Background: an optimization exercise with open tools, aiming at small area, a short achievable clock period and few clock cycles per item. Do not read the settings as production practice.
Only simulation tests tie the RTL to the original design; equivalence was not proved.
Some runs may be left out. An edit can pass the tests and still lose a function that they never use.

--- flow/run.sh ---
#!/bin/bash
# synth_recipe.tcl (not shown) runs the flow's synth.tcl, then flattens the netlist and writes it again
# the make line also repeats each setting of config.mk as NAME=value (left out here)
make -C /OpenROAD-flow-scripts/flow DESIGN_CONFIG=/design/flow/config.mk WORK_HOME=/design/flow/orfs CLKGATE_MAP_FILE= SYNTH_SCRIPT=/design/flow/synth_recipe.tcl finish
--- flow/constraint.sdc ---
create_clock -name core_clock -period 11.0 [get_ports {clk_i}]
set_input_delay 2.2000 -clock core_clock [delete_from_list [all_inputs] [get_ports {clk_i}]]
set_output_delay 2.2000 -clock core_clock [all_outputs]
set_load 0.01 [all_outputs]
--- flow/config.mk ---
export PLATFORM = sky130hd
export DESIGN_NAME = alu
export DESIGN_NICKNAME = alu
export VERILOG_FILES = /design/flow/design.v
export SDC_FILE = /design/flow/constraint.sdc
export NUM_CORES = 4
export LEC_CHECK = 0
export CAP_MARGIN = 20
export CORE_MARGIN = 2
export CORE_UTILIZATION = 40
export SLEW_MARGIN = 20
--- flow/design.v ---
module mult_dsp (
    input  wire        CLK,
    input  wire [31:0] A,
    input  wire [31:0] B,
    output reg  [63:0] P
);
    reg [31:0] a_reg, b_reg;
    always @(posedge CLK) begin
        a_reg <= A;
        b_reg <= B;
        P     <= a_reg * b_reg;
    end
endmodule
module priority_encoder_4bits (
    input wire [3:0] data,
    output reg [1:0] result,
    output wire zero
);
    assign zero = (data == 4'b0000);
    always @(*)
        case (data)
            0, 1: result = 2'b00;
            2, 3: result = 2'b01;
            4, 5, 6, 7: result = 2'b10;
            default: result = 2'b11;
        endcase
endmodule
module priority_encoder_16bits (
    input wire [15:0] data,
    output wire [3:0] result,
    output wire zero
);
    wire [3:0] reduction = {(|data[15:12]), (|data[11:8]), (|data[7:4]), (|data[3:0])};
    wire [1:0] level1_result;
    wire level1_zero;
    priority_encoder_4bits level1 (
        .data  (reduction),
        .result(level1_result),
        .zero  (level1_zero)
    );
    wire [1:0] level2_result[3:0];
    wire [3:0] level2_zero;
    genvar i;
    generate
        for (i = 0; i < 4; i = i + 1) begin
            priority_encoder_4bits level2 (
                .data  (data[4*i+:4]),
                .result(level2_result[i]),
                .zero  (level2_zero[i])
            );
        end
    endgenerate
    wire [1:0] level2_result_summary = level2_result[level1_result];
    wire level2_zero_summary = level2_zero[level1_result];
    assign result = {level1_result, level2_result_summary};
    assign zero   = level2_zero_summary;
endmodule
module base4_divider (
    input wire clk,
    input wire rst,
    input wire [31:0] dividend,
    input wire [31:0] divisor,
    input wire input_valid,
    output wire [31:0] quotient,
    output wire [31:0] remainder,
    output wire output_valid
);
    localparam STATE_IDLE = 0;
    localparam STATE_PREPROCESS = 1;
    localparam STATE_SHIFT = 2;
    localparam STATE_DIVIDE = 3;
    localparam STATE_CACHED = 4;
    reg [4:0] cycle_counter;
    reg [2:0] state;
    reg [31:0] dividend_reg, divisor_reg;
    reg [15:0] interleaved_dividend_reg;
    reg [33:0] divisor_1, divisor_2, divisor_3;
    reg [65:0] dividend_shift;
    reg [31:0] quotient_shift;
    reg [31:0] last_dividend, last_divisor, last_quotient, last_remainder;   
    wire [15:0] interleaved_dividend_result = {
        dividend[31] | dividend[30],
        dividend[29] | dividend[28],
        dividend[27] | dividend[26],
        dividend[25] | dividend[24],
        dividend[23] | dividend[22],
        dividend[21] | dividend[20],
        dividend[19] | dividend[18],
        dividend[17] | dividend[16],
        dividend[15] | dividend[14],
        dividend[13] | dividend[12],
        dividend[11] | dividend[10],
        dividend[9] | dividend[8],
        dividend[7] | dividend[6],
        dividend[5] | dividend[4],
        dividend[3] | dividend[2],
        dividend[1] | dividend[0]
    };
    wire [3:0] counter_value;
    wire counter_zero;
    priority_encoder_16bits counter (
        .data  (interleaved_dividend_result),
        .result(counter_value),
        .zero  (counter_zero)
    );
    wire [4:0] counter_init = {!counter_zero, counter_value};
    wire counter_end = !cycle_counter[4];
    wire cache_hit = last_dividend == dividend_reg && last_divisor == divisor_reg;
    wire [33:0] divisor_1_gen = divisor_reg;
    wire [33:0] divisor_2_gen = {divisor_reg, 1'b0};
    wire [33:0] divisor_3_gen = divisor_2_gen + divisor_1_gen;
    wire [33:0] dividend_target = dividend_shift[65:32];
    wire lt1 = dividend_target < divisor_1;   
    wire lt2 = dividend_target < divisor_2;   
    wire lt3 = dividend_target < divisor_3;   
    reg [1:0] gen_res;
    always @(*)
        case ({
            lt1, lt2, lt3
        })
            3'b111, 3'b110, 3'b101, 3'b100: gen_res = 0;   
            3'b011, 3'b010: gen_res = 1;   
            3'b001: gen_res = 2;   
            3'b000: gen_res = 3;   
        endcase
    reg [33:0] sel_sub;
    always @(*)
        case (gen_res)
            0: sel_sub = 0;   
            1: sel_sub = divisor_1_gen;   
            2: sel_sub = divisor_2_gen;   
            3: sel_sub = divisor_3_gen;   
        endcase
    wire [33:0] dividend_sub = dividend_target - sel_sub;
    always @(posedge clk)
        if (rst) begin
            cycle_counter            <= 0;
            state                    <= STATE_IDLE;
            dividend_reg             <= 0;
            divisor_reg              <= 0;
            interleaved_dividend_reg <= 0;
            divisor_1                <= 0;
            divisor_2                <= 0;
            divisor_3                <= 0;
            dividend_shift           <= 0;
            quotient_shift           <= 0;
            last_dividend            <= 0;
            last_divisor             <= 0;
            last_quotient            <= 0;
            last_remainder           <= 0;
        end else
            case (state)
                STATE_IDLE: begin
                    if (input_valid) begin
                        state                    <= STATE_PREPROCESS;
                        dividend_reg             <= dividend;
                        divisor_reg              <= divisor;
                        interleaved_dividend_reg <= interleaved_dividend_result;
                    end
                end
                STATE_PREPROCESS: begin
                    if (cache_hit) state <= STATE_CACHED;
                    else state <= STATE_SHIFT;
                    quotient_shift <= 0;
                    dividend_shift <= {34'b0, dividend_reg};
                    divisor_1      <= divisor_1_gen;
                    divisor_2      <= divisor_2_gen;
                    divisor_3      <= divisor_3_gen;
                    cycle_counter  <= counter_init;
                end
                STATE_SHIFT: begin
                    state <= STATE_DIVIDE;
                    dividend_shift <= dividend_shift << {16 - cycle_counter[3:0], 1'b0};   
                end
                STATE_DIVIDE: begin
                    if (counter_end) begin
                        state          <= STATE_IDLE;
                        last_dividend  <= dividend_reg;
                        last_divisor   <= divisor_reg;
                        last_quotient  <= quotient;
                        last_remainder <= remainder;
                    end else begin
                        cycle_counter  <= cycle_counter - 1;
                        quotient_shift <= {quotient_shift[29:0], gen_res};
                    end
                    if (cycle_counter != 5'b10000)
                        dividend_shift <= {dividend_sub[31:0], dividend_shift[31:0], 2'b00};
                    else dividend_shift <= {2'b00, dividend_sub[31:0], 32'b00};
                end
                STATE_CACHED: state <= STATE_IDLE;
                default: state <= STATE_IDLE;
            endcase
    assign output_valid = state == STATE_DIVIDE && counter_end || state == STATE_CACHED;
    assign quotient     = state == STATE_CACHED ? last_quotient : quotient_shift;
    assign remainder    = state == STATE_CACHED ? last_remainder : dividend_shift[63:32];
endmodule
module alu_integer (
    input  wire [ 3:0] op,
    input  wire [31:0] num1,
    input  wire [31:0] num2,
    output reg  [31:0] result,
    output wire [31:0] add
);
    assign add = num1 + num2;
    always @(*)
        case (op)
            4'b0000:  result = add;
            4'b1000:  result = num1 - num2;
            4'b0001:  result = num1 << num2[4:0];
            4'b0010:  result = $signed(num1) < $signed(num2);
            4'b0011: result = num1 < num2;
            4'b0100:  result = num1 ^ num2;
            4'b0101:  result = num1 >> num2[4:0];
            4'b1101:  result = $signed(num1) >>> num2[4:0];
            4'b0110:   result = num1 | num2;
            4'b0111:  result = num1 & num2;
            default:  result = 0;
        endcase
endmodule
module alu_muldiv (
    input wire clk,
    input wire rst,
    input wire [2:0] op,
    input wire input_valid,
    input wire [31:0] num1,
    input wire [31:0] num2,
    output reg [31:0] result,
    output reg busy
);
    wire [31:0] mul_num1, mul_num2;
    wire [63:0] mul_result;
    mult_dsp mul_module (
        .CLK(clk),
        .A  (mul_num1),
        .B  (mul_num2),
        .P  (mul_result)
    );
    wire [31:0] div_dividend, div_divisor;
    wire [31:0] div_quotient, div_remainder;
    wire div_done;
    wire div_tx_valid;
    base4_divider div_module (
        .clk         (clk),
        .rst         (rst),
        .dividend    (div_dividend),
        .divisor     (div_divisor),
        .input_valid (div_tx_valid),
        .quotient    (div_quotient),
        .remainder   (div_remainder),
        .output_valid(div_done)
    );
    wire num1_sign = num1[31], num2_sign = num2[31];
    reg num1_signed, num2_signed;
    wire result_sign_flip = (num1_sign && num1_signed) ^ (num2_sign && num2_signed);
    wire rem_sign_flip = num1_sign && num1_signed;
    wire divide_by_zero = num2 == 0;
    wire [31:0] abs_num1 = num1_sign && num1_signed ? -num1 : num1, abs_num2 = num2_sign && num2_signed ? -num2 : num2;
    assign mul_num1     = abs_num1;
    assign mul_num2     = abs_num2;
    assign div_dividend = abs_num1;
    assign div_divisor  = abs_num2;
    always @(*) begin
        case (op)
            3'b000, 3'b001, 3'b100, 3'b110: begin
                num1_signed = 1;
                num2_signed = 1;
            end
            3'b010: begin
                num1_signed = 1;
                num2_signed = 0;
            end
            3'b011, 3'b101, 3'b111: begin
                num1_signed = 0;
                num2_signed = 0;
            end
        endcase
    end
    reg [2:0] state;
    reg [63:0] mul_result_signed;
    wire op_is_division = op[2] == 1;
    assign div_tx_valid = input_valid && state != 6 && op_is_division;
    always @(posedge clk)
        if (rst) begin
            state             <= 0;
            mul_result_signed <= 0;
        end else
            case (state)
                0: if (input_valid) state <= op_is_division ? 6 : 1;
                1:   state <= 2;
                2:   state <= 3;
                3:   state <= 4;
                4: begin
                    mul_result_signed <= result_sign_flip ? -mul_result : mul_result;
                    state             <= 5;
                end
                5: state <= 0;
                6: if (div_done) state <= 0;
                default: state <= 0;
            endcase
    always @(*)
        case (state)
            0: busy = input_valid;
            1, 2, 3, 4: busy = 1;
            5: busy = 0;
            6: busy = !div_done;
            default: busy = 0;
        endcase
    reg [31:0] div_result_quotient, div_result_remainder;
    always @(*)
        case ({
            divide_by_zero, result_sign_flip
        })
            2'b00: begin
                div_result_quotient  = div_quotient;
                div_result_remainder = rem_sign_flip ? -div_remainder : div_remainder;
            end
            2'b01: begin
                div_result_quotient  = -div_quotient;
                div_result_remainder = rem_sign_flip ? -div_remainder : div_remainder;
            end
            2'b10, 2'b11: begin
                div_result_quotient  = 32'hFFFFFFFF;
                div_result_remainder = num1;
            end
        endcase
    always @(*)
        case (op)
            3'b000: result = mul_result_signed[31:0];
            3'b001, 3'b011, 3'b010: result = mul_result_signed[63:32];
            3'b100, 3'b101: result = div_result_quotient;
            3'b110, 3'b111: result = div_result_remainder;
        endcase
endmodule
module alu_zicond (
    input wire [31:0] num1,
    input wire [31:0] num2,
    input wire [ 2:0] op,
    output reg [31:0] result
);
    wire num2_eqz = num2 == 0;
    always @(*)
        case (op)
            3'b101: result = num2_eqz ? 0 : num1;
            3'b111: result = num2_eqz ? num1 : 0;
            default: result = 0;
        endcase
endmodule
module alu (
    input wire clk_i,
    input wire rst_i,
    input wire [3:0] alu_op_i,
    input wire [1:0] alu_section_i,
    input wire [31:0] alu_num1_i,
    input wire [31:0] alu_num2_i,
    output reg [31:0] alu_result_o,
    output wire [31:0] alu_add_result_o,
    input wire alu_valid_i,
    output wire alu_busy_o
);
    wire [31:0] integer_result, muldiv_result, zicond_result;
    wire muldiv_busy;
    alu_integer integer_module (
        .op    (alu_op_i),
        .num1  (alu_num1_i),
        .num2  (alu_num2_i),
        .result(integer_result),
        .add   (alu_add_result_o)
    );
    alu_muldiv muldiv_module (
        .clk        (clk_i),
        .rst        (rst_i),
        .op         (alu_op_i[2:0]),
        .input_valid(alu_valid_i && alu_section_i == 2'b01),
        .num1       (alu_num1_i),
        .num2       (alu_num2_i),
        .result     (muldiv_result),
        .busy       (muldiv_busy)
    );
    alu_zicond zicond_module (
        .num1  (alu_num1_i),
        .num2  (alu_num2_i),
        .op    (alu_op_i[2:0]),
        .result(zicond_result)
    );
    assign alu_busy_o = muldiv_busy;
    always @(*)
        case (alu_section_i)
            2'b00: alu_result_o = integer_result;
            2'b01: alu_result_o = muldiv_result;
            2'b10: alu_result_o = zicond_result;
            default: alu_result_o = 0;
        endcase
endmodule
Fig. 1: run 1, cell classes on the final placement
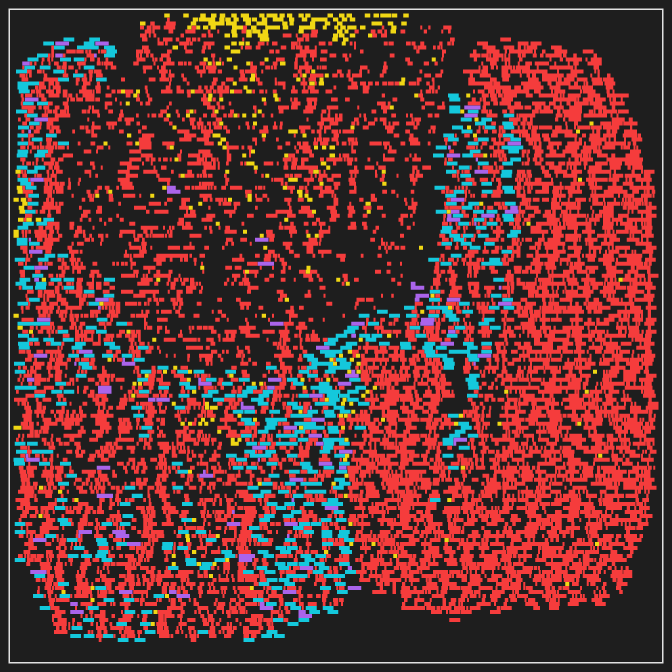
[red] combinational and other logic | cells: 8256
[yellow] other buffers and delay cells | cells: 378
[cyan] flops | cells: 558
[purple] clock drivers and dummy loads | cells: 119
sequential share of cell area: 0.1340
Final Cell Area: 83530 um^2

Fig. 2: run 1, wires after detailed routing
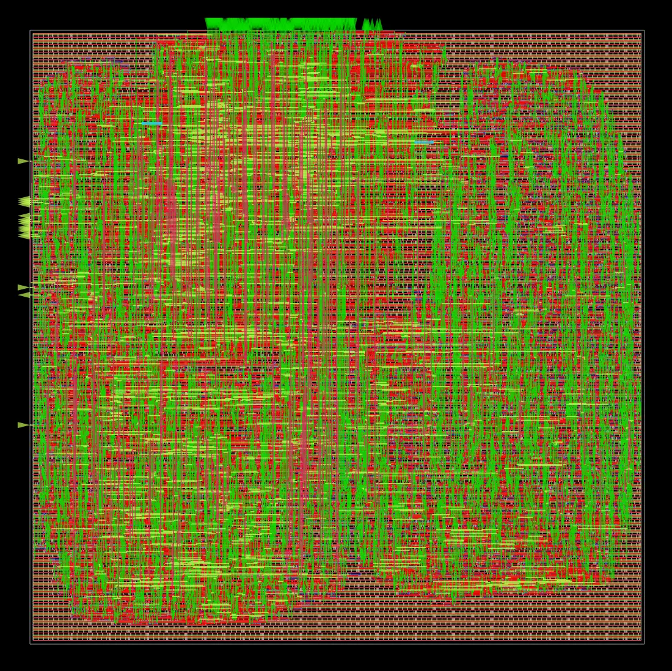
overall global routing resource usage: 0.3225
met1 wire length: 131.0 mm

Fig. 3: run 1, metal 1
Bar = 100 um. Cells faint in the background.
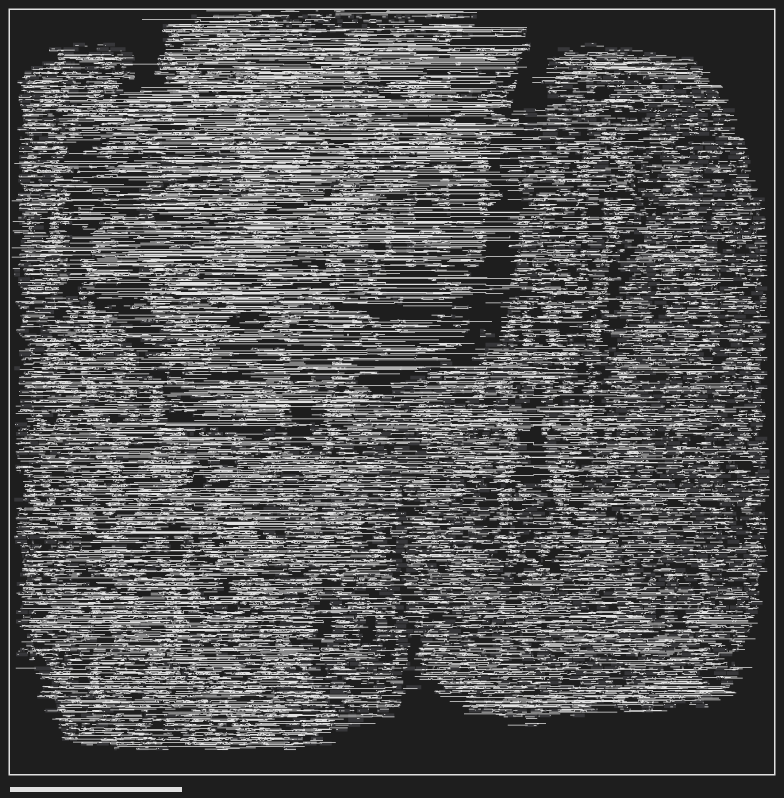
share of all routed wire: 41%
nets with wire on the layer: 9935
wire length on this layer: 131 mm
longest straight run: 184 um

Fig. 4: run 1, wire density map
Bar = 100 um. 22 x 22 tiles, from dark blue (low) to red (high), scaled to the fullest tile. Values are wire area over tile area, all layers added.
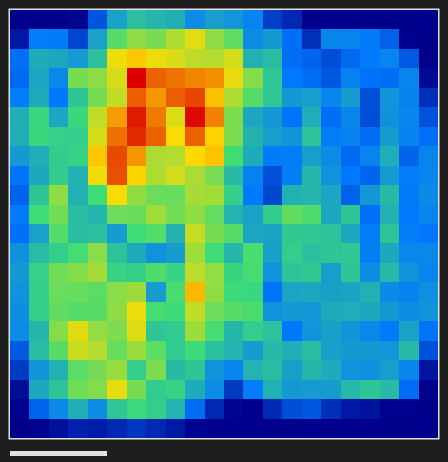
mean over tiles: 0.27
fullest tile: 0.68
tiles over half the peak: 28%

==> run 1: metrics by stage <==
stage,hold WS (ns),instances,utilization
5_1_grt,0.4690,11840,0.4350
3_5_place_dp,0.4463,11718,0.4230
4_1_cts,0.4540,11837,0.4348
3_3_place_gp,0.4422,11718,0.4229
2_1_floorplan,0.4319,9455,-
6_report,0.4510,11850,0.4351
==> run 1: cells in the mapped netlist, drive strengths merged, types with 39 or more instances <==
master     n  area, um^2
nand2   1274        4790
inv     1069        4013
fa       900       18020
a21oi    640        3203
and2     627        3923
nor2     599        2248
clkbuf   569        2137
dfxtp    558       11170
ha       526        6581
o21ai    349        1747
xnor2    284        2487
mux2i    228        2282
a211oi   157        1184
nor3     147       750.7
nand3    143       720.7
xor2     118        1033
a221oi   101       884.6
o211ai    98       735.7
a21o      90       675.7
mux4      84        1892
buf       72       312.8
nand4     65       406.6
a31oi     63       394.1
or3       56       350.3
nor4      46       345.3
o31ai     42       315.3
o21bai    39       292.8
==> metrics.csv, run 1 <==
metric;value;unit
clockBufferDepth;3;
worst_ep_arrival_time;7.82;ns
cp.required;8.80;ns
pre_cts_ws;1.163;ns
ys_types;92;
final-seq-area;11200;um^2
hp-start;muldiv_module.div_module.divisor_2[17];
nFillCells;19188;
num_vias;69302;
fin_skew;0.06620;ns
min_path_type;reg2reg;
synthCells;9455;
critPathLaunch;alu_num1_i[19];
tightest_slew;1.315;ns
slowest_delay;1.08;ns
io_pins;138;
diodes;13;
r2r_slack;2.07;ns
multi_input_area_share;0.7146;
placeableCoreArea;192000;um^2
hold_buffers;0;
grt_max_degree;92;
largest-register;muldiv_module.div_module.dividend_shift;
grt_use_met3;0.05128;
grt_busiest_layer;met2;
cts_tree;done;
wl_per_cell;27.01;um
drt-initial-drc-count;6153;
rsz0062_at_grt;no;
outcome;no timing/DRC/antenna violations;
dieArea;196300;um^2
dominant-cell-class;multi-input gates;
die_w;443.0;um
seq_cells;558;
grt-ovfl-total;0;
final_common_cell;nand2_1;
cts_resized;0;
cts.clk_slew.worst_paths;0.05;ns
endpoint;alu_result_o[28];
die_y;443.0;um
holdPathEnd;muldiv_module.div_module.divisor_2[17];
maxCapViolCount;0;
synth_top_family_by_area;adder cells;
grt_use_met2;0.5229;
synth.avg_cell_area;8.154;um^2
synth_ff_type;dfxtp_1;
hold_violations;0;
reg_top3;muldiv_module.div_module.dividend_shift: 66 flops, muldiv_module.mul_module.P: 64 flops, muldiv_module.mul_result_signed: 64 flops;
area_delta_synth_final;8.348;%
drc;0;
min_path_cells;2;
dr_wl_met2;147.7;mm
Testbench counts for the RTL of run 1, summed over its fixed seeds: cycles 94,269, ops 16,000.
==> run 2: a larger rewrite; changed files in full <==
removed: flow/run.sh
==> flow/design.v <==
module alu_adder (
    input  wire [31:0] a,
    input  wire [31:0] b,
    output wire [31:0] s
);
    assign s = a + b;
endmodule
module alu_integer (
    input  wire [ 1:0] sec,
    input  wire [ 3:0] op,
    input  wire [31:0] a,
    input  wire [31:0] b,
    input  wire [31:0] add,
    input  wire [31:0] md_res,
    input  wire        dz,
    output wire [31:0] result
);
    function [31:0] rev32;
        input [31:0] x;
        integer k;
        for (k = 0; k < 32; k = k + 1) rev32[k] = x[31-k];
    endfunction
    wire [32:0] sub = {1'b0, a} - {1'b0, b};
    wire        ltu = sub[32];
    wire        lt  = (a[31] ^ b[31]) ? a[31] : sub[31];
    wire [31:0] sh_in  = op[2] ? a : rev32(a);
    wire [32:0] sh_ext = $signed({op[3] & a[31], sh_in}) >>> b[4:0];
    wire [31:0] sh_out = sh_ext[31:0];
    wire s_int = sec == 2'd0;
    wire s_md  = sec == 2'd1;
    wire s_zc  = sec == 2'd2;
    wire e_add  = s_int & (op == 4'b0000);
    wire e_sub  = s_int & (op == 4'b1000);
    wire e_sll  = s_int & (op == 4'b0001);
    wire e_slt  = s_int & (op == 4'b0010);
    wire e_sltu = s_int & (op == 4'b0011);
    wire e_xor  = s_int & (op == 4'b0100);
    wire e_sr   = s_int & (op[2:0] == 3'b101);
    wire e_or   = s_int & (op == 4'b0110);
    wire e_and  = s_int & (op == 4'b0111);
    wire e_zc   = s_zc & op[2] & op[0] & (op[1] ? dz : ~dz);
    assign result = ({32{e_add}} & add)
                  | ({32{e_sub}} & sub[31:0])
                  | ({32{e_sll}} & rev32(sh_out))
                  | ({32{e_sr}}  & sh_out)
                  | {31'd0, (e_slt & lt) | (e_sltu & ltu)}
                  | ({32{e_xor}} & (a ^ b))
                  | ({32{e_or}}  & (a | b))
                  | ({32{e_and}} & (a & b))
                  | ({32{e_zc}}  & a)
                  | ({32{s_md}}  & md_res);
endmodule
module alu (
    input wire clk_i,
    input wire rst_i,
    input wire [3:0] alu_op_i,
    input wire [1:0] alu_section_i,
    input wire [31:0] alu_num1_i,
    input wire [31:0] alu_num2_i,
    output wire [31:0] alu_result_o,
    output wire [31:0] alu_add_result_o,
    input wire alu_valid_i,
    output wire alu_busy_o
);
    wire [ 3:0] op = alu_op_i;
    wire [31:0] a  = alu_num1_i;
    wire [31:0] b  = alu_num2_i;
    function [31:0] neg32;
        input [31:0] x;
        reg [31:0] t;
        begin
            t = x;
            t = t | (t << 1);
            t = t | (t << 2);
            t = t | (t << 4);
            t = t | (t << 8);
            t = t | (t << 16);
            neg32 = x ^ {t[30:0], 1'b0};
        end
    endfunction
    alu_adder adder (.a(a), .b(b), .s(alu_add_result_o));
    localparam S_IDLE = 2'd0, S_RUN = 2'd1, S_DONE = 2'd2;
    reg [1:0]  state;
    reg [3:0]  cnt;
    reg [63:0] p;
    reg [31:0] breg;        
    reg        bsgn;        
    reg        neg_res;
    reg        hi;          
    reg        mswap;       
    reg        msgn;        
    reg [2:0]  nbits;       
    wire start  = alu_valid_i && alu_section_i == 2'b01;
    wire is_div = op[2];
    wire idle   = state == S_IDLE;
    wire az     = a == 32'd0;
    wire dz     = b == 32'd0;
    wire sg    = ~op[0];                
    wire neg_n = sg & a[31];
    wire neg_d = sg & b[31];
    wire        qzero, qz_fast;
    wire [3:0]  dch;
    wire [31:0] nabs, rem_init, quo_init;
    wire [2:0]  first_bits;
    integer c;
    function [31:0] ds_smear_lo;
        input [31:0] x;
        reg [31:0] t;
        begin
            t = x;
            t = t | (t << 1);
            t = t | (t << 2);
            t = t | (t << 4);
            t = t | (t << 8);
            t = t | (t << 16);
            ds_smear_lo = t;
        end
    endfunction
    wire [31:0] ds_lo_or = ds_smear_lo(a);
    assign nabs = neg_n ? (a ^ {ds_lo_or[30:0], 1'b0}) : a;
    wire [31:0] ds_xd = neg_d ? ~b : b;
    function [31:0] ds_smear;              
        input [31:0] x;
        reg [31:0] t;
        begin
            t = x;
            t = t | (t >> 1);
            t = t | (t >> 2);
            t = t | (t >> 4);
            t = t | (t >> 8);
            t = t | (t >> 16);
            ds_smear = t;
        end
    endfunction
    wire [31:0] ds_xn = neg_n ? ~a : a;
    wire [31:0] ds_tn = ds_smear(ds_xn);
    wire [31:0] ds_td = ds_smear(ds_xd);
    assign qz_fast = |(ds_td & ~{ds_tn[30:0], 1'b1});
    function [5:0] ds_msb3;                
        input [31:0] x;
        reg [32:0] v;
        reg [10:0] g, t, h;
        reg [2:0]  bits;
        integer j;
        begin
            v = {1'b0, x};
            for (j = 0; j < 11; j = j + 1) g[j] = |v[3*j +: 3];
            t = g;
            t = t | (t >> 1);
            t = t | (t >> 2);
            t = t | (t >> 4);
            t = t | (t >> 8);
            h = t & ~{1'b0, t[10:1]};
            ds_msb3[5:2] = 4'd0;
            bits = 3'd0;
            for (j = 0; j < 11; j = j + 1) begin
                if (h[j]) ds_msb3[5:2] = ds_msb3[5:2] | j;
                bits = bits | ({3{h[j]}} & v[3*j +: 3]);
            end
            ds_msb3[1:0] = bits[2] ? 2'd2 : bits[1] ? 2'd1 : 2'd0;
        end
    endfunction
    wire [5:0] ds_mn = ds_msb3(nabs);
    wire [5:0] ds_md = ds_msb3(ds_xd);
    wire [4:0] ds_dch_s = {1'b0, ds_mn[5:2]} - {1'b0, ds_md[5:2]} - {4'd0, ds_mn[1:0] < ds_md[1:0]};
    assign qzero = ds_dch_s[4] | ~(|nabs);
    assign dch   = ds_dch_s[3:0];
    wire [31:0] ds_sh1 = dch[0] ? {3'd0, nabs[31:3]} : nabs;
    wire [31:0] ds_sh2 = dch[1] ? {6'd0, ds_sh1[31:6]} : ds_sh1;
    wire [31:0] ds_sh3 = dch[2] ? {12'd0, ds_sh2[31:12]} : ds_sh2;
    wire [31:0] ds_sh4 = dch[3] ? {24'd0, ds_sh3[31:24]} : ds_sh3;
    assign rem_init   = {3'd0, ds_sh4[31:3]};
    assign first_bits = ds_sh4[2:0];
    reg [31:0] ds_qmask;
    always @(*)
        for (c = 0; c < 32; c = c + 1) ds_qmask[c] = (c / 3) <= dch;
    assign quo_init = nabs & ds_qmask;
    reg [10:0] chunk_en;
    always @(*)
        for (c = 0; c < 11; c = c + 1) chunk_en[c] = cnt == c;
    wire [32:0] q_pad = {1'b0, p[31:0]};
    reg  [2:0]  nbits_next;             
    always @(*) begin
        nbits_next = 3'd0;
        for (c = 1; c < 11; c = c + 1)
            nbits_next = nbits_next | ({3{chunk_en[c]}} & q_pad[3*(c-1) +: 3]);
    end
    wire [31:0] rem_next;
    wire [2:0]  qbits;
    wire [33:0] dv_dop = {2'b11, breg};
    wire        dv_cin = ~bsgn;
    reg [31:0] dv_r;
    reg [33:0] dv_s;
    reg [3-1:0] dv_q;
    integer dv_j;
    always @(*) begin
        dv_r = p[63:32];
        for (dv_j = 3 - 1; dv_j >= 0; dv_j = dv_j - 1) begin
            dv_s = {1'b0, dv_r, nbits[dv_j]} + dv_dop + dv_cin;
            dv_q[dv_j] = ~dv_s[33];
            dv_r = dv_s[33] ? {dv_r[30:0], nbits[dv_j]} : dv_s[31:0];
        end
    end
    assign rem_next = dv_r;
    assign qbits = dv_q;
    reg [32:0] quo_next;
    always @(*)
        for (c = 0; c < 11; c = c + 1)
            quo_next[3*c +: 3] = chunk_en[c] ? qbits : q_pad[3*c +: 3];
    wire sa = ~(op[1] & op[0]);         
    wire sb = ~op[1];                   
    wire ea = sa & a[31];
    wire eb = sb & b[31];
    function [2:0] mul_groups;
        input [31:0] x;
        input        e;
        reg [33:0] v;
        begin
            v = {e, x, 1'b0};
            if      ((&v[33:0])  | ~(|v[33:0]))  mul_groups = 3'd0;
            else if ((&v[33:8])  | ~(|v[33:8]))  mul_groups = 3'd1;
            else if ((&v[33:16]) | ~(|v[33:16])) mul_groups = 3'd2;
            else if ((&v[33:24]) | ~(|v[33:24])) mul_groups = 3'd3;
            else if ((&v[33:32]) | ~(|v[33:32])) mul_groups = 3'd4;
            else                                  mul_groups = 3'd5;
        end
    endfunction
    wire [2:0] ga = mul_groups(a, ea);
    wire [2:0] gb = mul_groups(b, eb);
    wire swap_now = ga < gb;
    wire [2:0] ngroups = swap_now ? ga : gb;
    wire [41:0] mx = {{9{bsgn}}, breg, 1'b0};
    reg  [8:0]  win;
    always @(*)
        case (cnt[2:0])
            3'd0: win = mx[8:0];
            3'd1: win = mx[16:8];
            3'd2: win = mx[24:16];
            3'd3: win = mx[32:24];
            default: win = mx[40:32];
        endcase
    wire [63:0] mul_next;
    wire [32:0] m_a = {msgn, mswap ? b : a};
    function [34:0] m_booth_pp;   
        input [32:0] aa;
        input [2:0]  bb;
        reg one, two, neg;
        reg [34:0] m;
        begin
            one = bb[1] ^ bb[0];
            two = (bb[2] & ~bb[1] & ~bb[0]) | (~bb[2] & bb[1] & bb[0]);
            neg = bb[2];
            m = one ? {{2{aa[32]}}, aa} : two ? {aa[32], aa, 1'b0} : 35'd0;
            m_booth_pp = neg ? ~m : m;
        end
    endfunction
    wire [34:0] m_pp0 = m_booth_pp(m_a, win[2:0]);
    wire [34:0] m_pp1 = m_booth_pp(m_a, win[4:2]);
    wire [34:0] m_pp2 = m_booth_pp(m_a, win[6:4]);
    wire [34:0] m_pp3 = m_booth_pp(m_a, win[8:6]);
    wire [34:0] m_f0 = {~m_pp0[34], m_pp0[33:0]};
    wire [34:0] m_f1 = {~m_pp1[34], m_pp1[33:0]};
    wire [34:0] m_f2 = {~m_pp2[34], m_pp2[33:0]};
    wire [34:0] m_f3 = {~m_pp3[34], m_pp3[33:0]};
    wire [63:0] m_r0 = {p[55:0], 1'b0, win[8], 6'd0};
    wire [63:0] m_r1 = {29'd0, m_f0};
    wire [63:0] m_r2 = {27'd0, m_f1, 1'b0, win[2]};
    wire [63:0] m_r3 = {25'd0, m_f2, 1'b0, win[4], 2'd0};
    wire [63:0] m_r4 = {23'd0, m_f3, 1'b0, win[6], 4'd0};
    wire [63:0] m_r5 = 64'hfffffeac00000000;
    wire [63:0] m_s1a = m_r0 ^ m_r1 ^ m_r2;
    wire [63:0] m_c1a = {((m_r0 & m_r1) | (m_r0 & m_r2) | (m_r1 & m_r2)), 1'b0};
    wire [63:0] m_s1b = m_r3 ^ m_r4 ^ m_r5;
    wire [63:0] m_c1b = {((m_r3 & m_r4) | (m_r3 & m_r5) | (m_r4 & m_r5)), 1'b0};
    wire [63:0] m_s2  = m_s1a ^ m_c1a ^ m_s1b;
    wire [63:0] m_c2  = {((m_s1a & m_c1a) | (m_s1a & m_s1b) | (m_c1a & m_s1b)), 1'b0};
    wire [63:0] m_s3  = m_s2 ^ m_c2 ^ m_c1b;
    wire [63:0] m_c3  = {((m_s2 & m_c2) | (m_s2 & m_c1b) | (m_c2 & m_c1b)), 1'b0};
    assign mul_next = m_s3 + m_c3;
    reg        cvalid;
    reg        csg;
    reg [31:0] ca;
    wire hit = is_div & cvalid & (csg == sg) & (ca == a) & ((bsgn ? breg : ~breg) == b);
    wire early = is_div ? (dz | qz_fast | hit) : (az | dz);    
    wire fin1  = is_div & qzero;                
    always @(posedge clk_i)
        if (rst_i) begin
            state  <= S_IDLE;
            cvalid <= 1'b0;
        end else case (state)
            S_IDLE: if (start && !hit) begin
                if (!early) state <= fin1 ? S_DONE : S_RUN;
                cvalid <= is_div & ~early;
            end
            S_RUN:  if (cnt == 4'd0) state <= S_DONE;
            default: state <= S_IDLE;
        endcase
    always @(posedge clk_i)
        case (state)
            S_IDLE: if (start && !hit) begin
                if (is_div) begin
                    cnt     <= dch;
                    nbits   <= first_bits;
                    breg    <= neg_d ? b : ~b;    
                    bsgn    <= neg_d;
                    neg_res <= op[1] ? neg_n : (neg_n ^ neg_d);
                    hi      <= op[1];
                    ca      <= a;
                    csg     <= sg;
                    p       <= qzero ? {nabs, 32'd0} : {rem_init, quo_init};
                end else begin
                    cnt     <= {1'b0, ngroups} - 4'd1;
                    breg    <= swap_now ? a : b;
                    bsgn    <= swap_now ? ea : eb;
                    mswap   <= swap_now;
                    msgn    <= swap_now ? eb : ea;
                    neg_res <= 1'b0;
                    hi      <= op[1] | op[0];
                    p       <= 64'd0;
                end
            end
            S_RUN: begin
                cnt <= cnt - 4'd1;
                nbits <= nbits_next;
                p   <= is_div ? {rem_next, quo_next[31:0]} : mul_next;
            end
            default: ;
        endcase
    wire        sel_hi = idle ? op[1] : hi;
    wire        sel_neg = idle ? (op[1] ? neg_n : (neg_n ^ neg_d)) : neg_res;
    wire [31:0] md_raw = sel_hi ? p[63:32] : p[31:0];
    wire [31:0] md_run = sel_neg ? neg32(md_raw) : md_raw;
    wire [31:0] md_early = is_div ? (op[1] ? a : {32{dz}}) : 32'd0;
    wire [31:0] md_res = (idle & ~hit) ? md_early : md_run;
    assign alu_busy_o = idle ? (start & ~early) : (state != S_DONE);
    alu_integer integer_unit (
        .sec   (alu_section_i),
        .op    (op),
        .a     (a),
        .b     (b),
        .add   (alu_add_result_o),
        .md_res(md_res),
        .dz    (dz),
        .result(alu_result_o)
    );
endmodule
==> flow/flow/run.sh <==
#!/bin/bash
# Layout: the standard flow (standard.sh), with two changes:
#  * the buffers that the flow puts on every input and output port are buf_4
#    cells instead of the default choice, the slow delay cell clkdlybuf4s50_1;
#  * the buffers that synthesis (abc) inserted are removed at floorplan
#    (REMOVE_ABC_BUFFERS), so that placement-aware repair buffers the nets.
# The full output of the flow goes to standard_flow.log in the work folder;
# ORFS's own per-step logs are under orfs/logs/.
set -euo pipefail
cd "$(dirname "$0")/.."
export BUFFER_PORTS_ARGS="-buffer_cell sky130_fd_sc_hd__buf_4"
export REMOVE_ABC_BUFFERS=1
bash standard.sh > standard_flow.log 2>&1
==> flow/standard.sh <==
#!/bin/bash
# synth_recipe.tcl (not shown) runs the flow's synth.tcl, then flattens the netlist and writes it again
# the make line also repeats each setting of config.mk as NAME=value (left out here)
make -C /OpenROAD-flow-scripts/flow DESIGN_CONFIG=/design/flow/config.mk WORK_HOME=/design/flow/orfs CLKGATE_MAP_FILE= SYNTH_SCRIPT=/design/flow/synth_recipe.tcl "${@:-finish}"
==> flow/config.mk <==
export PLATFORM = sky130hd
export DESIGN_NAME = alu
export DESIGN_NICKNAME = alu
export VERILOG_FILES = /design/flow/design.v
export SDC_FILE = /design/flow/constraint.sdc
export NUM_CORES = 4
export LEC_CHECK = 0
export CAP_MARGIN = 20
export CORE_MARGIN = 2
export CORE_UTILIZATION = 50
export GPL_TIMING_DRIVEN = 0
export SETUP_SLACK_MARGIN = 1.2
export SLEW_MARGIN = 20
Fig. 5: run 2, cell classes on the final placement
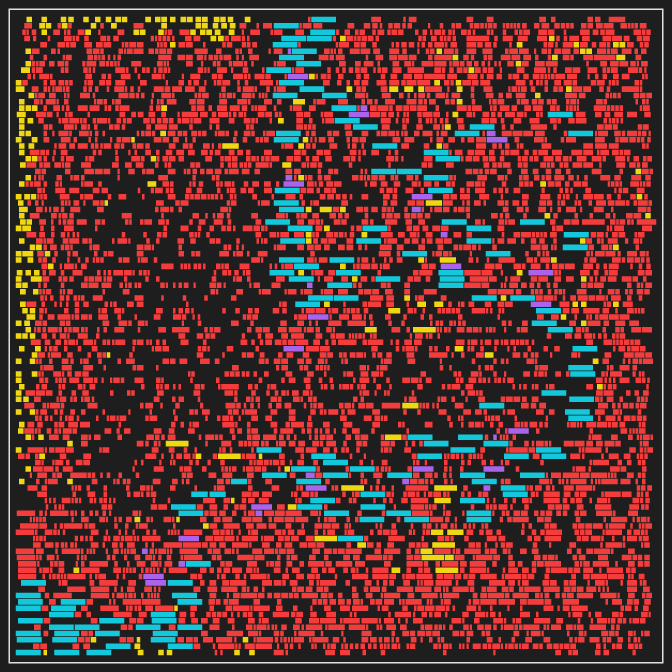
[yellow] other buffers and delay cells | cells: 252
[cyan] flops | cells: 144
[purple] clock drivers and dummy loads | cells: 32
[red] combinational and other logic | cells: 4575
Cell Rows: 101
core area: 75700 um^2

Fig. 6: run 2, metal 1
Bar = 100 um. Cells faint in the background.
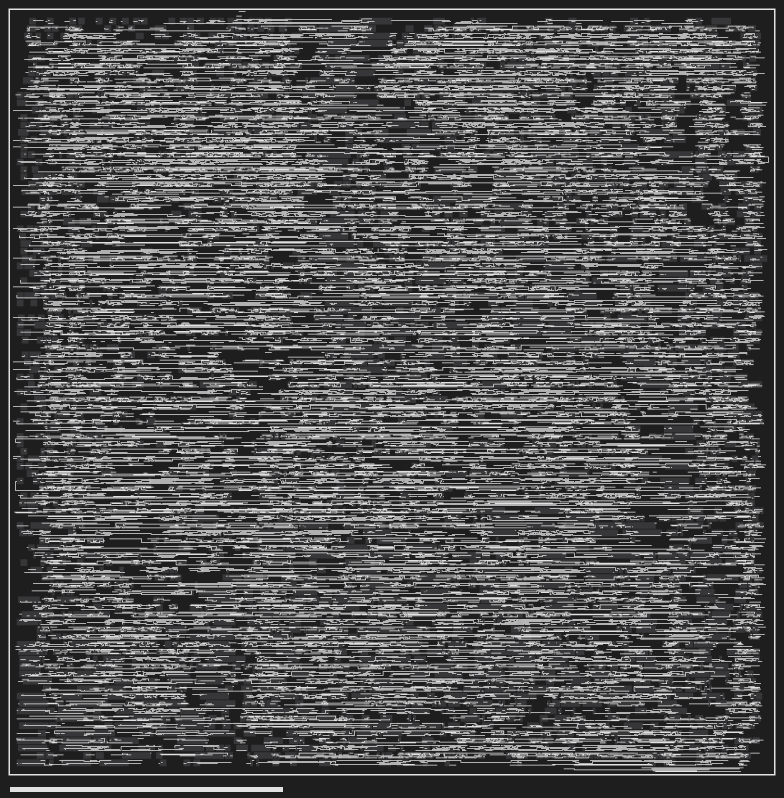
met1 usage: 0.5825
Post-Route WL: 193.2 mm
via count: 42579

Fig. 7: run 2, wire density map
Bar = 100 um. 28 x 28 tiles, from dark blue (low) to red (high), scaled to the fullest tile. Values are wire area over tile area, all layers added.
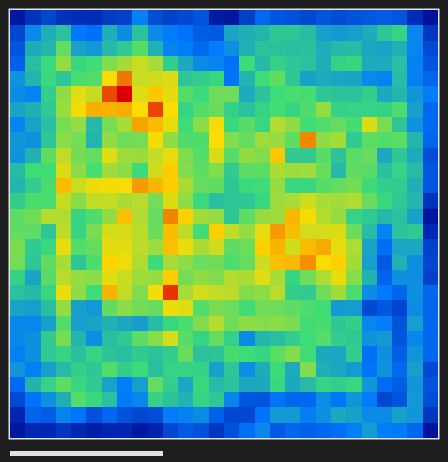
tiles over half the peak: 42%
fullest tile: 0.98
mean over tiles: 0.45
overall global routing resource usage: 0.4764
WL/cell: 32.28 um

==> metrics.csv, run 2 <==
metric;value;unit
end_kind;output pin;
dp_hpwl;145.3;mm
slew_headroom;0.07940;
fin_area;41470;um^2
path_cells;buf_4 > inv_1 > ha_1 > or3_1 > o41ai_2 > or4_1 > a31o_2 > a31oi_2 > o41ai_2 > nor2_1 > o41ai_2 > fa_1 > mux2i_1 > a2bb2oi_1 > nor3b_1 > a21oi_1 > nor2_1 > a221oi_1 > o211ai_1 > or3b_2 > buf_4;
synth_top_family_by_area;compound AO/OA/AOI/OAI gates;
fin_util;0.5478;
cp.required;8.80;ns
place_congestion;1.077;
grt_max_degree;118;
synth_compound_area_frac;0.2899;
final_common_cell;a21oi_1;
cts.clk_slew.worst_paths;0.06;ns
dieArea;78490;um^2
final_nets;5510;
cp_max_fo;20;
rsz0062_at_grt;no;
min_period;9.742;ns
hold_violations;0;
hold_slack;0.5212;ns
synth.avg_cell_area;7.493;um^2
grt_use_met3;0.1209;
area_delta_synth_final;8.748;%
numPortBuffers;137;
synth_top_area_cell;ha_1;
synth.area.mux_share;0.07684;
dr_wl_met2;79.41;mm
maxCapViolCount;0;
dp_cells;5882;
wl_met3;22.82;mm
outcome;no timing/DRC/antenna violations;
async_reset_ff_frac;0;
grt_pass1_wl;273.8;mm
setup_viol;0;
instances_no_fill;5984;
cts_tree;done;
min_path_type;reg2reg;
tightest_slew;1.371;ns
worst-setup-path-type;in2out;
dpl_cell_area;39910;um^2
worst_ep_arrival_time;7.54;ns
crit_path_start_kind;primary input;
h-tree-depth;4;
grt_use_met2;0.7039;
cts.sinks;144;
synth_xor_area_frac;0.1116;
die_w;280.2;um
grt_busiest_layer;met2;
hp-start;cvalid;
avgViaCountPerCell;7.115;
fin_skew;0.01408;ns
synth_area;38130;um^2
report.final.slew_viol_count;0;
reg_top3;p: 64 flops, breg: 32 flops, ca: 32 flops;
drt-initial-drc-count;5123;
yosys_warnings;2;
r2r-start;breg[8];
synthTopCellsByCount;a21oi_1, nor2_1, nand2_1;
pre_cts_ws;-3.324;ns
synthCells;5089;
netlist_top_cells_area;ha_1, edfxtp_1, xnor2_1, a21oi_1, fa_1;
root_buffer;clkbuf_16;
post-synth-top-count-cell;a21oi_1;
ys_ff_latch;144;
critPathLaunch;alu_num1_i[9];
finalSetupTns;0;ns
hold_buffers;0;
start_util;0.5038;
synth_ff_type;edfxtp_1;
wl_met1;71.00;mm
clockBufferDepth;2;
synth-simple-area-share;0.1660;
io_pins;138;
grt-ovfl-total;0;
synth_edf_count;141;
synth_adder_area_share;0.1685;
yosysTopAreaCellShare;0.1112;
largest-register;p;
drc;0;
slowest_delay;0.53;ns
synth_seq_area_share;0.1126;
die_y;280.2;um
layout_common_cells;a21oi_1, nor2_1, nand2_1, inv_1, ha_1;
ys_types;107;
Testbench counts for the RTL of run 2, summed over its fixed seeds: cycles 39,917, ops 16,000.
## run 2: changes by cell type in the layout (fill, tap and decap cells not counted), moves of 70 or more
cell             delta
a221oi_1           -78
clkdlybuf4s50_1   -130
a211oi_1           -87
fa_1              -795
nor2_1            -206
a21oi_1           -193
mux2i_1            -70
edfxtp_1          +141
and2_1            -602
inv_1             -717
nand2_1           -893
o22ai_1           +160
dfxtp_1           -537
ha_1              -192
## run 2: area by class of cell
type                    instances  area, um^2
fillers                      7503       34230
multi-input cells            4207       31680
flip-flops and latches        144        4294
repair buffers                252        2266
inverters                     366        1414
well taps                     978        1224
clock buffers                  17       425.4
clock inverters                15       150.1
repair inverters                2       10.01
diodes                          3       7.507
## run 2: final timing paths
kind,to,slack [ns],cells after the start
max,alu_result_o[0],1.26,21
min,cvalid,0.52,2
max reg2reg,p[38],1.35,37
min reg2reg,cvalid,0.52,2
## run 2: timing repair
action	in CTS	in global routing
setup buffers	30	33
resized for setup	48	48
setup endpoints to repair	51	46
cloned	2	1
pin swaps	8	9
## run 2: worst register-to-register path: cells and delay by family (launching register included)
family          cells  cell delay, ns
compound gates     19            4.66
simple gates        8            1.38
fa+ha+maj           3            1.22
buf+inv             6            1.14
flops               1            0.58
mux                 1            0.37
==> run 2 -> run 3 <==
--- a/flow/config.mk
+++ b/flow/config.mk
@@ -10,4 +10,4 @@
 export CORE_UTILIZATION = 50
 export GPL_TIMING_DRIVEN = 0
-export SETUP_SLACK_MARGIN = 1.2
+export SETUP_SLACK_MARGIN = 1.8
 export SLEW_MARGIN = 20
Fig. 8: run 3, metal 1
Bar = 100 um. Cells faint in the background.
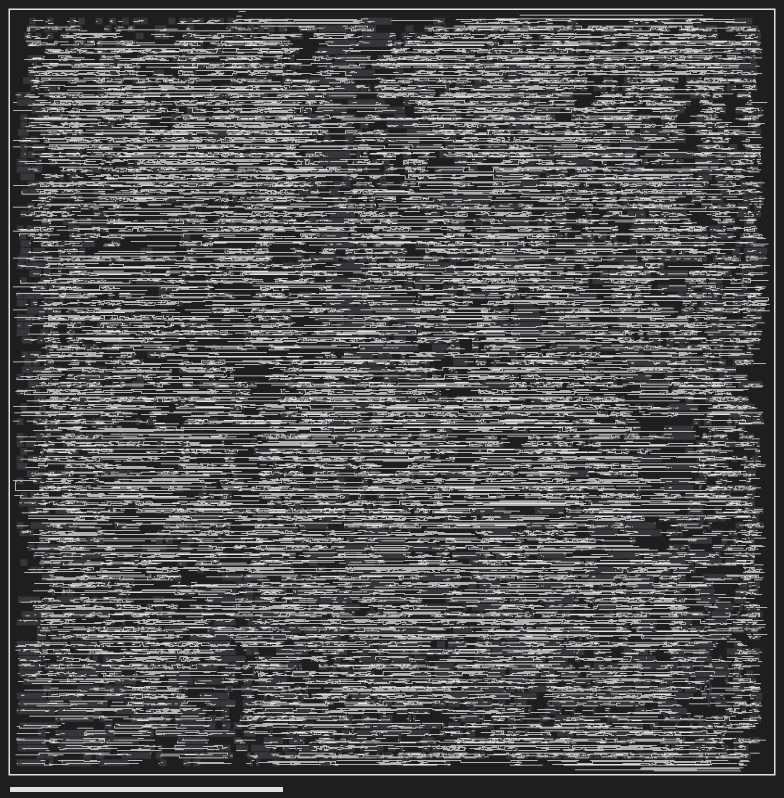
share of all routed wire: 37%
longest straight run: 90.6 um
wire length on this layer: 72.2 mm

Fig. 9: run 3, wire density map
Bar = 100 um. 28 x 28 tiles, from dark blue (low) to red (high), scaled to the fullest tile. Values are wire area over tile area, all layers added.
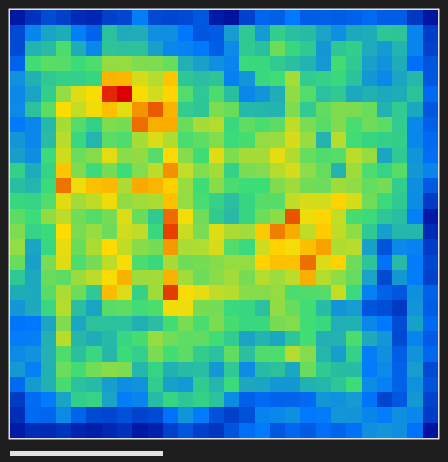
overall global routing resource usage: 0.4790
Post-Route WL: 195.1 mm

Fig. 10: run 3, where the registers sit
Bar = 100 um. Other sequential cells in the stronger gray, the rest of the logic in the fainter gray.
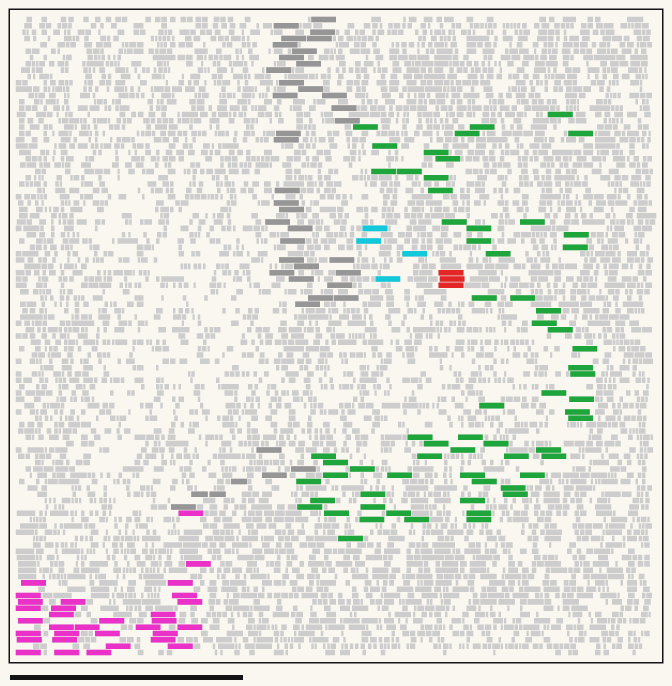
[magenta] ca | sequential cells: 32 | where: lower left
[red] nbits | sequential cells: 3
[cyan] cnt | sequential cells: 4
[green] p | sequential cells: 64
FF+latch area: 4294 um^2
sequential share of cell area: 0.1007

==> metrics.csv, run 3 <==
metric;value;unit
outcome;no timing/DRC/antenna violations;
nFillCells;7397;
yosysTopAreaCellShare;0.1112;
dieArea;78490;um^2
synthTopCellsByCount;a21oi_1, nor2_1, nand2_1;
synth.avg_cell_area;7.493;um^2
num_vias;43067;
r2r_slack;1.83;ns
wl_met1;72.18;mm
rsz0062_at_grt;yes;
cts_resized;138;
final_nets;5566;
min_path_type;reg2reg;
cts.sinks;144;
wl_met3;22.29;mm
root_buffer;clkbuf_16;
worst-setup-path-type;in2out;
synth_ff_type;edfxtp_1;
wl_per_cell;32.28;um
instances_no_fill;6044;
ys_ff_latch;144;
die_y;280.2;um
grt-ovfl-total;0;
start_util;0.5038;
min_period;9.336;ns
grt_use_met2;0.7075;
grt_max_degree;118;
maxCapViolCount;0;
hold_buffers;0;
cts.clk_slew.worst_paths;0.06;ns
fin_util;0.5634;
async_reset_ff_frac;0;
largest-register;p;
placeableCoreArea;75700;um^2
crit_path_start_kind;primary input;
fp-row-count;101;
cp.required;8.80;ns
slew_headroom;0.1174;
met1_usage;0.5880;
yosys_warnings;2;
place_congestion;1.077;
synth_area;38130;um^2
hold_slack;0.5248;ns
fin_skew;0.01855;ns
slowest_delay;0.52;ns
h-tree-depth;4;
cts_setup_buffers;54;
dpl_cell_area;39910;um^2
worst_ep_arrival_time;7.14;ns
avgViaCountPerCell;7.126;
antenna_found_initial;10;
drt-initial-drc-count;5580;
final_common_cell;a21oi_1;
reg_top3;p: 64 flops, breg: 32 flops, ca: 32 flops;
dp_hpwl;145.3;mm
ys_types;107;
post-synth-top-count-cell;a21oi_1;
hold_violations;0;
clockBufferDepth;2;
synth_top_area_cell;ha_1;
cts_tree;done;
path_cells;buf_6 > inv_1 > ha_2 > or3_1 > o41ai_4 > or4_1 > a31o_2 > a31oi_4 > o41ai_4 > nor2_1 > o41ai_2 > fa_1 > mux2i_1 > a2bb2oi_1 > nor3b_1 > a21oi_1 > nor2_1 > a221oi_1 > o211ai_1 > or3b_2 > buf_4;
synth_edf_count;141;
die_w;280.2;um
io_pins;138;
grt_busiest_layer;met2;
report.final.slew_viol_count;0;
pre_cts_ws;-3.324;ns
synthCells;5089;
==> run 3: cell type report <==
class	count	area [um^2]	area share
clock buffers	17	425.4	0.009974
repair buffers	305	2869	0.06727
well taps	978	1224	0.02869
multi-input cells	4210	32200	0.7551
inverters	366	1456	0.03415
repair inverters	2	10.01	0.0002347
clock inverters	15	150.1	0.003520
flip-flops and latches	144	4294	0.1007
diodes	7	17.52	0.0004107
==> run 3: path summary, 6_finish.rpt <==
| check | from | end | cells past startpoint |
|---|---|---|---|
| min | cvalid | cvalid | 2 |
| min reg2reg | cvalid | cvalid | 2 |
| max reg2reg | bsgn | p[46] | 36 |
| max | alu_num1_i[10] | alu_result_o[0] | 21 |
==> run 3: logic make-up after synthesis <==
logic type,Yosys count,synth area share
flip-flops,144,0.1126
buffers and inverters,739,0.07465
AND/OR/NAND/NOR,1332,0.1660
XOR/XNOR,485,0.1116
adder cells (fa/ha/maj),449,0.1685
AO/OA/AOI/OAI,1696,0.2899
multiplexers,244,0.07684
==> run 3 -> run 4 <==
--- a/flow/config.mk
+++ b/flow/config.mk
@@ -10,4 +10,4 @@
 export CORE_UTILIZATION = 50
 export GPL_TIMING_DRIVEN = 0
-export SETUP_SLACK_MARGIN = 1.8
+export SETUP_SLACK_MARGIN = 2.6
 export SLEW_MARGIN = 20
Fig. 11: run 4, cell classes on the final placement
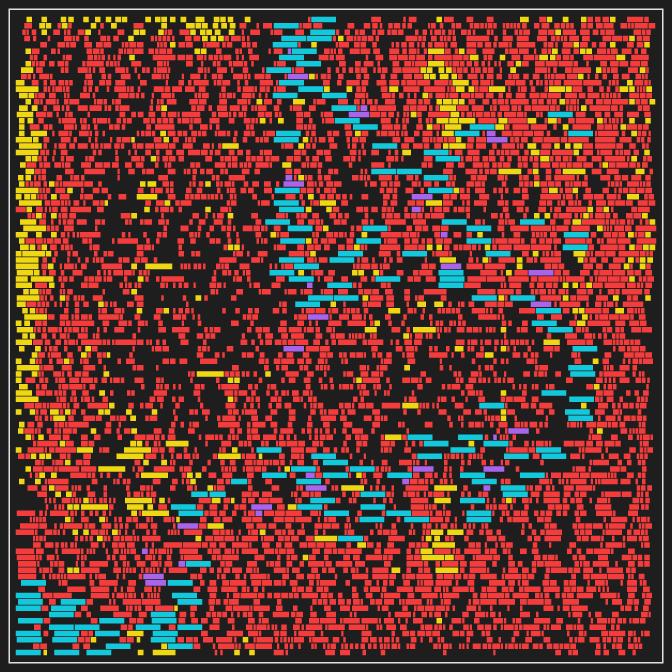
Final Cell Area: 46080 um^2
sequential share of cell area: 0.09319
post-route core utilization: 0.6087

Fig. 12: run 4, wires after detailed routing
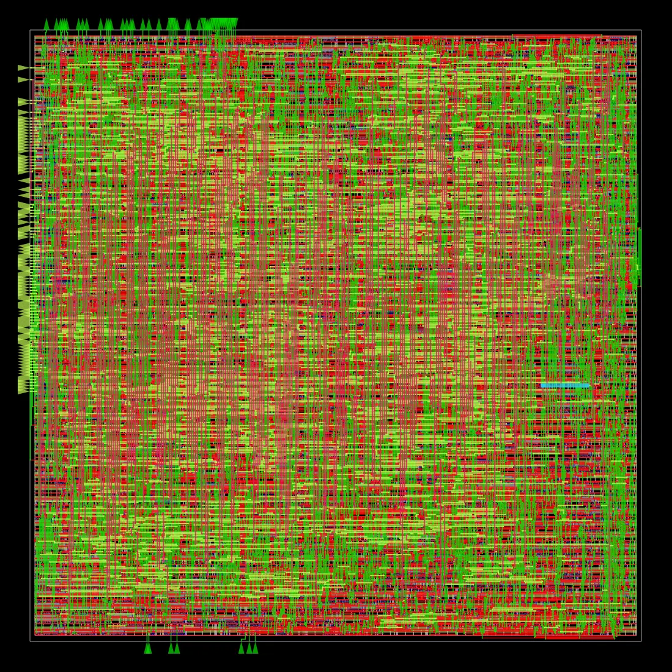
met1 wire length: 73.81 mm
overall global routing resource usage: 0.5056

Fig. 13: run 4, wire density map
Bar = 100 um. 28 x 28 tiles, from dark blue (low) to red (high), scaled to the fullest tile. Values are wire area over tile area, all layers added.
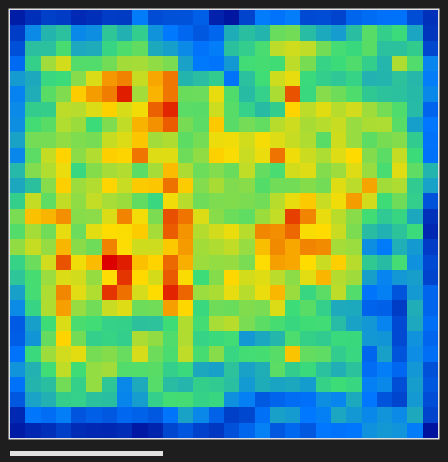
tiles over half the peak: 55%
fullest tile: 0.96
mean over tiles: 0.48
emptiest ninth of the die: lower right

==> metrics.csv, run 4 <==
metric;value;unit
outcome;no timing/DRC/antenna violations;
worst_ep_arrival_time;9.18;ns
place_congestion;1.077;
yosys_warnings;2;
async_reset_ff_frac;0;
clockBufferDepth;2;
min_period;8.936;ns
numPortBuffers;137;
critPathLaunch;bsgn;
grt_busiest_layer;met2;
layout_common_cells;a21oi_1, nor2_1, nand2_1, buf_4, inv_1;
grt_pass1_wl;289.0;mm
met1_usage;0.6104;
cts_resized;434;
tightest_slew;1.297;ns
nMultiInputCombCells;4211;
min_path_type;reg2reg;
slew_headroom;0.1292;
multiInputGateArea;33490;um^2
io_pins;138;
seq_cells;144;
grt_use_met2;0.7353;
dieArea;78490;um^2
ys_ff_latch;144;
grt_max_degree;103;
cp.required;11.24;ns
synth.avg_cell_area;7.493;um^2
synth_edf_count;141;
synthCells;5089;
r2r-start;bsgn;
num_vias;44704;
yosysTopAreaCellShare;0.1112;
tap_cells;978;
h-tree-depth;4;
final-seq-area;4294;um^2
clock_area_frac;0.01249;
n_all_buffers;471;
largest-register;p;
nFillCells;6956;
hold_buffers;0;
maxCapViolCount;0;
fin_skew;0.01552;ns
ys_types;107;
wirelength;206.5;mm
slowest_delay;0.44;ns
r2r_slack;2.06;ns
worst-setup-path-type;reg2reg;
dp_hpwl;145.3;mm
drc;0;
run 4: cell counts after synthesis:
Identical to the previous run, type by type.
run 4: cells by family (layout without fill, tap and decap cells):
group	after synthesis	in the layout	share of synthesized area
AOI/OAI and AO/OA	1696	1696	0.2899
adders and majority gates	449	449	0.1685
muxes	244	244	0.07684
DFF	144	144	0.1126
and+or+nand+nor	1332	1337	0.1660
other	0	4	0
xor gates and xnor gates	485	485	0.1116
buffers and inverters	739	873	0.07465
run 4: through the flow:
stage          instances  setup TNS (ns)  instance area [um^2]  hold WS (ns)
6_report            6210               0                 46080        0.5248
5_1_grt             6206               0                 46070        0.5365
4_1_cts             6107               0                 44520        0.5275
3_5_place_dp        5882         -124.04                 39910        0.5116
3_3_place_gp        5831         -262.97                 38910        0.5001
2_1_floorplan       4716               0                 36660        0.4600
run 4: worst max-delay path by stage:
stage | endpoint | slack [ns] | cells past startpoint
final | p[50] | 2.06 | 40
after global placement | p[0] | -5.07 | 31
after detailed placement | p[27] | -3.32 | 33
after CTS | p[59] | 2.27 | 22
after floorplan | p[40] | 0.32 | 31
after global routing | p[50] | 1.94 | 41
==> run 4 -> run 5 <==
--- a/flow/config.mk
+++ b/flow/config.mk
@@ -8,6 +8,6 @@
 export CAP_MARGIN = 20
 export CORE_MARGIN = 2
-export CORE_UTILIZATION = 50
+export CORE_UTILIZATION = 60
 export GPL_TIMING_DRIVEN = 0
-export SETUP_SLACK_MARGIN = 2.6
+export SETUP_SLACK_MARGIN = 2.0
 export SLEW_MARGIN = 20
Fig. 14: run 5, cell classes on the final placement
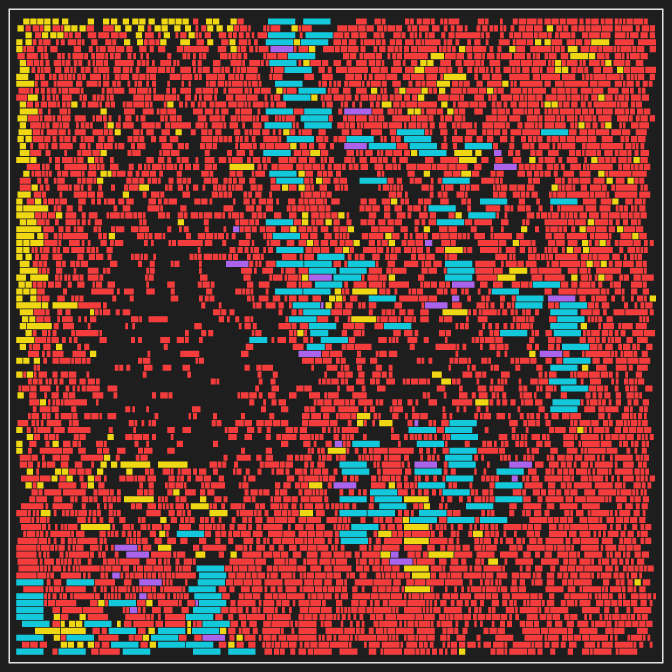
post-route core utilization: 0.6896
sequential share of cell area: 0.09890
Cell Rows: 92

Fig. 15: run 5, wires after detailed routing
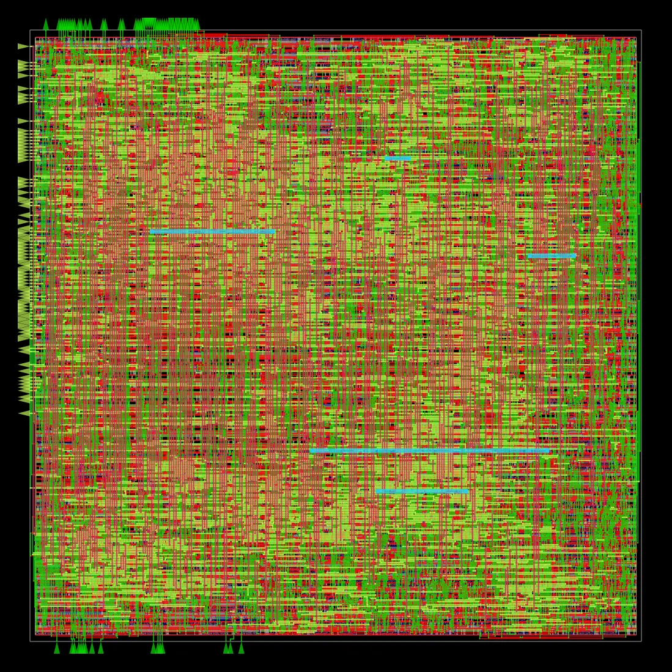
met1 wire length: 63.37 mm
Routed met3 length: 32.25 mm
Routed met2 length: 78.02 mm
overall global routing resource usage: 0.5815

Fig. 16: run 5, metal 1
Bar = 100 um. Cells faint in the background.
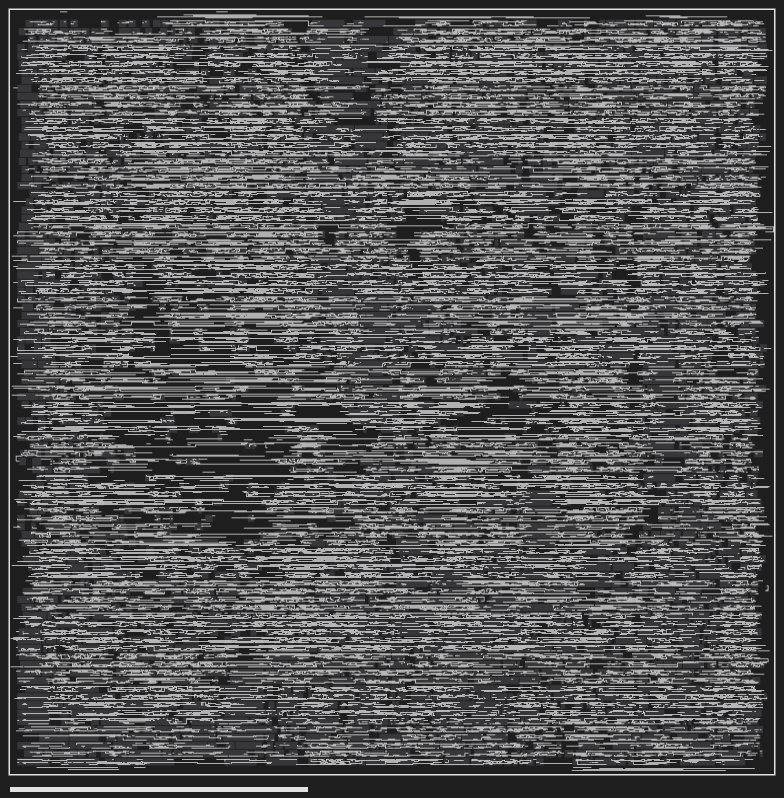
met1 usage: 0.6563
Post-Route WL: 198.3 mm

==> metrics.csv, run 5 <==
metric;value;unit
outcome;no timing/DRC/antenna violations;
synth_adder_area_share;0.1685;
r2r_slack;1.68;ns
synthTopCellsByCount;a21oi_1, nor2_1, nand2_1;
reg2reg_to;p[49];
grt_use_met3;0.2574;
dp_cells;5745;
async_reset_ff_frac;0;
cp.required;11.23;ns
nFillCells;5175;
finalSetupTns;0;ns
numPortBuffers;137;
largest-register;p;
num_vias;45421;
synth_xor_area_frac;0.1116;
cts.clk_slew.worst_paths;0.09;ns
synth_compound_area_frac;0.2899;
avgViaCountPerCell;7.643;
synth_ff_type;edfxtp_1;
synth.avg_cell_area;7.493;um^2
min_path_type;reg2reg;
grt_pass1_wl;283.1;mm
worst_ep_arrival_time;9.55;ns
slowest_delay;0.70;ns
cts.sinks;144;
r2r-start;breg[3];
cts_resized;231;
critPathLaunch;breg[3];
synth-simple-area-share;0.1660;
worst-setup-path-type;reg2reg;
cp_max_fo;12;
post-synth-top-count-cell;a21oi_1;
final_common_cell;a21oi_1;
report.final.slew_viol_count;0;
clockBufferDepth;2;
layout_common_cells;a21oi_1, nor2_1, nand2_1, inv_1, o21ai_0;
final_nets;5591;
synth_area;38130;um^2
dieArea;65590;um^2
pre_cts_ws;-3.171;ns
start_util;0.6056;
ys_ff_latch;144;
[run 5: cell counts after synthesis]
Identical to the previous run, type by type.
[run 5: cell type report]
cell class	count	area, um^2	area share
Antenna cell	13	32.53	0.0007492
Clock buffer	17	425.4	0.009797
Clock inverter	15	157.7	0.003631
Inverter	366	1509	0.03475
Multi-Input combinational cell	4210	32600	0.7507
Sequential cell	144	4294	0.09890
Tap cell	846	1059	0.02438
Timing Repair Buffer	329	3328	0.07665
Timing Repair inverter	3	18.77	0.0004322
[run 5: how the worst min path moves through the flow]
| stage | from | endpoint | depth (start not counted) |
|---|---|---|---|
| CTS | cvalid | cvalid | 2 |
| finish | cvalid | cvalid | 2 |
| floorplan | cvalid | cvalid | 2 |
| global placement | state[1] | state[1] | 1 |
| global route | cvalid | cvalid | 2 |
| detailed placement | cvalid | cvalid | 2 |
[run 5: through the flow]
| step | cell area [um^2] | util |
|---|---|---|
| final | 43420 | 0.6896 |
| after global routing | 43390 | 0.6892 |
| after CTS | 42390 | 0.6733 |
| after detailed placement | 39720 | 0.6309 |
| after global placement | 38750 | 0.6154 |
| after floorplan | 36660 | - |
==> run 5 -> run 6 <==
--- a/flow/config.mk
+++ b/flow/config.mk
@@ -8,5 +8,5 @@
 export CAP_MARGIN = 20
 export CORE_MARGIN = 2
-export CORE_UTILIZATION = 60
+export CORE_UTILIZATION = 45
 export GPL_TIMING_DRIVEN = 0
 export SETUP_SLACK_MARGIN = 2.0
Fig. 17: run 6, where the registers sit
Bar = 100 um. Other sequential cells in the stronger gray, the rest of the logic in the fainter gray.
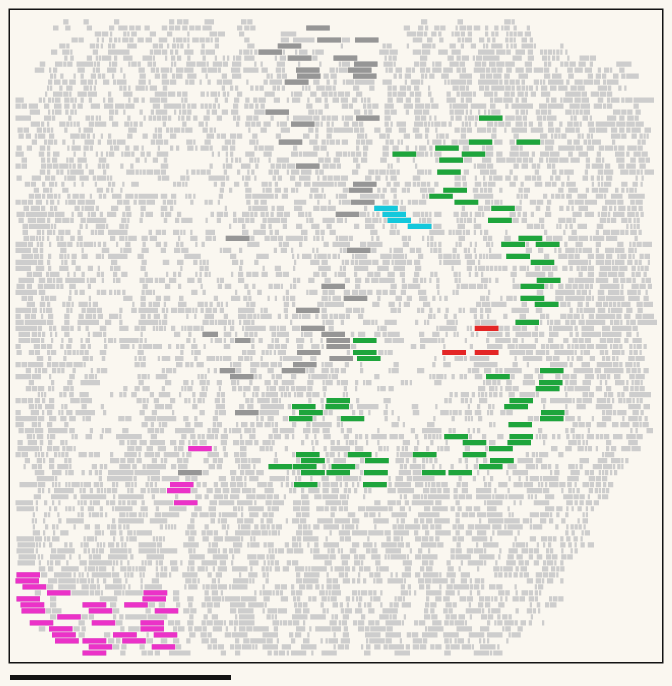
[green] p | sequential cells: 64
[magenta] ca | sequential cells: 32 | where: lower left
[red] nbits | sequential cells: 3
[cyan] cnt | sequential cells: 4

Fig. 18: run 6, wire density map
Bar = 100 um. 30 x 30 tiles, from dark blue (low) to red (high), scaled to the fullest tile. Values are wire area over tile area, all layers added.
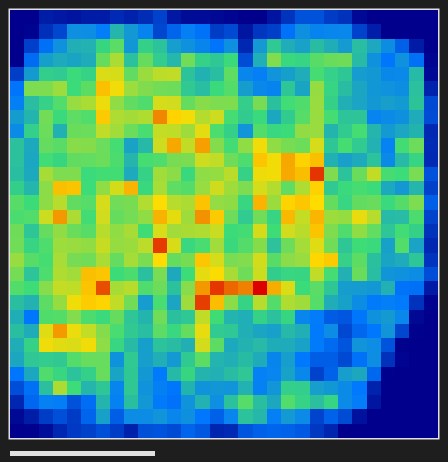
tiles over half the peak: 40%
densest ninth of the die: center
mean over tiles: 0.41

Fig. 19: run 6, metal 1
Bar = 100 um. Cells faint in the background.
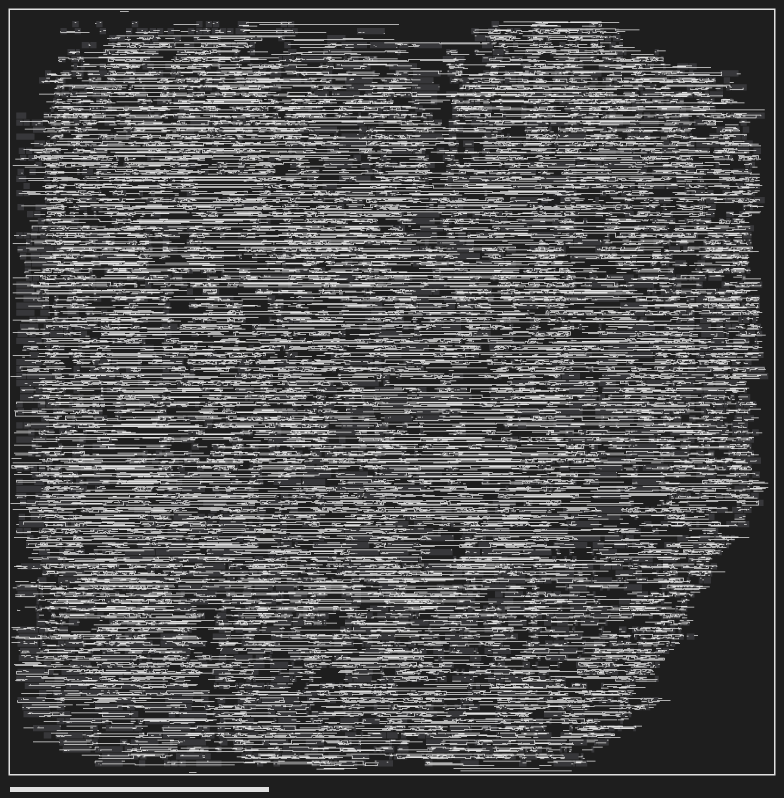
met1 usage: 0.5481
via count: 43203
Post-Route WL: 200.0 mm

==> metrics.csv, run 6 <==
metric;value;unit
grt-ovfl-total;0;
hp-start;cvalid;
cts_tree;done;
yosys_warnings;2;
cp.required;8.80;ns
reg2reg_to;p[57];
largest-register;p;
synthTopCellsByCount;a21oi_1, nor2_1, nand2_1;
instances_no_fill;6253;
cts_setup_buffers;88;
synth_xor_area_frac;0.1116;
synth_top_family_by_area;compound AO/OA/AOI/OAI gates;
dieArea;87080;um^2
worst_ep_arrival_time;7.11;ns
tightest_slew;1.247;ns
path_cells;buf_4 > inv_1 > ha_2 > o41ai_4 > or4_4 > a31o_4 > a31oi_4 > o41ai_4 > nor2_1 > o41ai_2 > fa_2 > mux2i_1 > a2bb2oi_2 > nor3b_1 > a21oi_1 > nor2_1 > a221oi_2 > o211ai_1 > or3b_4 > buf_6;
synth_compound_area_frac;0.2899;
synth.avg_cell_area;7.493;um^2
avgViaCountPerCell;6.909;
fin_util;0.5276;
post-synth-top-count-cell;a21oi_1;
ys_ff_latch;144;
pre_cts_ws;-2.910;ns
die_w;295.1;um
synth_top_area_cell;ha_1;
cp_max_fo;19;
slew_headroom;0.1627;
hold_buffers;0;
area_delta_synth_final;15.97;%
setup_viol;0;
fp-row-count;106;
holdPathEnd;cvalid;
numPortBuffers;137;
placeableCoreArea;83820;um^2
outcome;no timing/DRC/antenna violations;
end_kind;output pin;
synth.area.mux_share;0.07684;
grt_max_degree;118;
synth-simple-area-share;0.1660;
drt-initial-drc-count;5816;
grt_use_met2;0.6666;
yosysTopAreaCellShare;0.1112;
synth_seq_area_share;0.1126;
fin_skew;0.01807;ns
report.final.slew_viol_count;0;
min_path_type;reg2reg;
ys_types;107;
synthCells;5089;
antenna_found_initial;11;
crit_path_start_kind;primary input;
rsz0062_at_grt;yes;
cts.sinks;144;
reg2regPathDepth;33;
start_util;0.4549;
synth_area;38130;um^2
die_y;295.1;um
root_buffer;clkbuf_16;
async_reset_ff_frac;0;
synth_adder_area_share;0.1685;
finalSetupTns;0;ns
layout_common_cells;a21oi_1, nor2_1, nand2_1, inv_1, o21ai_0;
dp_cells;6047;
hold_violations;0;
dpl_cell_area;40290;um^2
maxCapViolCount;0;
[run 6: final cells by class]
class	count	area, um^2
Inverter	366	1499
Multi-Input combinational cell	4210	32610
Timing Repair Buffer	358	3782
Timing Repair inverter	4	27.53
Clock inverter	11	142.6
Sequential cell	144	4294
Antenna cell	7	17.52
Fill cell	8165	39600
Tap cell	1134	1419
Clock buffer	19	432.9
[run 6: cell families (layout without fill, tap and decap cells)]
| group | after synthesis | in the layout |
|---|---|---|
| simple gates | 1332 | 1336 |
| mux | 244 | 244 |
| fa+ha+maj | 449 | 449 |
| other cells | 0 | 7 |
| xor+xnor | 485 | 485 |
| buf+inv | 739 | 758 |
| flops | 144 | 144 |
| compound gates | 1696 | 1696 |
[run 6: worst max path at each step]
stage                     cells after the start              end            from
final                                        20  alu_result_o[0]   alu_num1_i[7]
after global routing                         21  alu_result_o[0]  alu_num1_i[10]
after detailed placement                     34            p[24]            bsgn
after CTS                                    24  alu_result_o[0]   alu_num2_i[1]
after global placement                       31            p[24]            bsgn
after floorplan                              31            p[40]            bsgn
[run 6: routing by layer]
metal | up-vias | wire length [um]
met3 | 816 | 22570
met5 | - | 138
met4 | 16 | 19540
met1 | 20606 | 74140
li1 | 18758 | -
met2 | 3007 | 83610
==> run 6 -> run 7 <==
--- a/flow/config.mk
+++ b/flow/config.mk
@@ -8,6 +8,6 @@
 export CAP_MARGIN = 20
 export CORE_MARGIN = 2
-export CORE_UTILIZATION = 45
+export CORE_UTILIZATION = 55
 export GPL_TIMING_DRIVEN = 0
-export SETUP_SLACK_MARGIN = 2.0
+export SETUP_SLACK_MARGIN = 1.6
 export SLEW_MARGIN = 20
Fig. 20: run 7, wires after detailed routing
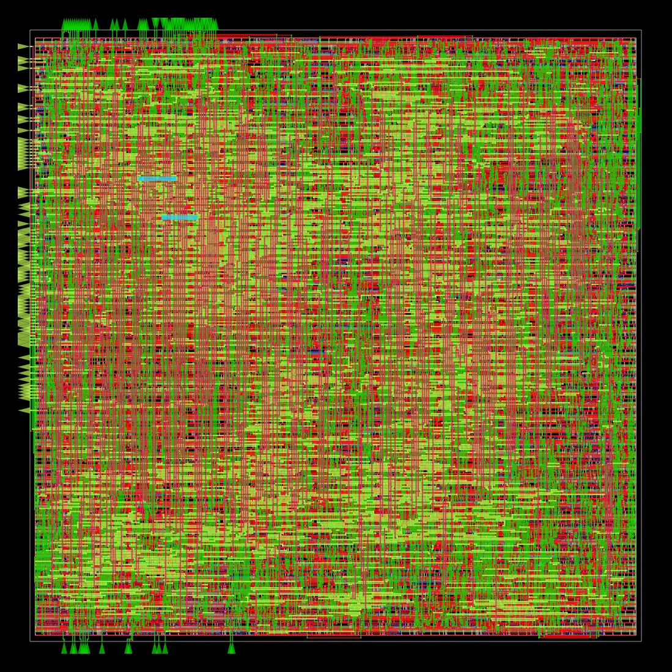
Routed met2 length: 78.30 mm
Routed met3 length: 27.44 mm
via count: 43918

Fig. 21: run 7, wire density map
Bar = 100 um. 27 x 27 tiles, from dark blue (low) to red (high), scaled to the fullest tile. Values are wire area over tile area, all layers added.
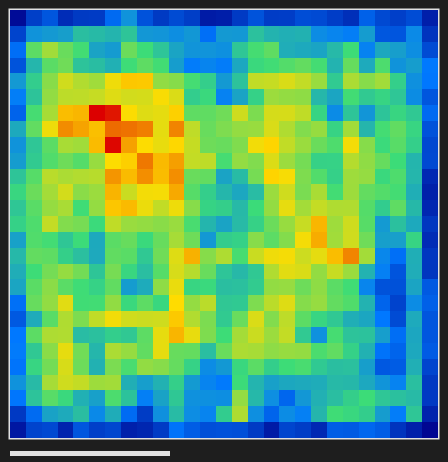
emptiest ninth of the die: lower right
mean over tiles: 0.51
tiles over half the peak: 49%
fullest tile: 1.1
Post-Route WL: 193.7 mm
overall global routing resource usage: 0.5239
WL/cell: 32.39 um

Fig. 22: run 7, where the registers sit
Bar = 100 um. Other sequential cells in the stronger gray, the rest of the logic in the fainter gray.
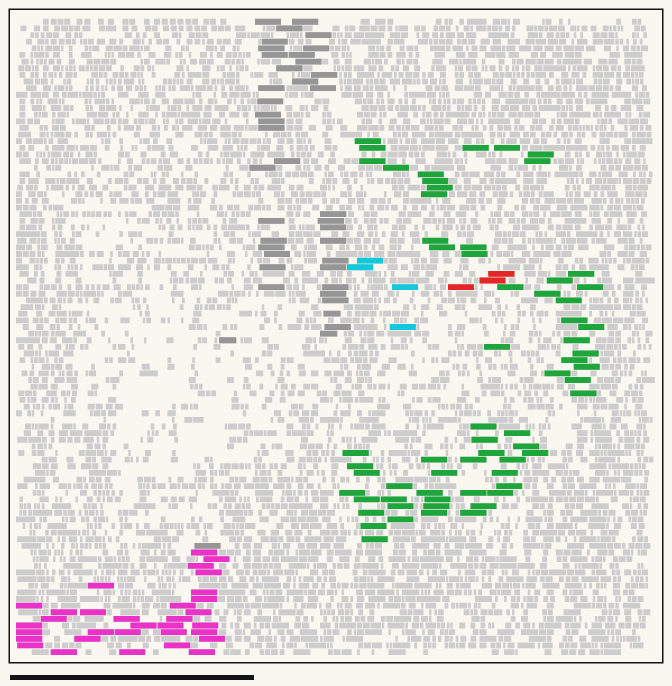
sequential share of cell area: 0.1013
post-route core utilization: 0.6178

==> metrics.csv, run 7 <==
metric;value;unit
end_kind;flop;
synth_ff_type;edfxtp_1;
finalSetupTns;0;ns
grt_max_degree;118;
nNonClkInverters;369;
path_cells;buf_4 > or4_1 > o22ai_2 > o21a_1 > inv_1 > a2111oi_2 > nand2_1 > o221ai_1 > a211oi_1 > mux2i_1 > o221ai_1 > a21oi_1 > fa_2 > inv_1 > fa_2 > clkinv_4 > mux4_2 > a21oi_1 > o21ai_0 > a31oi_1 > o21ai_0;
layout_common_cells;a21oi_1, nor2_1, nand2_1, inv_1, ha_1;
n_all_buffers;287;
outcome;no timing/DRC/antenna violations;
clock_area_frac;0.01382;
place_congestion;1.096;
nFillCells;6343;
final_common_cell;a21oi_1;
worst-path-stages;21;
drt-initial-drc-count;6565;
slew_headroom;0.1194;
synth_edf_count;141;
start_util;0.5560;
hold_violations;0;
pre_cts_ws;-3.474;ns
cts_resized;122;
cts_setup_buffers;58;
buffer_area_frac;0.06316;
maxCapViolCount;0;
dominant-cell-class;multi-input gates;
root_buffer;clkbuf_16;
cts.clk_slew.worst_paths;0.08;ns
synth_seq_area_share;0.1126;
grt_pass1_wl;273.0;mm
avgViaCountPerCell;7.345;
final_nets;5548;
clockBufferDepth;2;
tap_cells;931;
multiInputGateArea;32140;um^2
report.final.slew_viol_count;0;
synthCells;5089;
critPathLaunch;alu_num2_i[31];
synthTopCellsByCount;a21oi_1, nor2_1, nand2_1;
post-synth-top-count-cell;a21oi_1;
die_w;267.3;um
holdPathEnd;cvalid;
dp_hpwl;140.8;mm
synth_top_area_cell;ha_1;
endpoint;p[47];
r2r-start;breg[6];
cts_tree;done;
netlist_top_cells_area;ha_1, edfxtp_1, xnor2_1, a21oi_1, fa_1;
min_period;9.366;ns
synth_area;38130;um^2
die_y;267.3;um
dieArea;71450;um^2
rsz0062_at_grt;yes;
antenna_found_initial;8;
cp_max_fo;24;
largest-register;p;
io_pins;138;
h-tree-depth;4;
fin_skew;0.01934;ns
worst-setup-path-type;in2reg;
yosys_warnings;2;
drc;0;
ys_ff_latch;144;
grt-ovfl-total;0;
placeableCoreArea;68590;um^2
cp.required;11.23;ns
crit_path_start_kind;primary input;
tightest_slew;1.307;ns
clockBufferCount;17;
nMultiInputCombCells;4209;
cts.sinks;144;
multi_input_area_share;0.7584;
synth.avg_cell_area;7.493;um^2
slowest_delay;0.97;ns
setup_viol;0;
hold_buffers;0;
r2r_slack;1.79;ns
yosysTopAreaCellShare;0.1112;
run 7: changes by cell type in the layout (fill, tap and decap cells not counted), moves of 8 or more:
cell and delta:
inv_1 +12, ha_4 -22, buf_4 -32, buf_16 -8, a21oi_1 +10, ha_1 +20, a21oi_2 -8, mux2i_1 -11
clkinvlp_4 -8, buf_12 -15
run 7: logic make-up after synthesis:
kind of cell / Yosys count / synth area share
AO/OA/AOI/OAI: 1696 / 0.2899
XOR/XNOR: 485 / 0.1116
adder cells (fa/ha/maj): 449 / 0.1685
buffers and inverters: 739 / 0.07465
flip-flops: 144 / 0.1126
multiplexers: 244 / 0.07684
AND/OR/NAND/NOR: 1332 / 0.1660
run 7: routing by layer:
layer | part of all wire | vias to the layer above | track usage
li1 | - | 18585 | -
met1 | 0.34 | 20471 | 0.6177
met2 | 0.40 | 3727 | 0.7687
met3 | 0.14 | 1131 | 0.1686
met4 | 0.11 | 4 | 0.4482
met5 | 0.00014 | - | 0
run 7: through the flow:
stage | cells | cell area, um^2
after global placement | 5784 | 38850
after global routing | 5972 | 42360
final | 5979 | 42380
after detailed placement | 5831 | 39810
after CTS | 5924 | 41450
after floorplan | 4716 | 36660
==> run 7 -> run 8 <==
==> flow/config.mk (replaced) <==
export PLATFORM = sky130hd
export DESIGN_NAME = alu
export DESIGN_NICKNAME = alu
export VERILOG_FILES = /design/flow/design.v
export SDC_FILE = /design/flow/constraint.sdc
export NUM_CORES = 4
export LEC_CHECK = 0
export CAP_MARGIN = 10
export CORE_MARGIN = 2
export CORE_UTILIZATION = 50
export GPL_TIMING_DRIVEN = 0
export SETUP_SLACK_MARGIN = 1.8
export SLEW_MARGIN = 10
Fig. 23: run 8, wire density map
Bar = 100 um. 28 x 28 tiles, from dark blue (low) to red (high), scaled to the fullest tile. Values are wire area over tile area, all layers added.
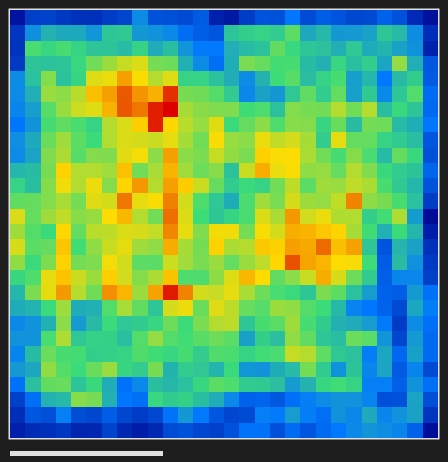
fullest tile: 0.95
tiles over half the peak: 49%
emptiest ninth of the die: lower right
mean over tiles: 0.45
Post-Route WL: 196.6 mm
via count: 43145
overall global routing resource usage: 0.4832

Fig. 24: run 8, cell classes on the final placement
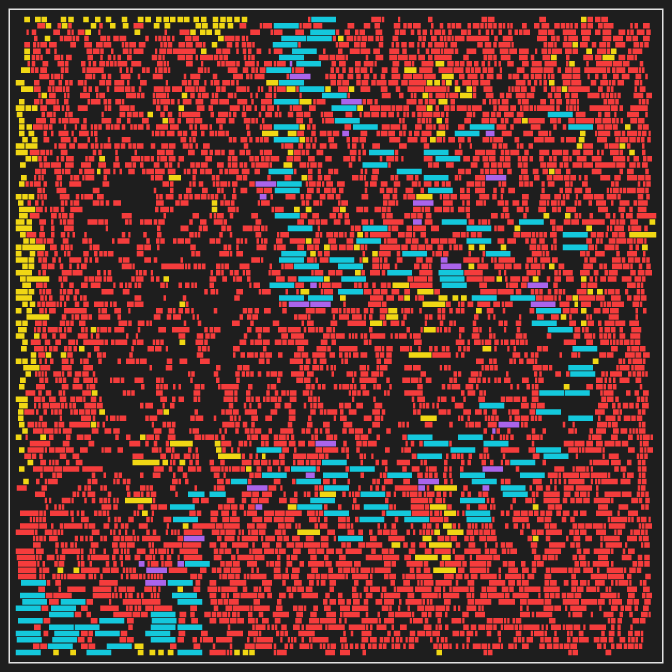
sequential share of cell area: 0.1009
Final Cell Area: 42550 um^2

Fig. 25: run 8, metal 1
Bar = 100 um. Cells faint in the background.
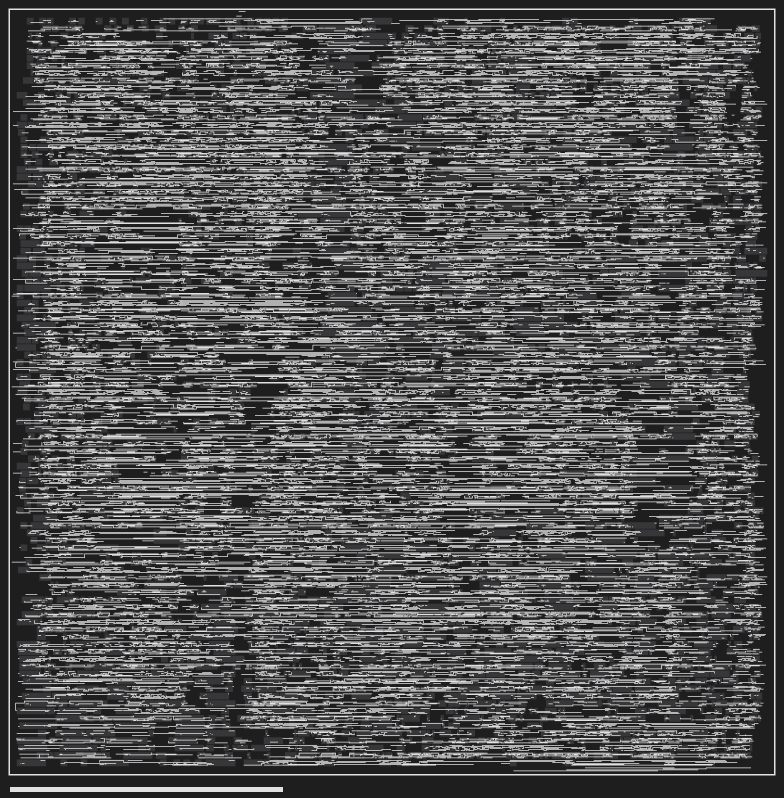
met1 usage: 0.6002

==> metrics.csv, run 8 <==
metric;value;unit
dp_cells;5882;
synth_seq_area_share;0.1126;
reg2regPathDepth;35;
h-tree-depth;4;
crit_path_start_kind;primary input;
fin_skew;0.02471;ns
ys_types;107;
numPortBuffers;137;
grt_use_met2;0.7162;
synthTopCellsByCount;a21oi_1, nor2_1, nand2_1;
wl_per_cell;32.59;um
die_y;280.2;um
cts_resized;156;
cts.clk_slew.worst_paths;0.07;ns
area_delta_synth_final;11.58;%
synth_edf_count;141;
reg_top3;p: 64 flops, breg: 32 flops, ca: 32 flops;
hold_buffers;0;
ys_ff_latch;144;
cp.required;8.80;ns
netlist_top_cells_area;ha_1, edfxtp_1, xnor2_1, a21oi_1, fa_1;
final_nets;5556;
min_period;9.149;ns
yosys_warnings;2;
reg2reg_to;p[44];
synth_top_family_by_area;compound AO/OA/AOI/OAI gates;
final_common_cell;a21oi_1;
worst_ep_arrival_time;6.95;ns
drt-initial-drc-count;6005;
wl_met3;22.78;mm
io_pins;138;
holdPathEnd;cvalid;
dp_hpwl;144.9;mm
grt_pass1_wl;277.0;mm
end_kind;output pin;
maxCapViolCount;0;
cts_setup_buffers;64;
cts.sinks;144;
endpoint;alu_result_o[22];
r2r_slack;1.86;ns
grt_use_met3;0.1053;
grt_max_degree;118;
post-synth-top-count-cell;a21oi_1;
avgViaCountPerCell;7.154;
drc;0;
tightest_slew;1.316;ns
highest_layer;met4;
r2r-start;bsgn;
root_buffer;clkbuf_16;
largest-register;p;
worst-setup-path-type;in2out;
synth_adder_area_share;0.1685;
synth_area;38130;um^2
synth.area.mux_share;0.07684;
antenna_found_initial;3;
setup_viol;0;
synthCells;5089;
placeableCoreArea;75700;um^2
yosysTopAreaCellShare;0.1112;
place_congestion;1.077;
synth_ff_type;edfxtp_1;
slew_headroom;0.1134;
dieArea;78490;um^2
cp_max_fo;117;
synth_top_area_cell;ha_1;
instances_no_fill;6031;
critPathLaunch;alu_op_i[1];
start_util;0.5038;
min_path_cells;2;
report.final.slew_viol_count;0;
wl_met1;72.32;mm
synth_compound_area_frac;0.2899;
cts_tree;done;
outcome;no timing/DRC/antenna violations;
min_path_type;reg2reg;
layout_common_cells;a21oi_1, nor2_1, nand2_1, inv_1, ha_1;
hp-start;cvalid;
grt_busiest_layer;met2;
dr_wl_met2;80.74;mm
finalSetupTns;0;ns
synth-simple-area-share;0.1660;
die_w;280.2;um
[run 8: critical path: stages]
cell     delay, ns
buf_8         0.53
nor3b_4       0.53
nor2_4        0.20
mux2i_1       0.37
ha_1          0.26
nand4_1       0.23
nor4_4        0.57
a41oi_1       0.23
xnor2_1       0.57
nor2_1        0.09
or4_1         0.61
a21oi_1       0.17
o21ai_0       0.10
buf_4         0.18
[run 8: stage by stage]
stage	worst slack, ns	area (um^2)	hold slack [ns]	util
after floorplan	0.3183	36660	0.4600	-
after global routing	1.756	42540	0.5534	0.5619
after global placement	-5.072	38910	0.5001	0.5141
final	1.851	42550	0.5073	0.5621
after CTS	1.758	41810	0.5145	0.5523
after detailed placement	-3.886	39890	0.4986	0.5270
[run 8: final cells by class]
type                    instances  area [um^2]
inverters                     366         1466
repair inverters                3        18.77
multi-input cells            4210        32060
clock inverters                15        150.1
diodes                          4        10.01
repair buffers                294         2903
well taps                     978         1224
clock buffers                  17        425.4
flip-flops and latches        144         4294
fillers                      7298        33150
==> run 8 -> run 9 <==
--- a/flow/config.mk
+++ b/flow/config.mk
@@ -6,8 +6,8 @@
 export NUM_CORES = 4
 export LEC_CHECK = 0
-export CAP_MARGIN = 10
+export CAP_MARGIN = 5
 export CORE_MARGIN = 2
 export CORE_UTILIZATION = 50
 export GPL_TIMING_DRIVEN = 0
 export SETUP_SLACK_MARGIN = 1.8
-export SLEW_MARGIN = 10
+export SLEW_MARGIN = 5
Fig. 26: run 9, where the registers sit
Bar = 100 um. Other sequential cells in the stronger gray, the rest of the logic in the fainter gray.
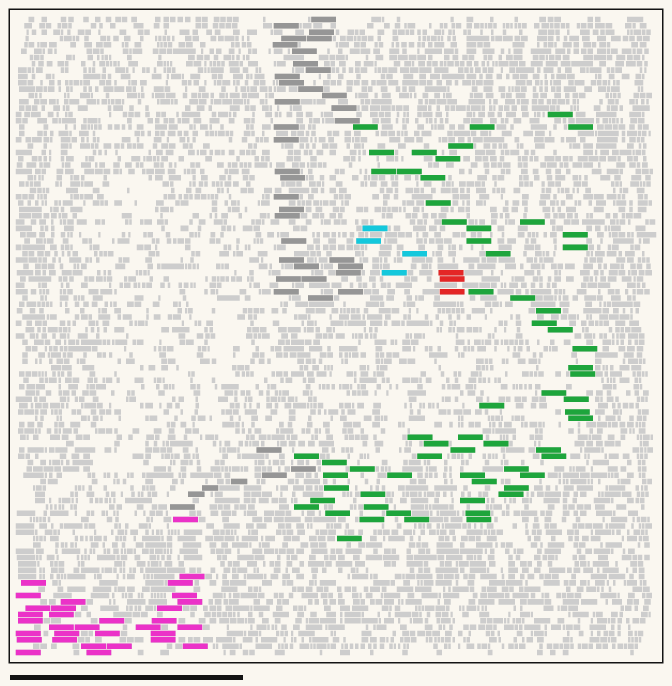
[red] nbits | sequential cells: 3
[magenta] ca | sequential cells: 32 | where: lower left
[green] p | sequential cells: 64
[cyan] cnt | sequential cells: 4
not colored: 41
sequential share of cell area: 0.1004
post-route core utilization: 0.5650

Fig. 27: run 9, wires after detailed routing
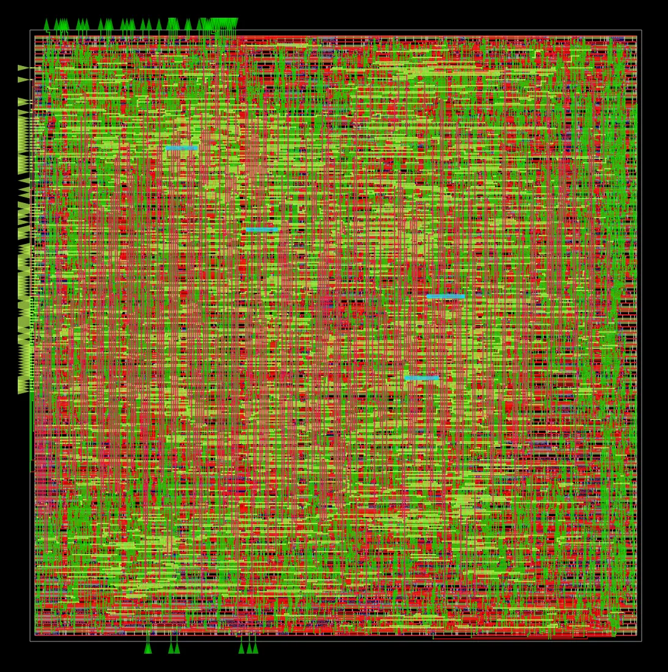
WL/cell: 32.62 um
Post-Route WL: 196.8 mm
Routed met2 length: 80.61 mm

Fig. 28: run 9, wire density map
Bar = 100 um. 28 x 28 tiles, from dark blue (low) to red (high), scaled to the fullest tile. Values are wire area over tile area, all layers added.
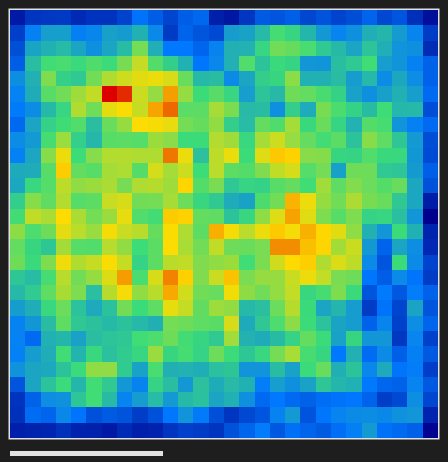
fullest tile: 1.0
nearly empty tiles: 0.30%
emptiest ninth of the die: lower right
mean over tiles: 0.46
tiles over half the peak: 41%
overall global routing resource usage: 0.4847
via count: 43095

==> metrics.csv, run 9 <==
metric;value;unit
ys_types;107;
cts_resized;166;
min_path_type;reg2reg;
yosys_warnings;2;
grt_busiest_layer;met2;
r2r_slack;1.90;ns
hold_slack;0.5290;ns
layout_common_cells;a21oi_1, nor2_1, nand2_1, inv_1, o21ai_0;
cp_max_fo;20;
die_y;280.2;um
grt_use_met3;0.1108;
maxCapViolCount;0;
pre_cts_ws;-3.745;ns
dpl_cell_area;39840;um^2
final_common_cell;a21oi_1;
fin_area;42770;um^2
cts_tree;done;
reg2regPathDepth;34;
numPortBuffers;137;
highest_layer;met5;
hp-start;cvalid;
cts.clk_slew.worst_paths;0.07;ns
grt_use_met2;0.7153;
setup_viol;0;
grt_max_degree;118;
reg2reg_to;p[50];
die_w;280.2;um
synth_edf_count;141;
synth_top_area_cell;ha_1;
endpoint;alu_result_o[31];
area_delta_synth_final;12.15;%
start_util;0.5038;
io_pins;138;
grt-ovfl-total;0;
h-tree-depth;4;
placeableCoreArea;75700;um^2
worst_ep_arrival_time;6.94;ns
post-synth-top-count-cell;a21oi_1;
place_congestion;1.077;
fin_ws;1.863;ns
min_path_cells;2;
cp.required;8.80;ns
synth_seq_area_share;0.1126;
instances_no_fill;6034;
finalSetupTns;0;ns
dp_cells;5873;
dieArea;78490;um^2
fin_skew;0.01590;ns
tightest_slew;1.320;ns
grt_pass1_wl;277.5;mm
synthTopCellsByCount;a21oi_1, nor2_1, nand2_1;
end_kind;output pin;
yosysTopAreaCellShare;0.1112;
fp-row-count;101;
ys_ff_latch;144;
wl_met3;22.59;mm
critPathLaunch;alu_num1_i[8];
hold_violations;0;
synth_area;38130;um^2
outcome;no timing/DRC/antenna violations;
min_period;9.137;ns
antenna_found_initial;6;
async_reset_ff_frac;0;
drc;0;
cts.sinks;144;
reg_top3;p: 64 flops, breg: 32 flops, ca: 32 flops;
rsz0062_at_grt;no;
root_buffer;clkbuf_16;
drt-initial-drc-count;5920;
final_nets;5558;
run 9: cell counts after synthesis:
Identical to the previous run, type by type.
run 9: critical path, cell delays in order:
cell and delay [ns]:
buf_4 0.40, inv_1 0.20, ha_2 0.51, nor2b_1 0.07, o21ai_0 0.34, o41ai_4 0.19
or4_4 0.56, a31o_4 0.26, a31oi_4 0.24, o41ai_4 0.10, nor2_1 0.15, o41ai_2 0.10
fa_2 0.42, a221o_1 0.35, a211oi_1 0.21, o221ai_1 0.19, o21bai_1 0.25, buf_4 0.18
run 9: cell type report:
class                           count  area [um^2]
Tap cell                          978         1224
Clock buffer                       17        425.4
Timing Repair inverter              3        18.77
Antenna cell                        5        12.51
Multi-Input combinational cell   4210        32150
Timing Repair Buffer              296         2958
Clock inverter                     15        203.9
Sequential cell                   144         4294
Inverter                          366         1479
Fill cell                        7263        32930
run 9: cell families after synthesis:
family	count (synthesis)	synth area share
AOI/OAI and AO/OA	1696	0.2899
and+or+nand+nor	1332	0.1660
buffers and inverters	739	0.07465
xor gates and xnor gates	485	0.1116
adders and majority gates	449	0.1685
muxes	244	0.07684
DFF	144	0.1126
==> run 9 -> run 10 <==
--- a/flow/config.mk
+++ b/flow/config.mk
@@ -6,8 +6,8 @@
 export NUM_CORES = 4
 export LEC_CHECK = 0
-export CAP_MARGIN = 5
+export CAP_MARGIN = 10
 export CORE_MARGIN = 2
 export CORE_UTILIZATION = 50
 export GPL_TIMING_DRIVEN = 0
-export SETUP_SLACK_MARGIN = 1.8
-export SLEW_MARGIN = 5
+export SETUP_SLACK_MARGIN = 2.2
+export SLEW_MARGIN = 10
Fig. 29: run 10, wires after detailed routing
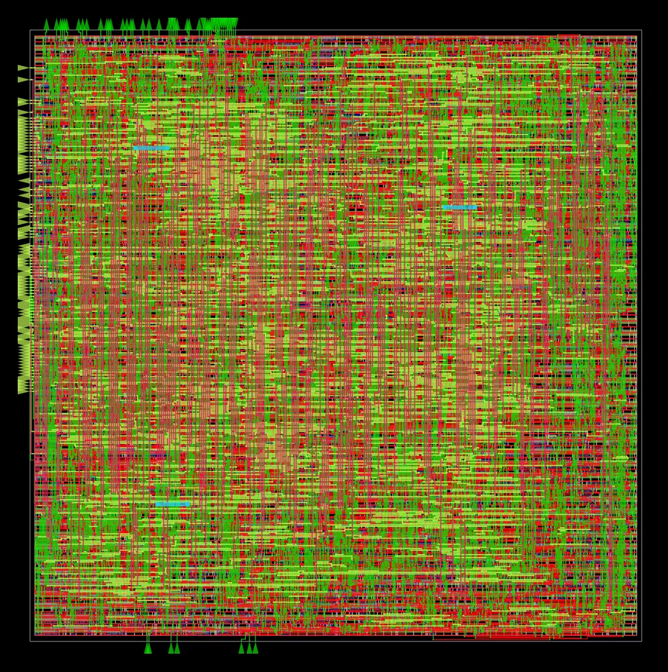
via count: 44026
top sig layer: met5
WL/cell: 33.11 um

Fig. 30: run 10, cell classes on the final placement
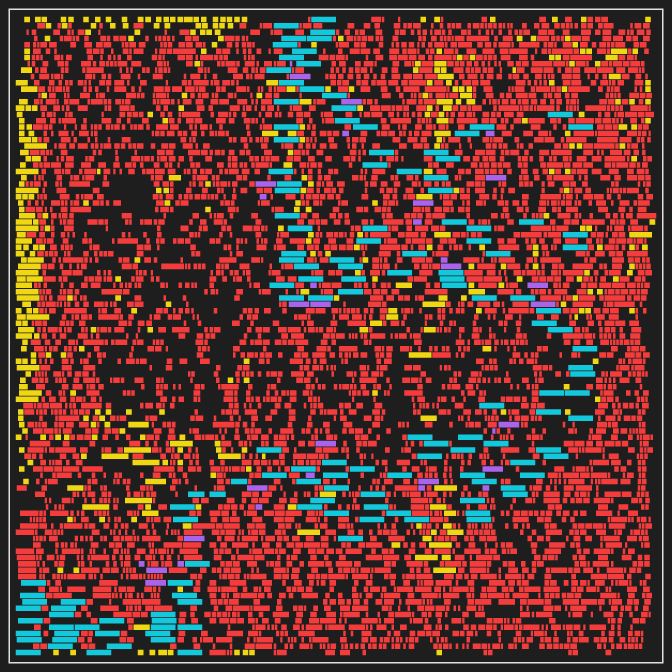
[cyan] flops | cells: 144
[purple] clock drivers and dummy loads | cells: 32
[red] combinational and other logic | cells: 4582
[yellow] other buffers and delay cells | cells: 390

Fig. 31: run 10, where the registers sit
Bar = 100 um. Other sequential cells in the stronger gray, the rest of the logic in the fainter gray.
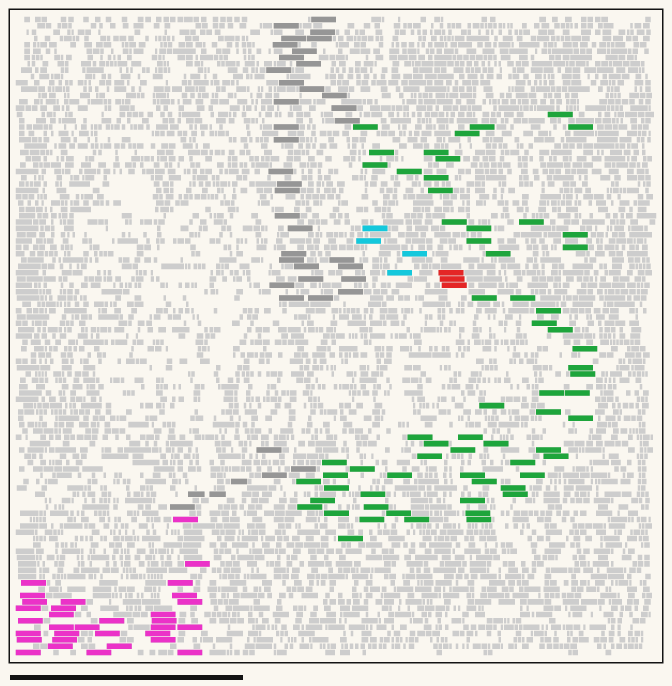
[cyan] cnt | sequential cells: 4
[red] nbits | sequential cells: 3
[magenta] ca | sequential cells: 32 | where: lower left
[green] p | sequential cells: 64
sequential share of cell area: 0.09615
post-route core utilization: 0.5900

==> metrics.csv, run 10 <==
metric;value;unit
outcome;no timing/DRC/antenna violations;
synth_edf_count;141;
ys_types;107;
slew_headroom;0.1195;
nNonClkInverters;370;
cts_tree;done;
hold_violations;0;
nMultiInputCombCells;4212;
synth_seq_area_share;0.1126;
ys_ff_latch;144;
slowest_delay;0.46;ns
die_w;280.2;um
final_common_cell;a21oi_1;
min_path_type;reg2reg;
dominant-cell-class;multi-input gates;
clock_area_frac;0.01289;
drt-initial-drc-count;6778;
synth_area;38130;um^2
root_buffer;clkbuf_16;
wl_met3;26.28;mm
grt.total_usage;0.4954;
reg_top3;p: 64 flops, breg: 32 flops, ca: 32 flops;
dp_cells;5882;
finalSetupTns;0;ns
instances_no_fill;6129;
placeableCoreArea;75700;um^2
numCtsBuffers;17;
grt-ovfl-total;0;
yosys_warnings;2;
grt_use_met3;0.1306;
area_delta_synth_final;17.12;%
n_all_buffers;390;
seq_cells;144;
layout_common_cells;a21oi_1, nor2_1, nand2_1, inv_1, xnor2_1;
tap_cells;978;
synth.avg_cell_area;7.493;um^2
wirelength;202.9;mm
io_pins;138;
clockBufferCount;17;
cts.sinks;144;
drc;0;
fin_ws;2.104;ns
grt_busiest_layer;met2;
tightest_slew;1.311;ns
dp_hpwl;144.9;mm
post-synth-top-count-cell;a21oi_1;
report.final.slew_viol_count;0;
grt_pass1_wl;283.2;mm
netlist_top_cells_area;ha_1, edfxtp_1, xnor2_1, a21oi_1, fa_1;
wl_met1;71.95;mm
avgViaCountPerCell;7.183;
rsz0062_at_grt;yes;
crit_family;compound AO/OA/AOI/OAI gates;
largest_reg_flops;64;
synth_top_area_cell;ha_1;
synthTopCellsByCount;a21oi_1, nor2_1, nand2_1;
grt_max_degree;118;
place_congestion;1.077;
h-tree-depth;4;
fp-row-count;101;
diodes;3;
start_util;0.5038;
pre_cts_ws;-3.886;ns
cp_max_fo;12;
critPathSlowestCell;edfxtp_1;
cts.clk_slew.worst_paths;0.07;ns
end_kind;flop;
fin_skew;0.02248;ns
dieArea;78490;um^2
antenna_found_initial;7;
multiInputGateArea;32960;um^2
worst-setup-path-type;reg2reg;
buffer_area_frac;0.09079;
synthCells;5089;
synth_ff_type;edfxtp_1;
clockBufferDepth;2;
async_reset_ff_frac;0;
numPortBuffers;137;
setup_viol;0;
largest-register;p;
die_y;280.2;um
grt_pass1_vias;40309;
yosysTopAreaCellShare;0.1112;
dr_wl_met2;82.75;mm
grt_use_met2;0.7281;
crit_path_start_kind;flop;
worst_ep_arrival_time;9.10;ns
min_period;8.896;ns
met1_usage;0.6020;
cp.required;11.20;ns
multi_input_area_share;0.7381;
final-seq-area;4294;um^2
nFillCells;7027;
maxCapViolCount;0;
final_nets;5655;
path_buf_inv;8;
-- run 10: per-stage QoR --
step | util | area, um^2 | hold WS (ns)
3_5_place_dp | 0.5270 | 39890 | 0.4986
4_1_cts | 0.5679 | 42990 | 0.5145
6_report | 0.5900 | 44660 | 0.5141
3_3_place_gp | 0.5141 | 38910 | 0.5001
2_1_floorplan | - | 36660 | 0.4600
5_1_grt | 0.5899 | 44660 | 0.5534
-- run 10: final timing paths --
| check | startpoint | to | slack [ns] | cells after the start |
|---|---|---|---|---|
| max | bsgn | p[59] | 2.10 | 37 |
| min | cvalid | cvalid | 0.51 | 2 |
| max reg2reg | bsgn | p[59] | 2.10 | 37 |
| min reg2reg | cvalid | cvalid | 0.51 | 2 |
-- run 10: kinds of logic (layout without fill, tap and decap cells) --
logic type	after synthesis	after routing	share of synthesized area
fa+ha+maj	449	449	0.1685
simple gates	1332	1338	0.1660
xor+xnor	485	485	0.1116
buf+inv	739	792	0.07465
other cells	0	3	0
mux	244	244	0.07684
flops	144	144	0.1126
compound gates	1696	1696	0.2899
-- run 10: repair_timing --
item	in CTS	in global routing
pin swaps	48	47
gates resized for setup	280	168
setup buffers	109	83
hold buffers	0	0
gates cloned	14	5
endpoints found under the setup margin	101	52
==> run 10 -> run 11 <==
--- a/flow/design.v
+++ b/flow/design.v
@@ -278,19 +278,10 @@
     wire [63:0] m_c3  = {((m_s2 & m_c2) | (m_s2 & m_c1b) | (m_c2 & m_c1b)), 1'b0};
     assign mul_next = m_s3 + m_c3;
-    reg        cvalid;
-    reg        csg;
-    reg [31:0] ca;
-    wire hit = is_div & cvalid & (csg == sg) & (ca == a) & ((bsgn ? breg : ~breg) == b);
-    wire early = is_div ? (dz | qz_fast | hit) : (az | dz);    
+    wire early = is_div ? (dz | qz_fast) : (az | dz);    
     wire fin1  = is_div & qzero;                
     always @(posedge clk_i)
-        if (rst_i) begin
-            state  <= S_IDLE;
-            cvalid <= 1'b0;
-        end else case (state)
-            S_IDLE: if (start && !hit) begin
-                if (!early) state <= fin1 ? S_DONE : S_RUN;
-                cvalid <= is_div & ~early;
-            end
+        if (rst_i) state <= S_IDLE;
+        else case (state)
+            S_IDLE: if (start && !early) state <= fin1 ? S_DONE : S_RUN;
             S_RUN:  if (cnt == 4'd0) state <= S_DONE;
             default: state <= S_IDLE;
@@ -298,5 +289,5 @@
     always @(posedge clk_i)
         case (state)
-            S_IDLE: if (start && !hit) begin
+            S_IDLE: if (start) begin
                 if (is_div) begin
                     cnt     <= dch;
@@ -306,6 +297,4 @@
                     neg_res <= op[1] ? neg_n : (neg_n ^ neg_d);
                     hi      <= op[1];
-                    ca      <= a;
-                    csg     <= sg;
                     p       <= qzero ? {nabs, 32'd0} : {rem_init, quo_init};
                 end else begin
@@ -327,10 +316,8 @@
             default: ;
         endcase
-    wire        sel_hi = idle ? op[1] : hi;
-    wire        sel_neg = idle ? (op[1] ? neg_n : (neg_n ^ neg_d)) : neg_res;
-    wire [31:0] md_raw = sel_hi ? p[63:32] : p[31:0];
-    wire [31:0] md_run = sel_neg ? neg32(md_raw) : md_raw;
+    wire [31:0] md_raw = hi ? p[63:32] : p[31:0];
+    wire [31:0] md_run = neg_res ? neg32(md_raw) : md_raw;
     wire [31:0] md_early = is_div ? (op[1] ? a : {32{dz}}) : 32'd0;
-    wire [31:0] md_res = (idle & ~hit) ? md_early : md_run;
+    wire [31:0] md_res = idle ? md_early : md_run;
     assign alu_busy_o = idle ? (start & ~early) : (state != S_DONE);
     alu_integer integer_unit (
--- a/flow/config.mk
+++ b/flow/config.mk
@@ -6,8 +6,8 @@
 export NUM_CORES = 4
 export LEC_CHECK = 0
-export CAP_MARGIN = 10
+export CAP_MARGIN = 20
 export CORE_MARGIN = 2
 export CORE_UTILIZATION = 50
 export GPL_TIMING_DRIVEN = 0
-export SETUP_SLACK_MARGIN = 2.2
-export SLEW_MARGIN = 10
+export SETUP_SLACK_MARGIN = 1.8
+export SLEW_MARGIN = 20
Fig. 32: run 11, where the registers sit
Bar = 100 um. Other sequential cells in the stronger gray, the rest of the logic in the fainter gray.
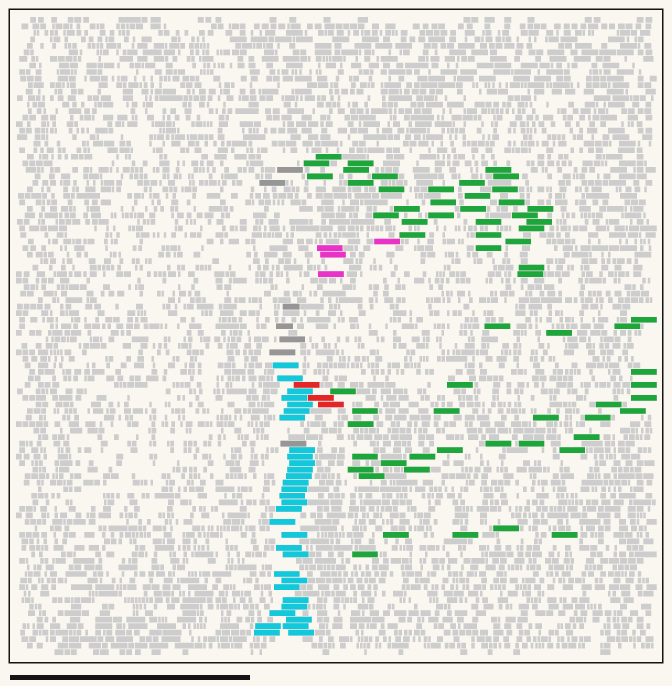
[red] nbits | sequential cells: 3
[green] p | sequential cells: 64
[cyan] breg | sequential cells: 32
[magenta] cnt | sequential cells: 4
not colored: 7

Fig. 33: run 11, metal 1
Bar = 100 um. Cells faint in the background.
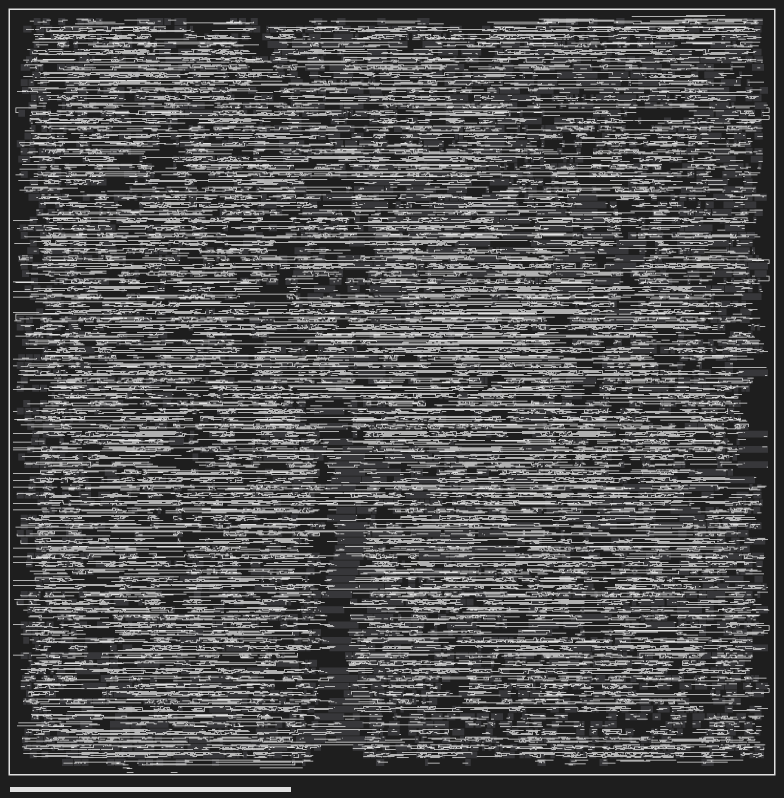
Post-Route WL: 182.0 mm
via count: 41751
met1 usage: 0.5569

Fig. 34: run 11, wires after detailed routing
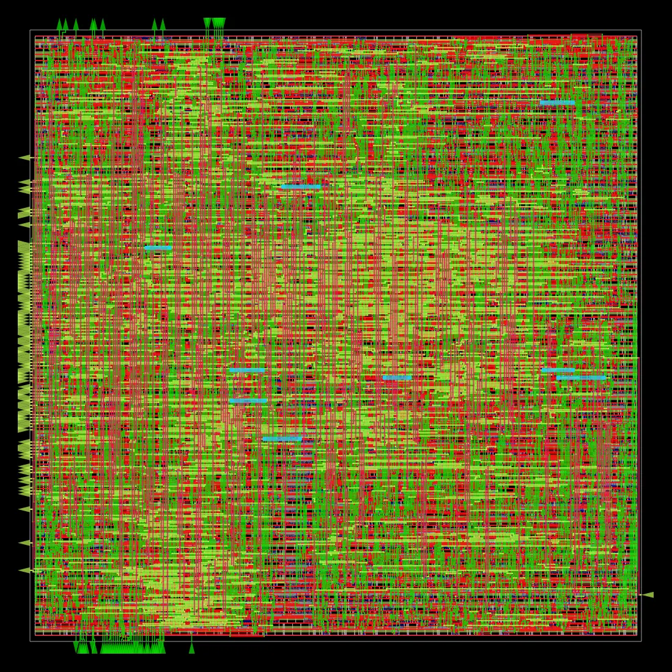
overall global routing resource usage: 0.4688
Routed met2 length: 75.52 mm
met1 wire length: 65.17 mm

==> metrics.csv, run 11 <==
metric;value;unit
pre_cts_ws;-1.804;ns
dominant-cell-class;multi-input gates;
numPortBuffers;137;
min_period;9.247;ns
final-seq-area;3283;um^2
setup_viol;0;
wl_met3;23.90;mm
clockBufferCount;9;
synth.avg_cell_area;7.124;um^2
nMultiInputCombCells;4221;
multi_input_area_share;0.7726;
grt_pass1_wl;257.0;mm
final_nets;5525;
synthTopCellsByCount;nand2_1, a21oi_1, nor2_1;
root_buffer;clkbuf_16;
outcome;no timing/DRC/antenna violations;
cts_setup_buffers;35;
clock_area_frac;0.007520;
worst-setup-path-type;in2out;
synth-simple-area-share;0.1826;
fp-row-count;98;
finalSetupTns;0;ns
grt_busiest_layer;met2;
multiInputGateArea;31110;um^2
grt_pass1_vias;38007;
io_pins;138;
crit_path_start_kind;primary input;
rsz0062_at_grt;yes;
synth_seq_area_share;0.09140;
largest_reg_flops;64;
highest_layer;met5;
reg_top3;p: 64 flops, breg: 32 flops, cnt: 4 flops;
die_w;272.0;um
layout_common_cells;nand2_1, a21oi_1, nor2_1, o21ai_0, inv_1;
numCtsBuffers;9;
grt-ovfl-total;0;
dieArea;74000;um^2
synth_ff_type;edfxtp_1;
dpl_cell_area;38030;um^2
Testbench counts for the RTL of run 11, summed over its fixed seeds: cycles 42,835, ops 16,000.
-- run 11: changes by cell type in the layout (fill, tap and decap cells not counted), moves of 61 or more --
cell     change
a22oi_1    +126
buf_4       -61
mux2i_1     -65
nand2_1    +119
o21ai_0     +62
o22ai_1    -121
xor2_1      -95
-- run 11: stage by stage --
step	hold slack [ns]	std cells
3_3_place_gp	0.5462	5780
6_report	0.6766	5965
4_1_cts	0.6569	5889
2_1_floorplan	0.4997	4693
5_1_grt	0.6820	5960
3_5_place_dp	0.6368	5831
-- run 11: final timing paths --
check,slack [ns],cells past startpoint,to,startpoint
hold reg to reg,0.68,1,state[1],state[1]
setup reg to reg,1.89,29,p[49],cnt[0]
hold / removal,0.68,1,state[1],state[1]
setup / recovery,1.75,21,alu_result_o[0],alu_num1_i[5]

==> notes/layouts.md <==
Pictures saved along the way, in no particular order.

Where the registers sit.
Bar = 100 um. Other sequential cells in the stronger gray, the rest of the logic in the fainter gray.
panel A
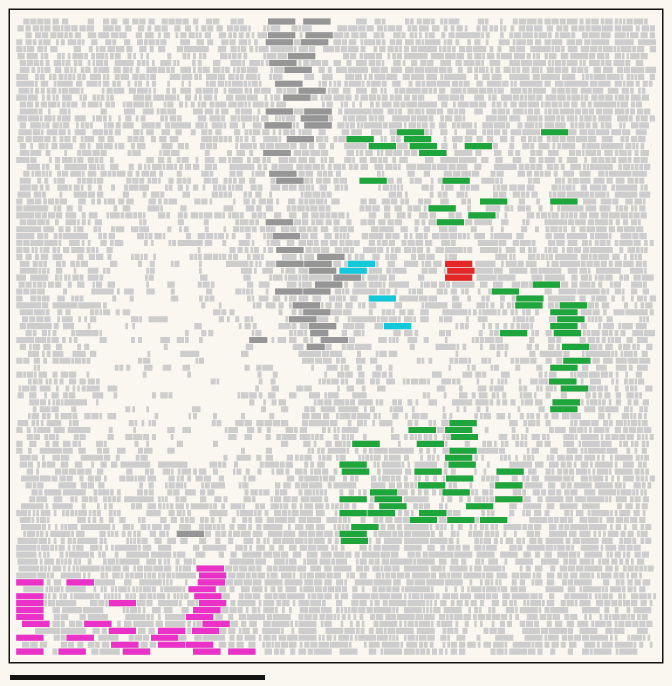
panel B
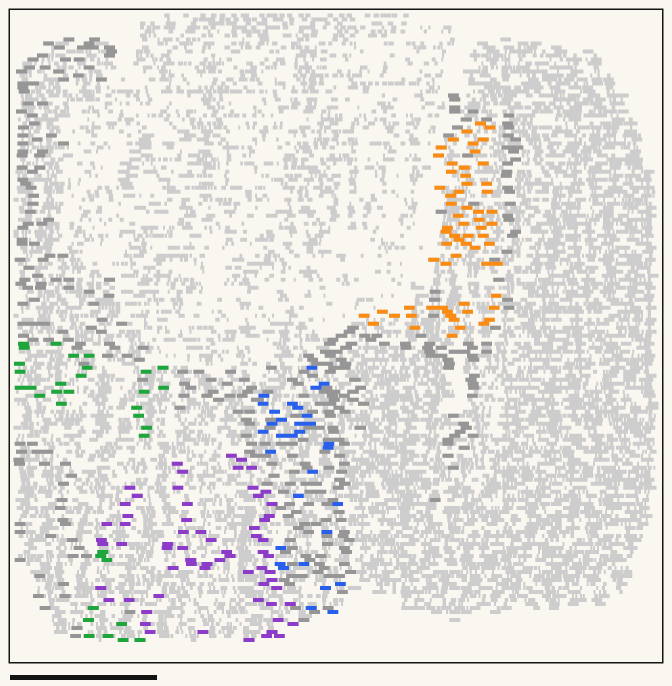
Of these, most sequential cells: panel B
Run 5 is panel A.
Run 1 is panel B.

Key to panel A:
[red] nbits | sequential cells: 3
[green] p | sequential cells: 64
[cyan] cnt | sequential cells: 4 | where: center
[magenta] ca | sequential cells: 32 | where: lower left
not colored: 41


==> screenshots <==
Metal 1.
Bar = 100 um. Cells faint in the background.
image #1
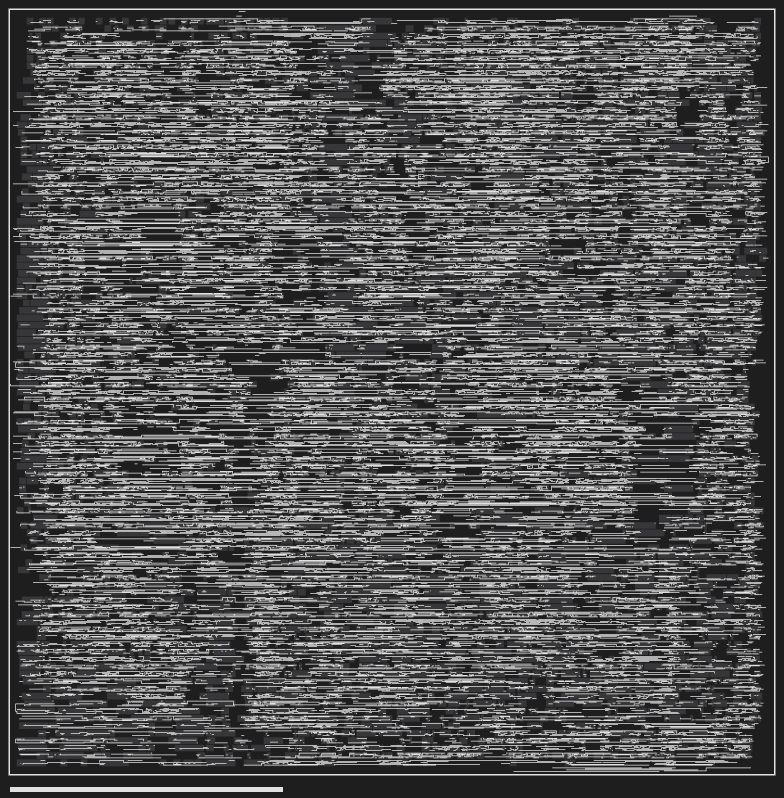
image #2
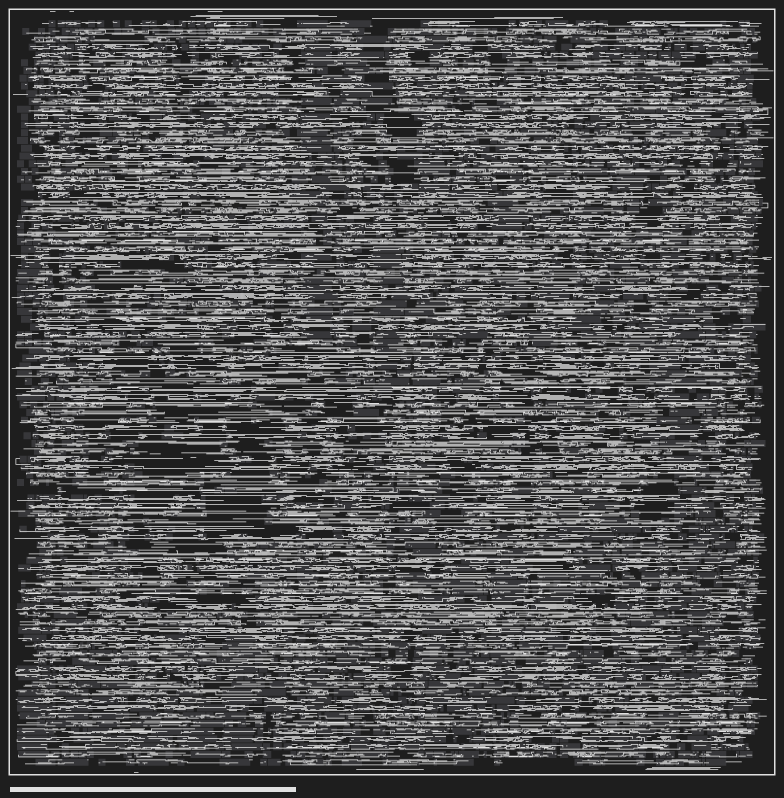
- image #2 = run 7
- image #1 = run 10

Key to image #1:
main direction: horizontal
nets with wire on the layer: 5341
wire length on this layer: 72.0 mm
longest straight run: 110 um
share of all routed wire: 35%

-- port drivers added, routing unchanged --
No port has a modelled driver above. Below, the same layouts with a new extraction and two added sets of constraints.
Step 1 sets driving cells, clkbuf_16 on the clock port and buf_2 on the other inputs (assumed; they add their load-dependent delay and slew).
Step 2 times the ports against the registers' clock, not the clock port: input delays grow and output delays shrink by t, the midpoint of the rising clock arrivals with the driver on.
Slacks: ideal ports / drivers / drivers and shift; pairs: ideal ports / drivers.
| run | t (ns) | setup WS [ns] | worst register clock-pin slew, ns |
|---|---|---|---|
| run 1 | 0.750 | 0.976 / 0.948 / 0.948 | 0.07 / 0.07 |
| run 2 | 0.566 | 1.258 / 1.234 / 0.838 | 0.08 / 0.08 |
| run 3 | 0.566 | 1.664 / 1.627 / 1.365 | 0.08 / 0.08 |
| run 4 | 0.558 | 2.064 / 1.994 / 1.811 | 0.08 / 0.08 |
| run 5 | 0.588 | 1.680 / 1.680 / 1.318 | 0.09 / 0.09 |
| run 6 | 0.565 | 1.690 / 1.502 / 1.502 | 0.07 / 0.07 |
| run 7 | 0.573 | 1.634 / 1.446 / 1.055 | 0.08 / 0.08 |
| run 8 | 0.555 | 1.851 / 1.790 / 1.424 | 0.08 / 0.08 |
| run 9 | 0.568 | 1.863 / 1.837 / 1.332 | 0.07 / 0.07 |
| run 10 | 0.561 | 2.104 / 2.052 / 1.749 | 0.08 / 0.08 |
| run 11 | 0.446 | 1.753 / 1.699 / 1.354 | 0.10 / 0.10 |
After both steps setup and hold are still met in every run listed. The setup slack of run 7, which loses most, moves by -0.188 ns with the drivers and by -0.579 ns with both steps.
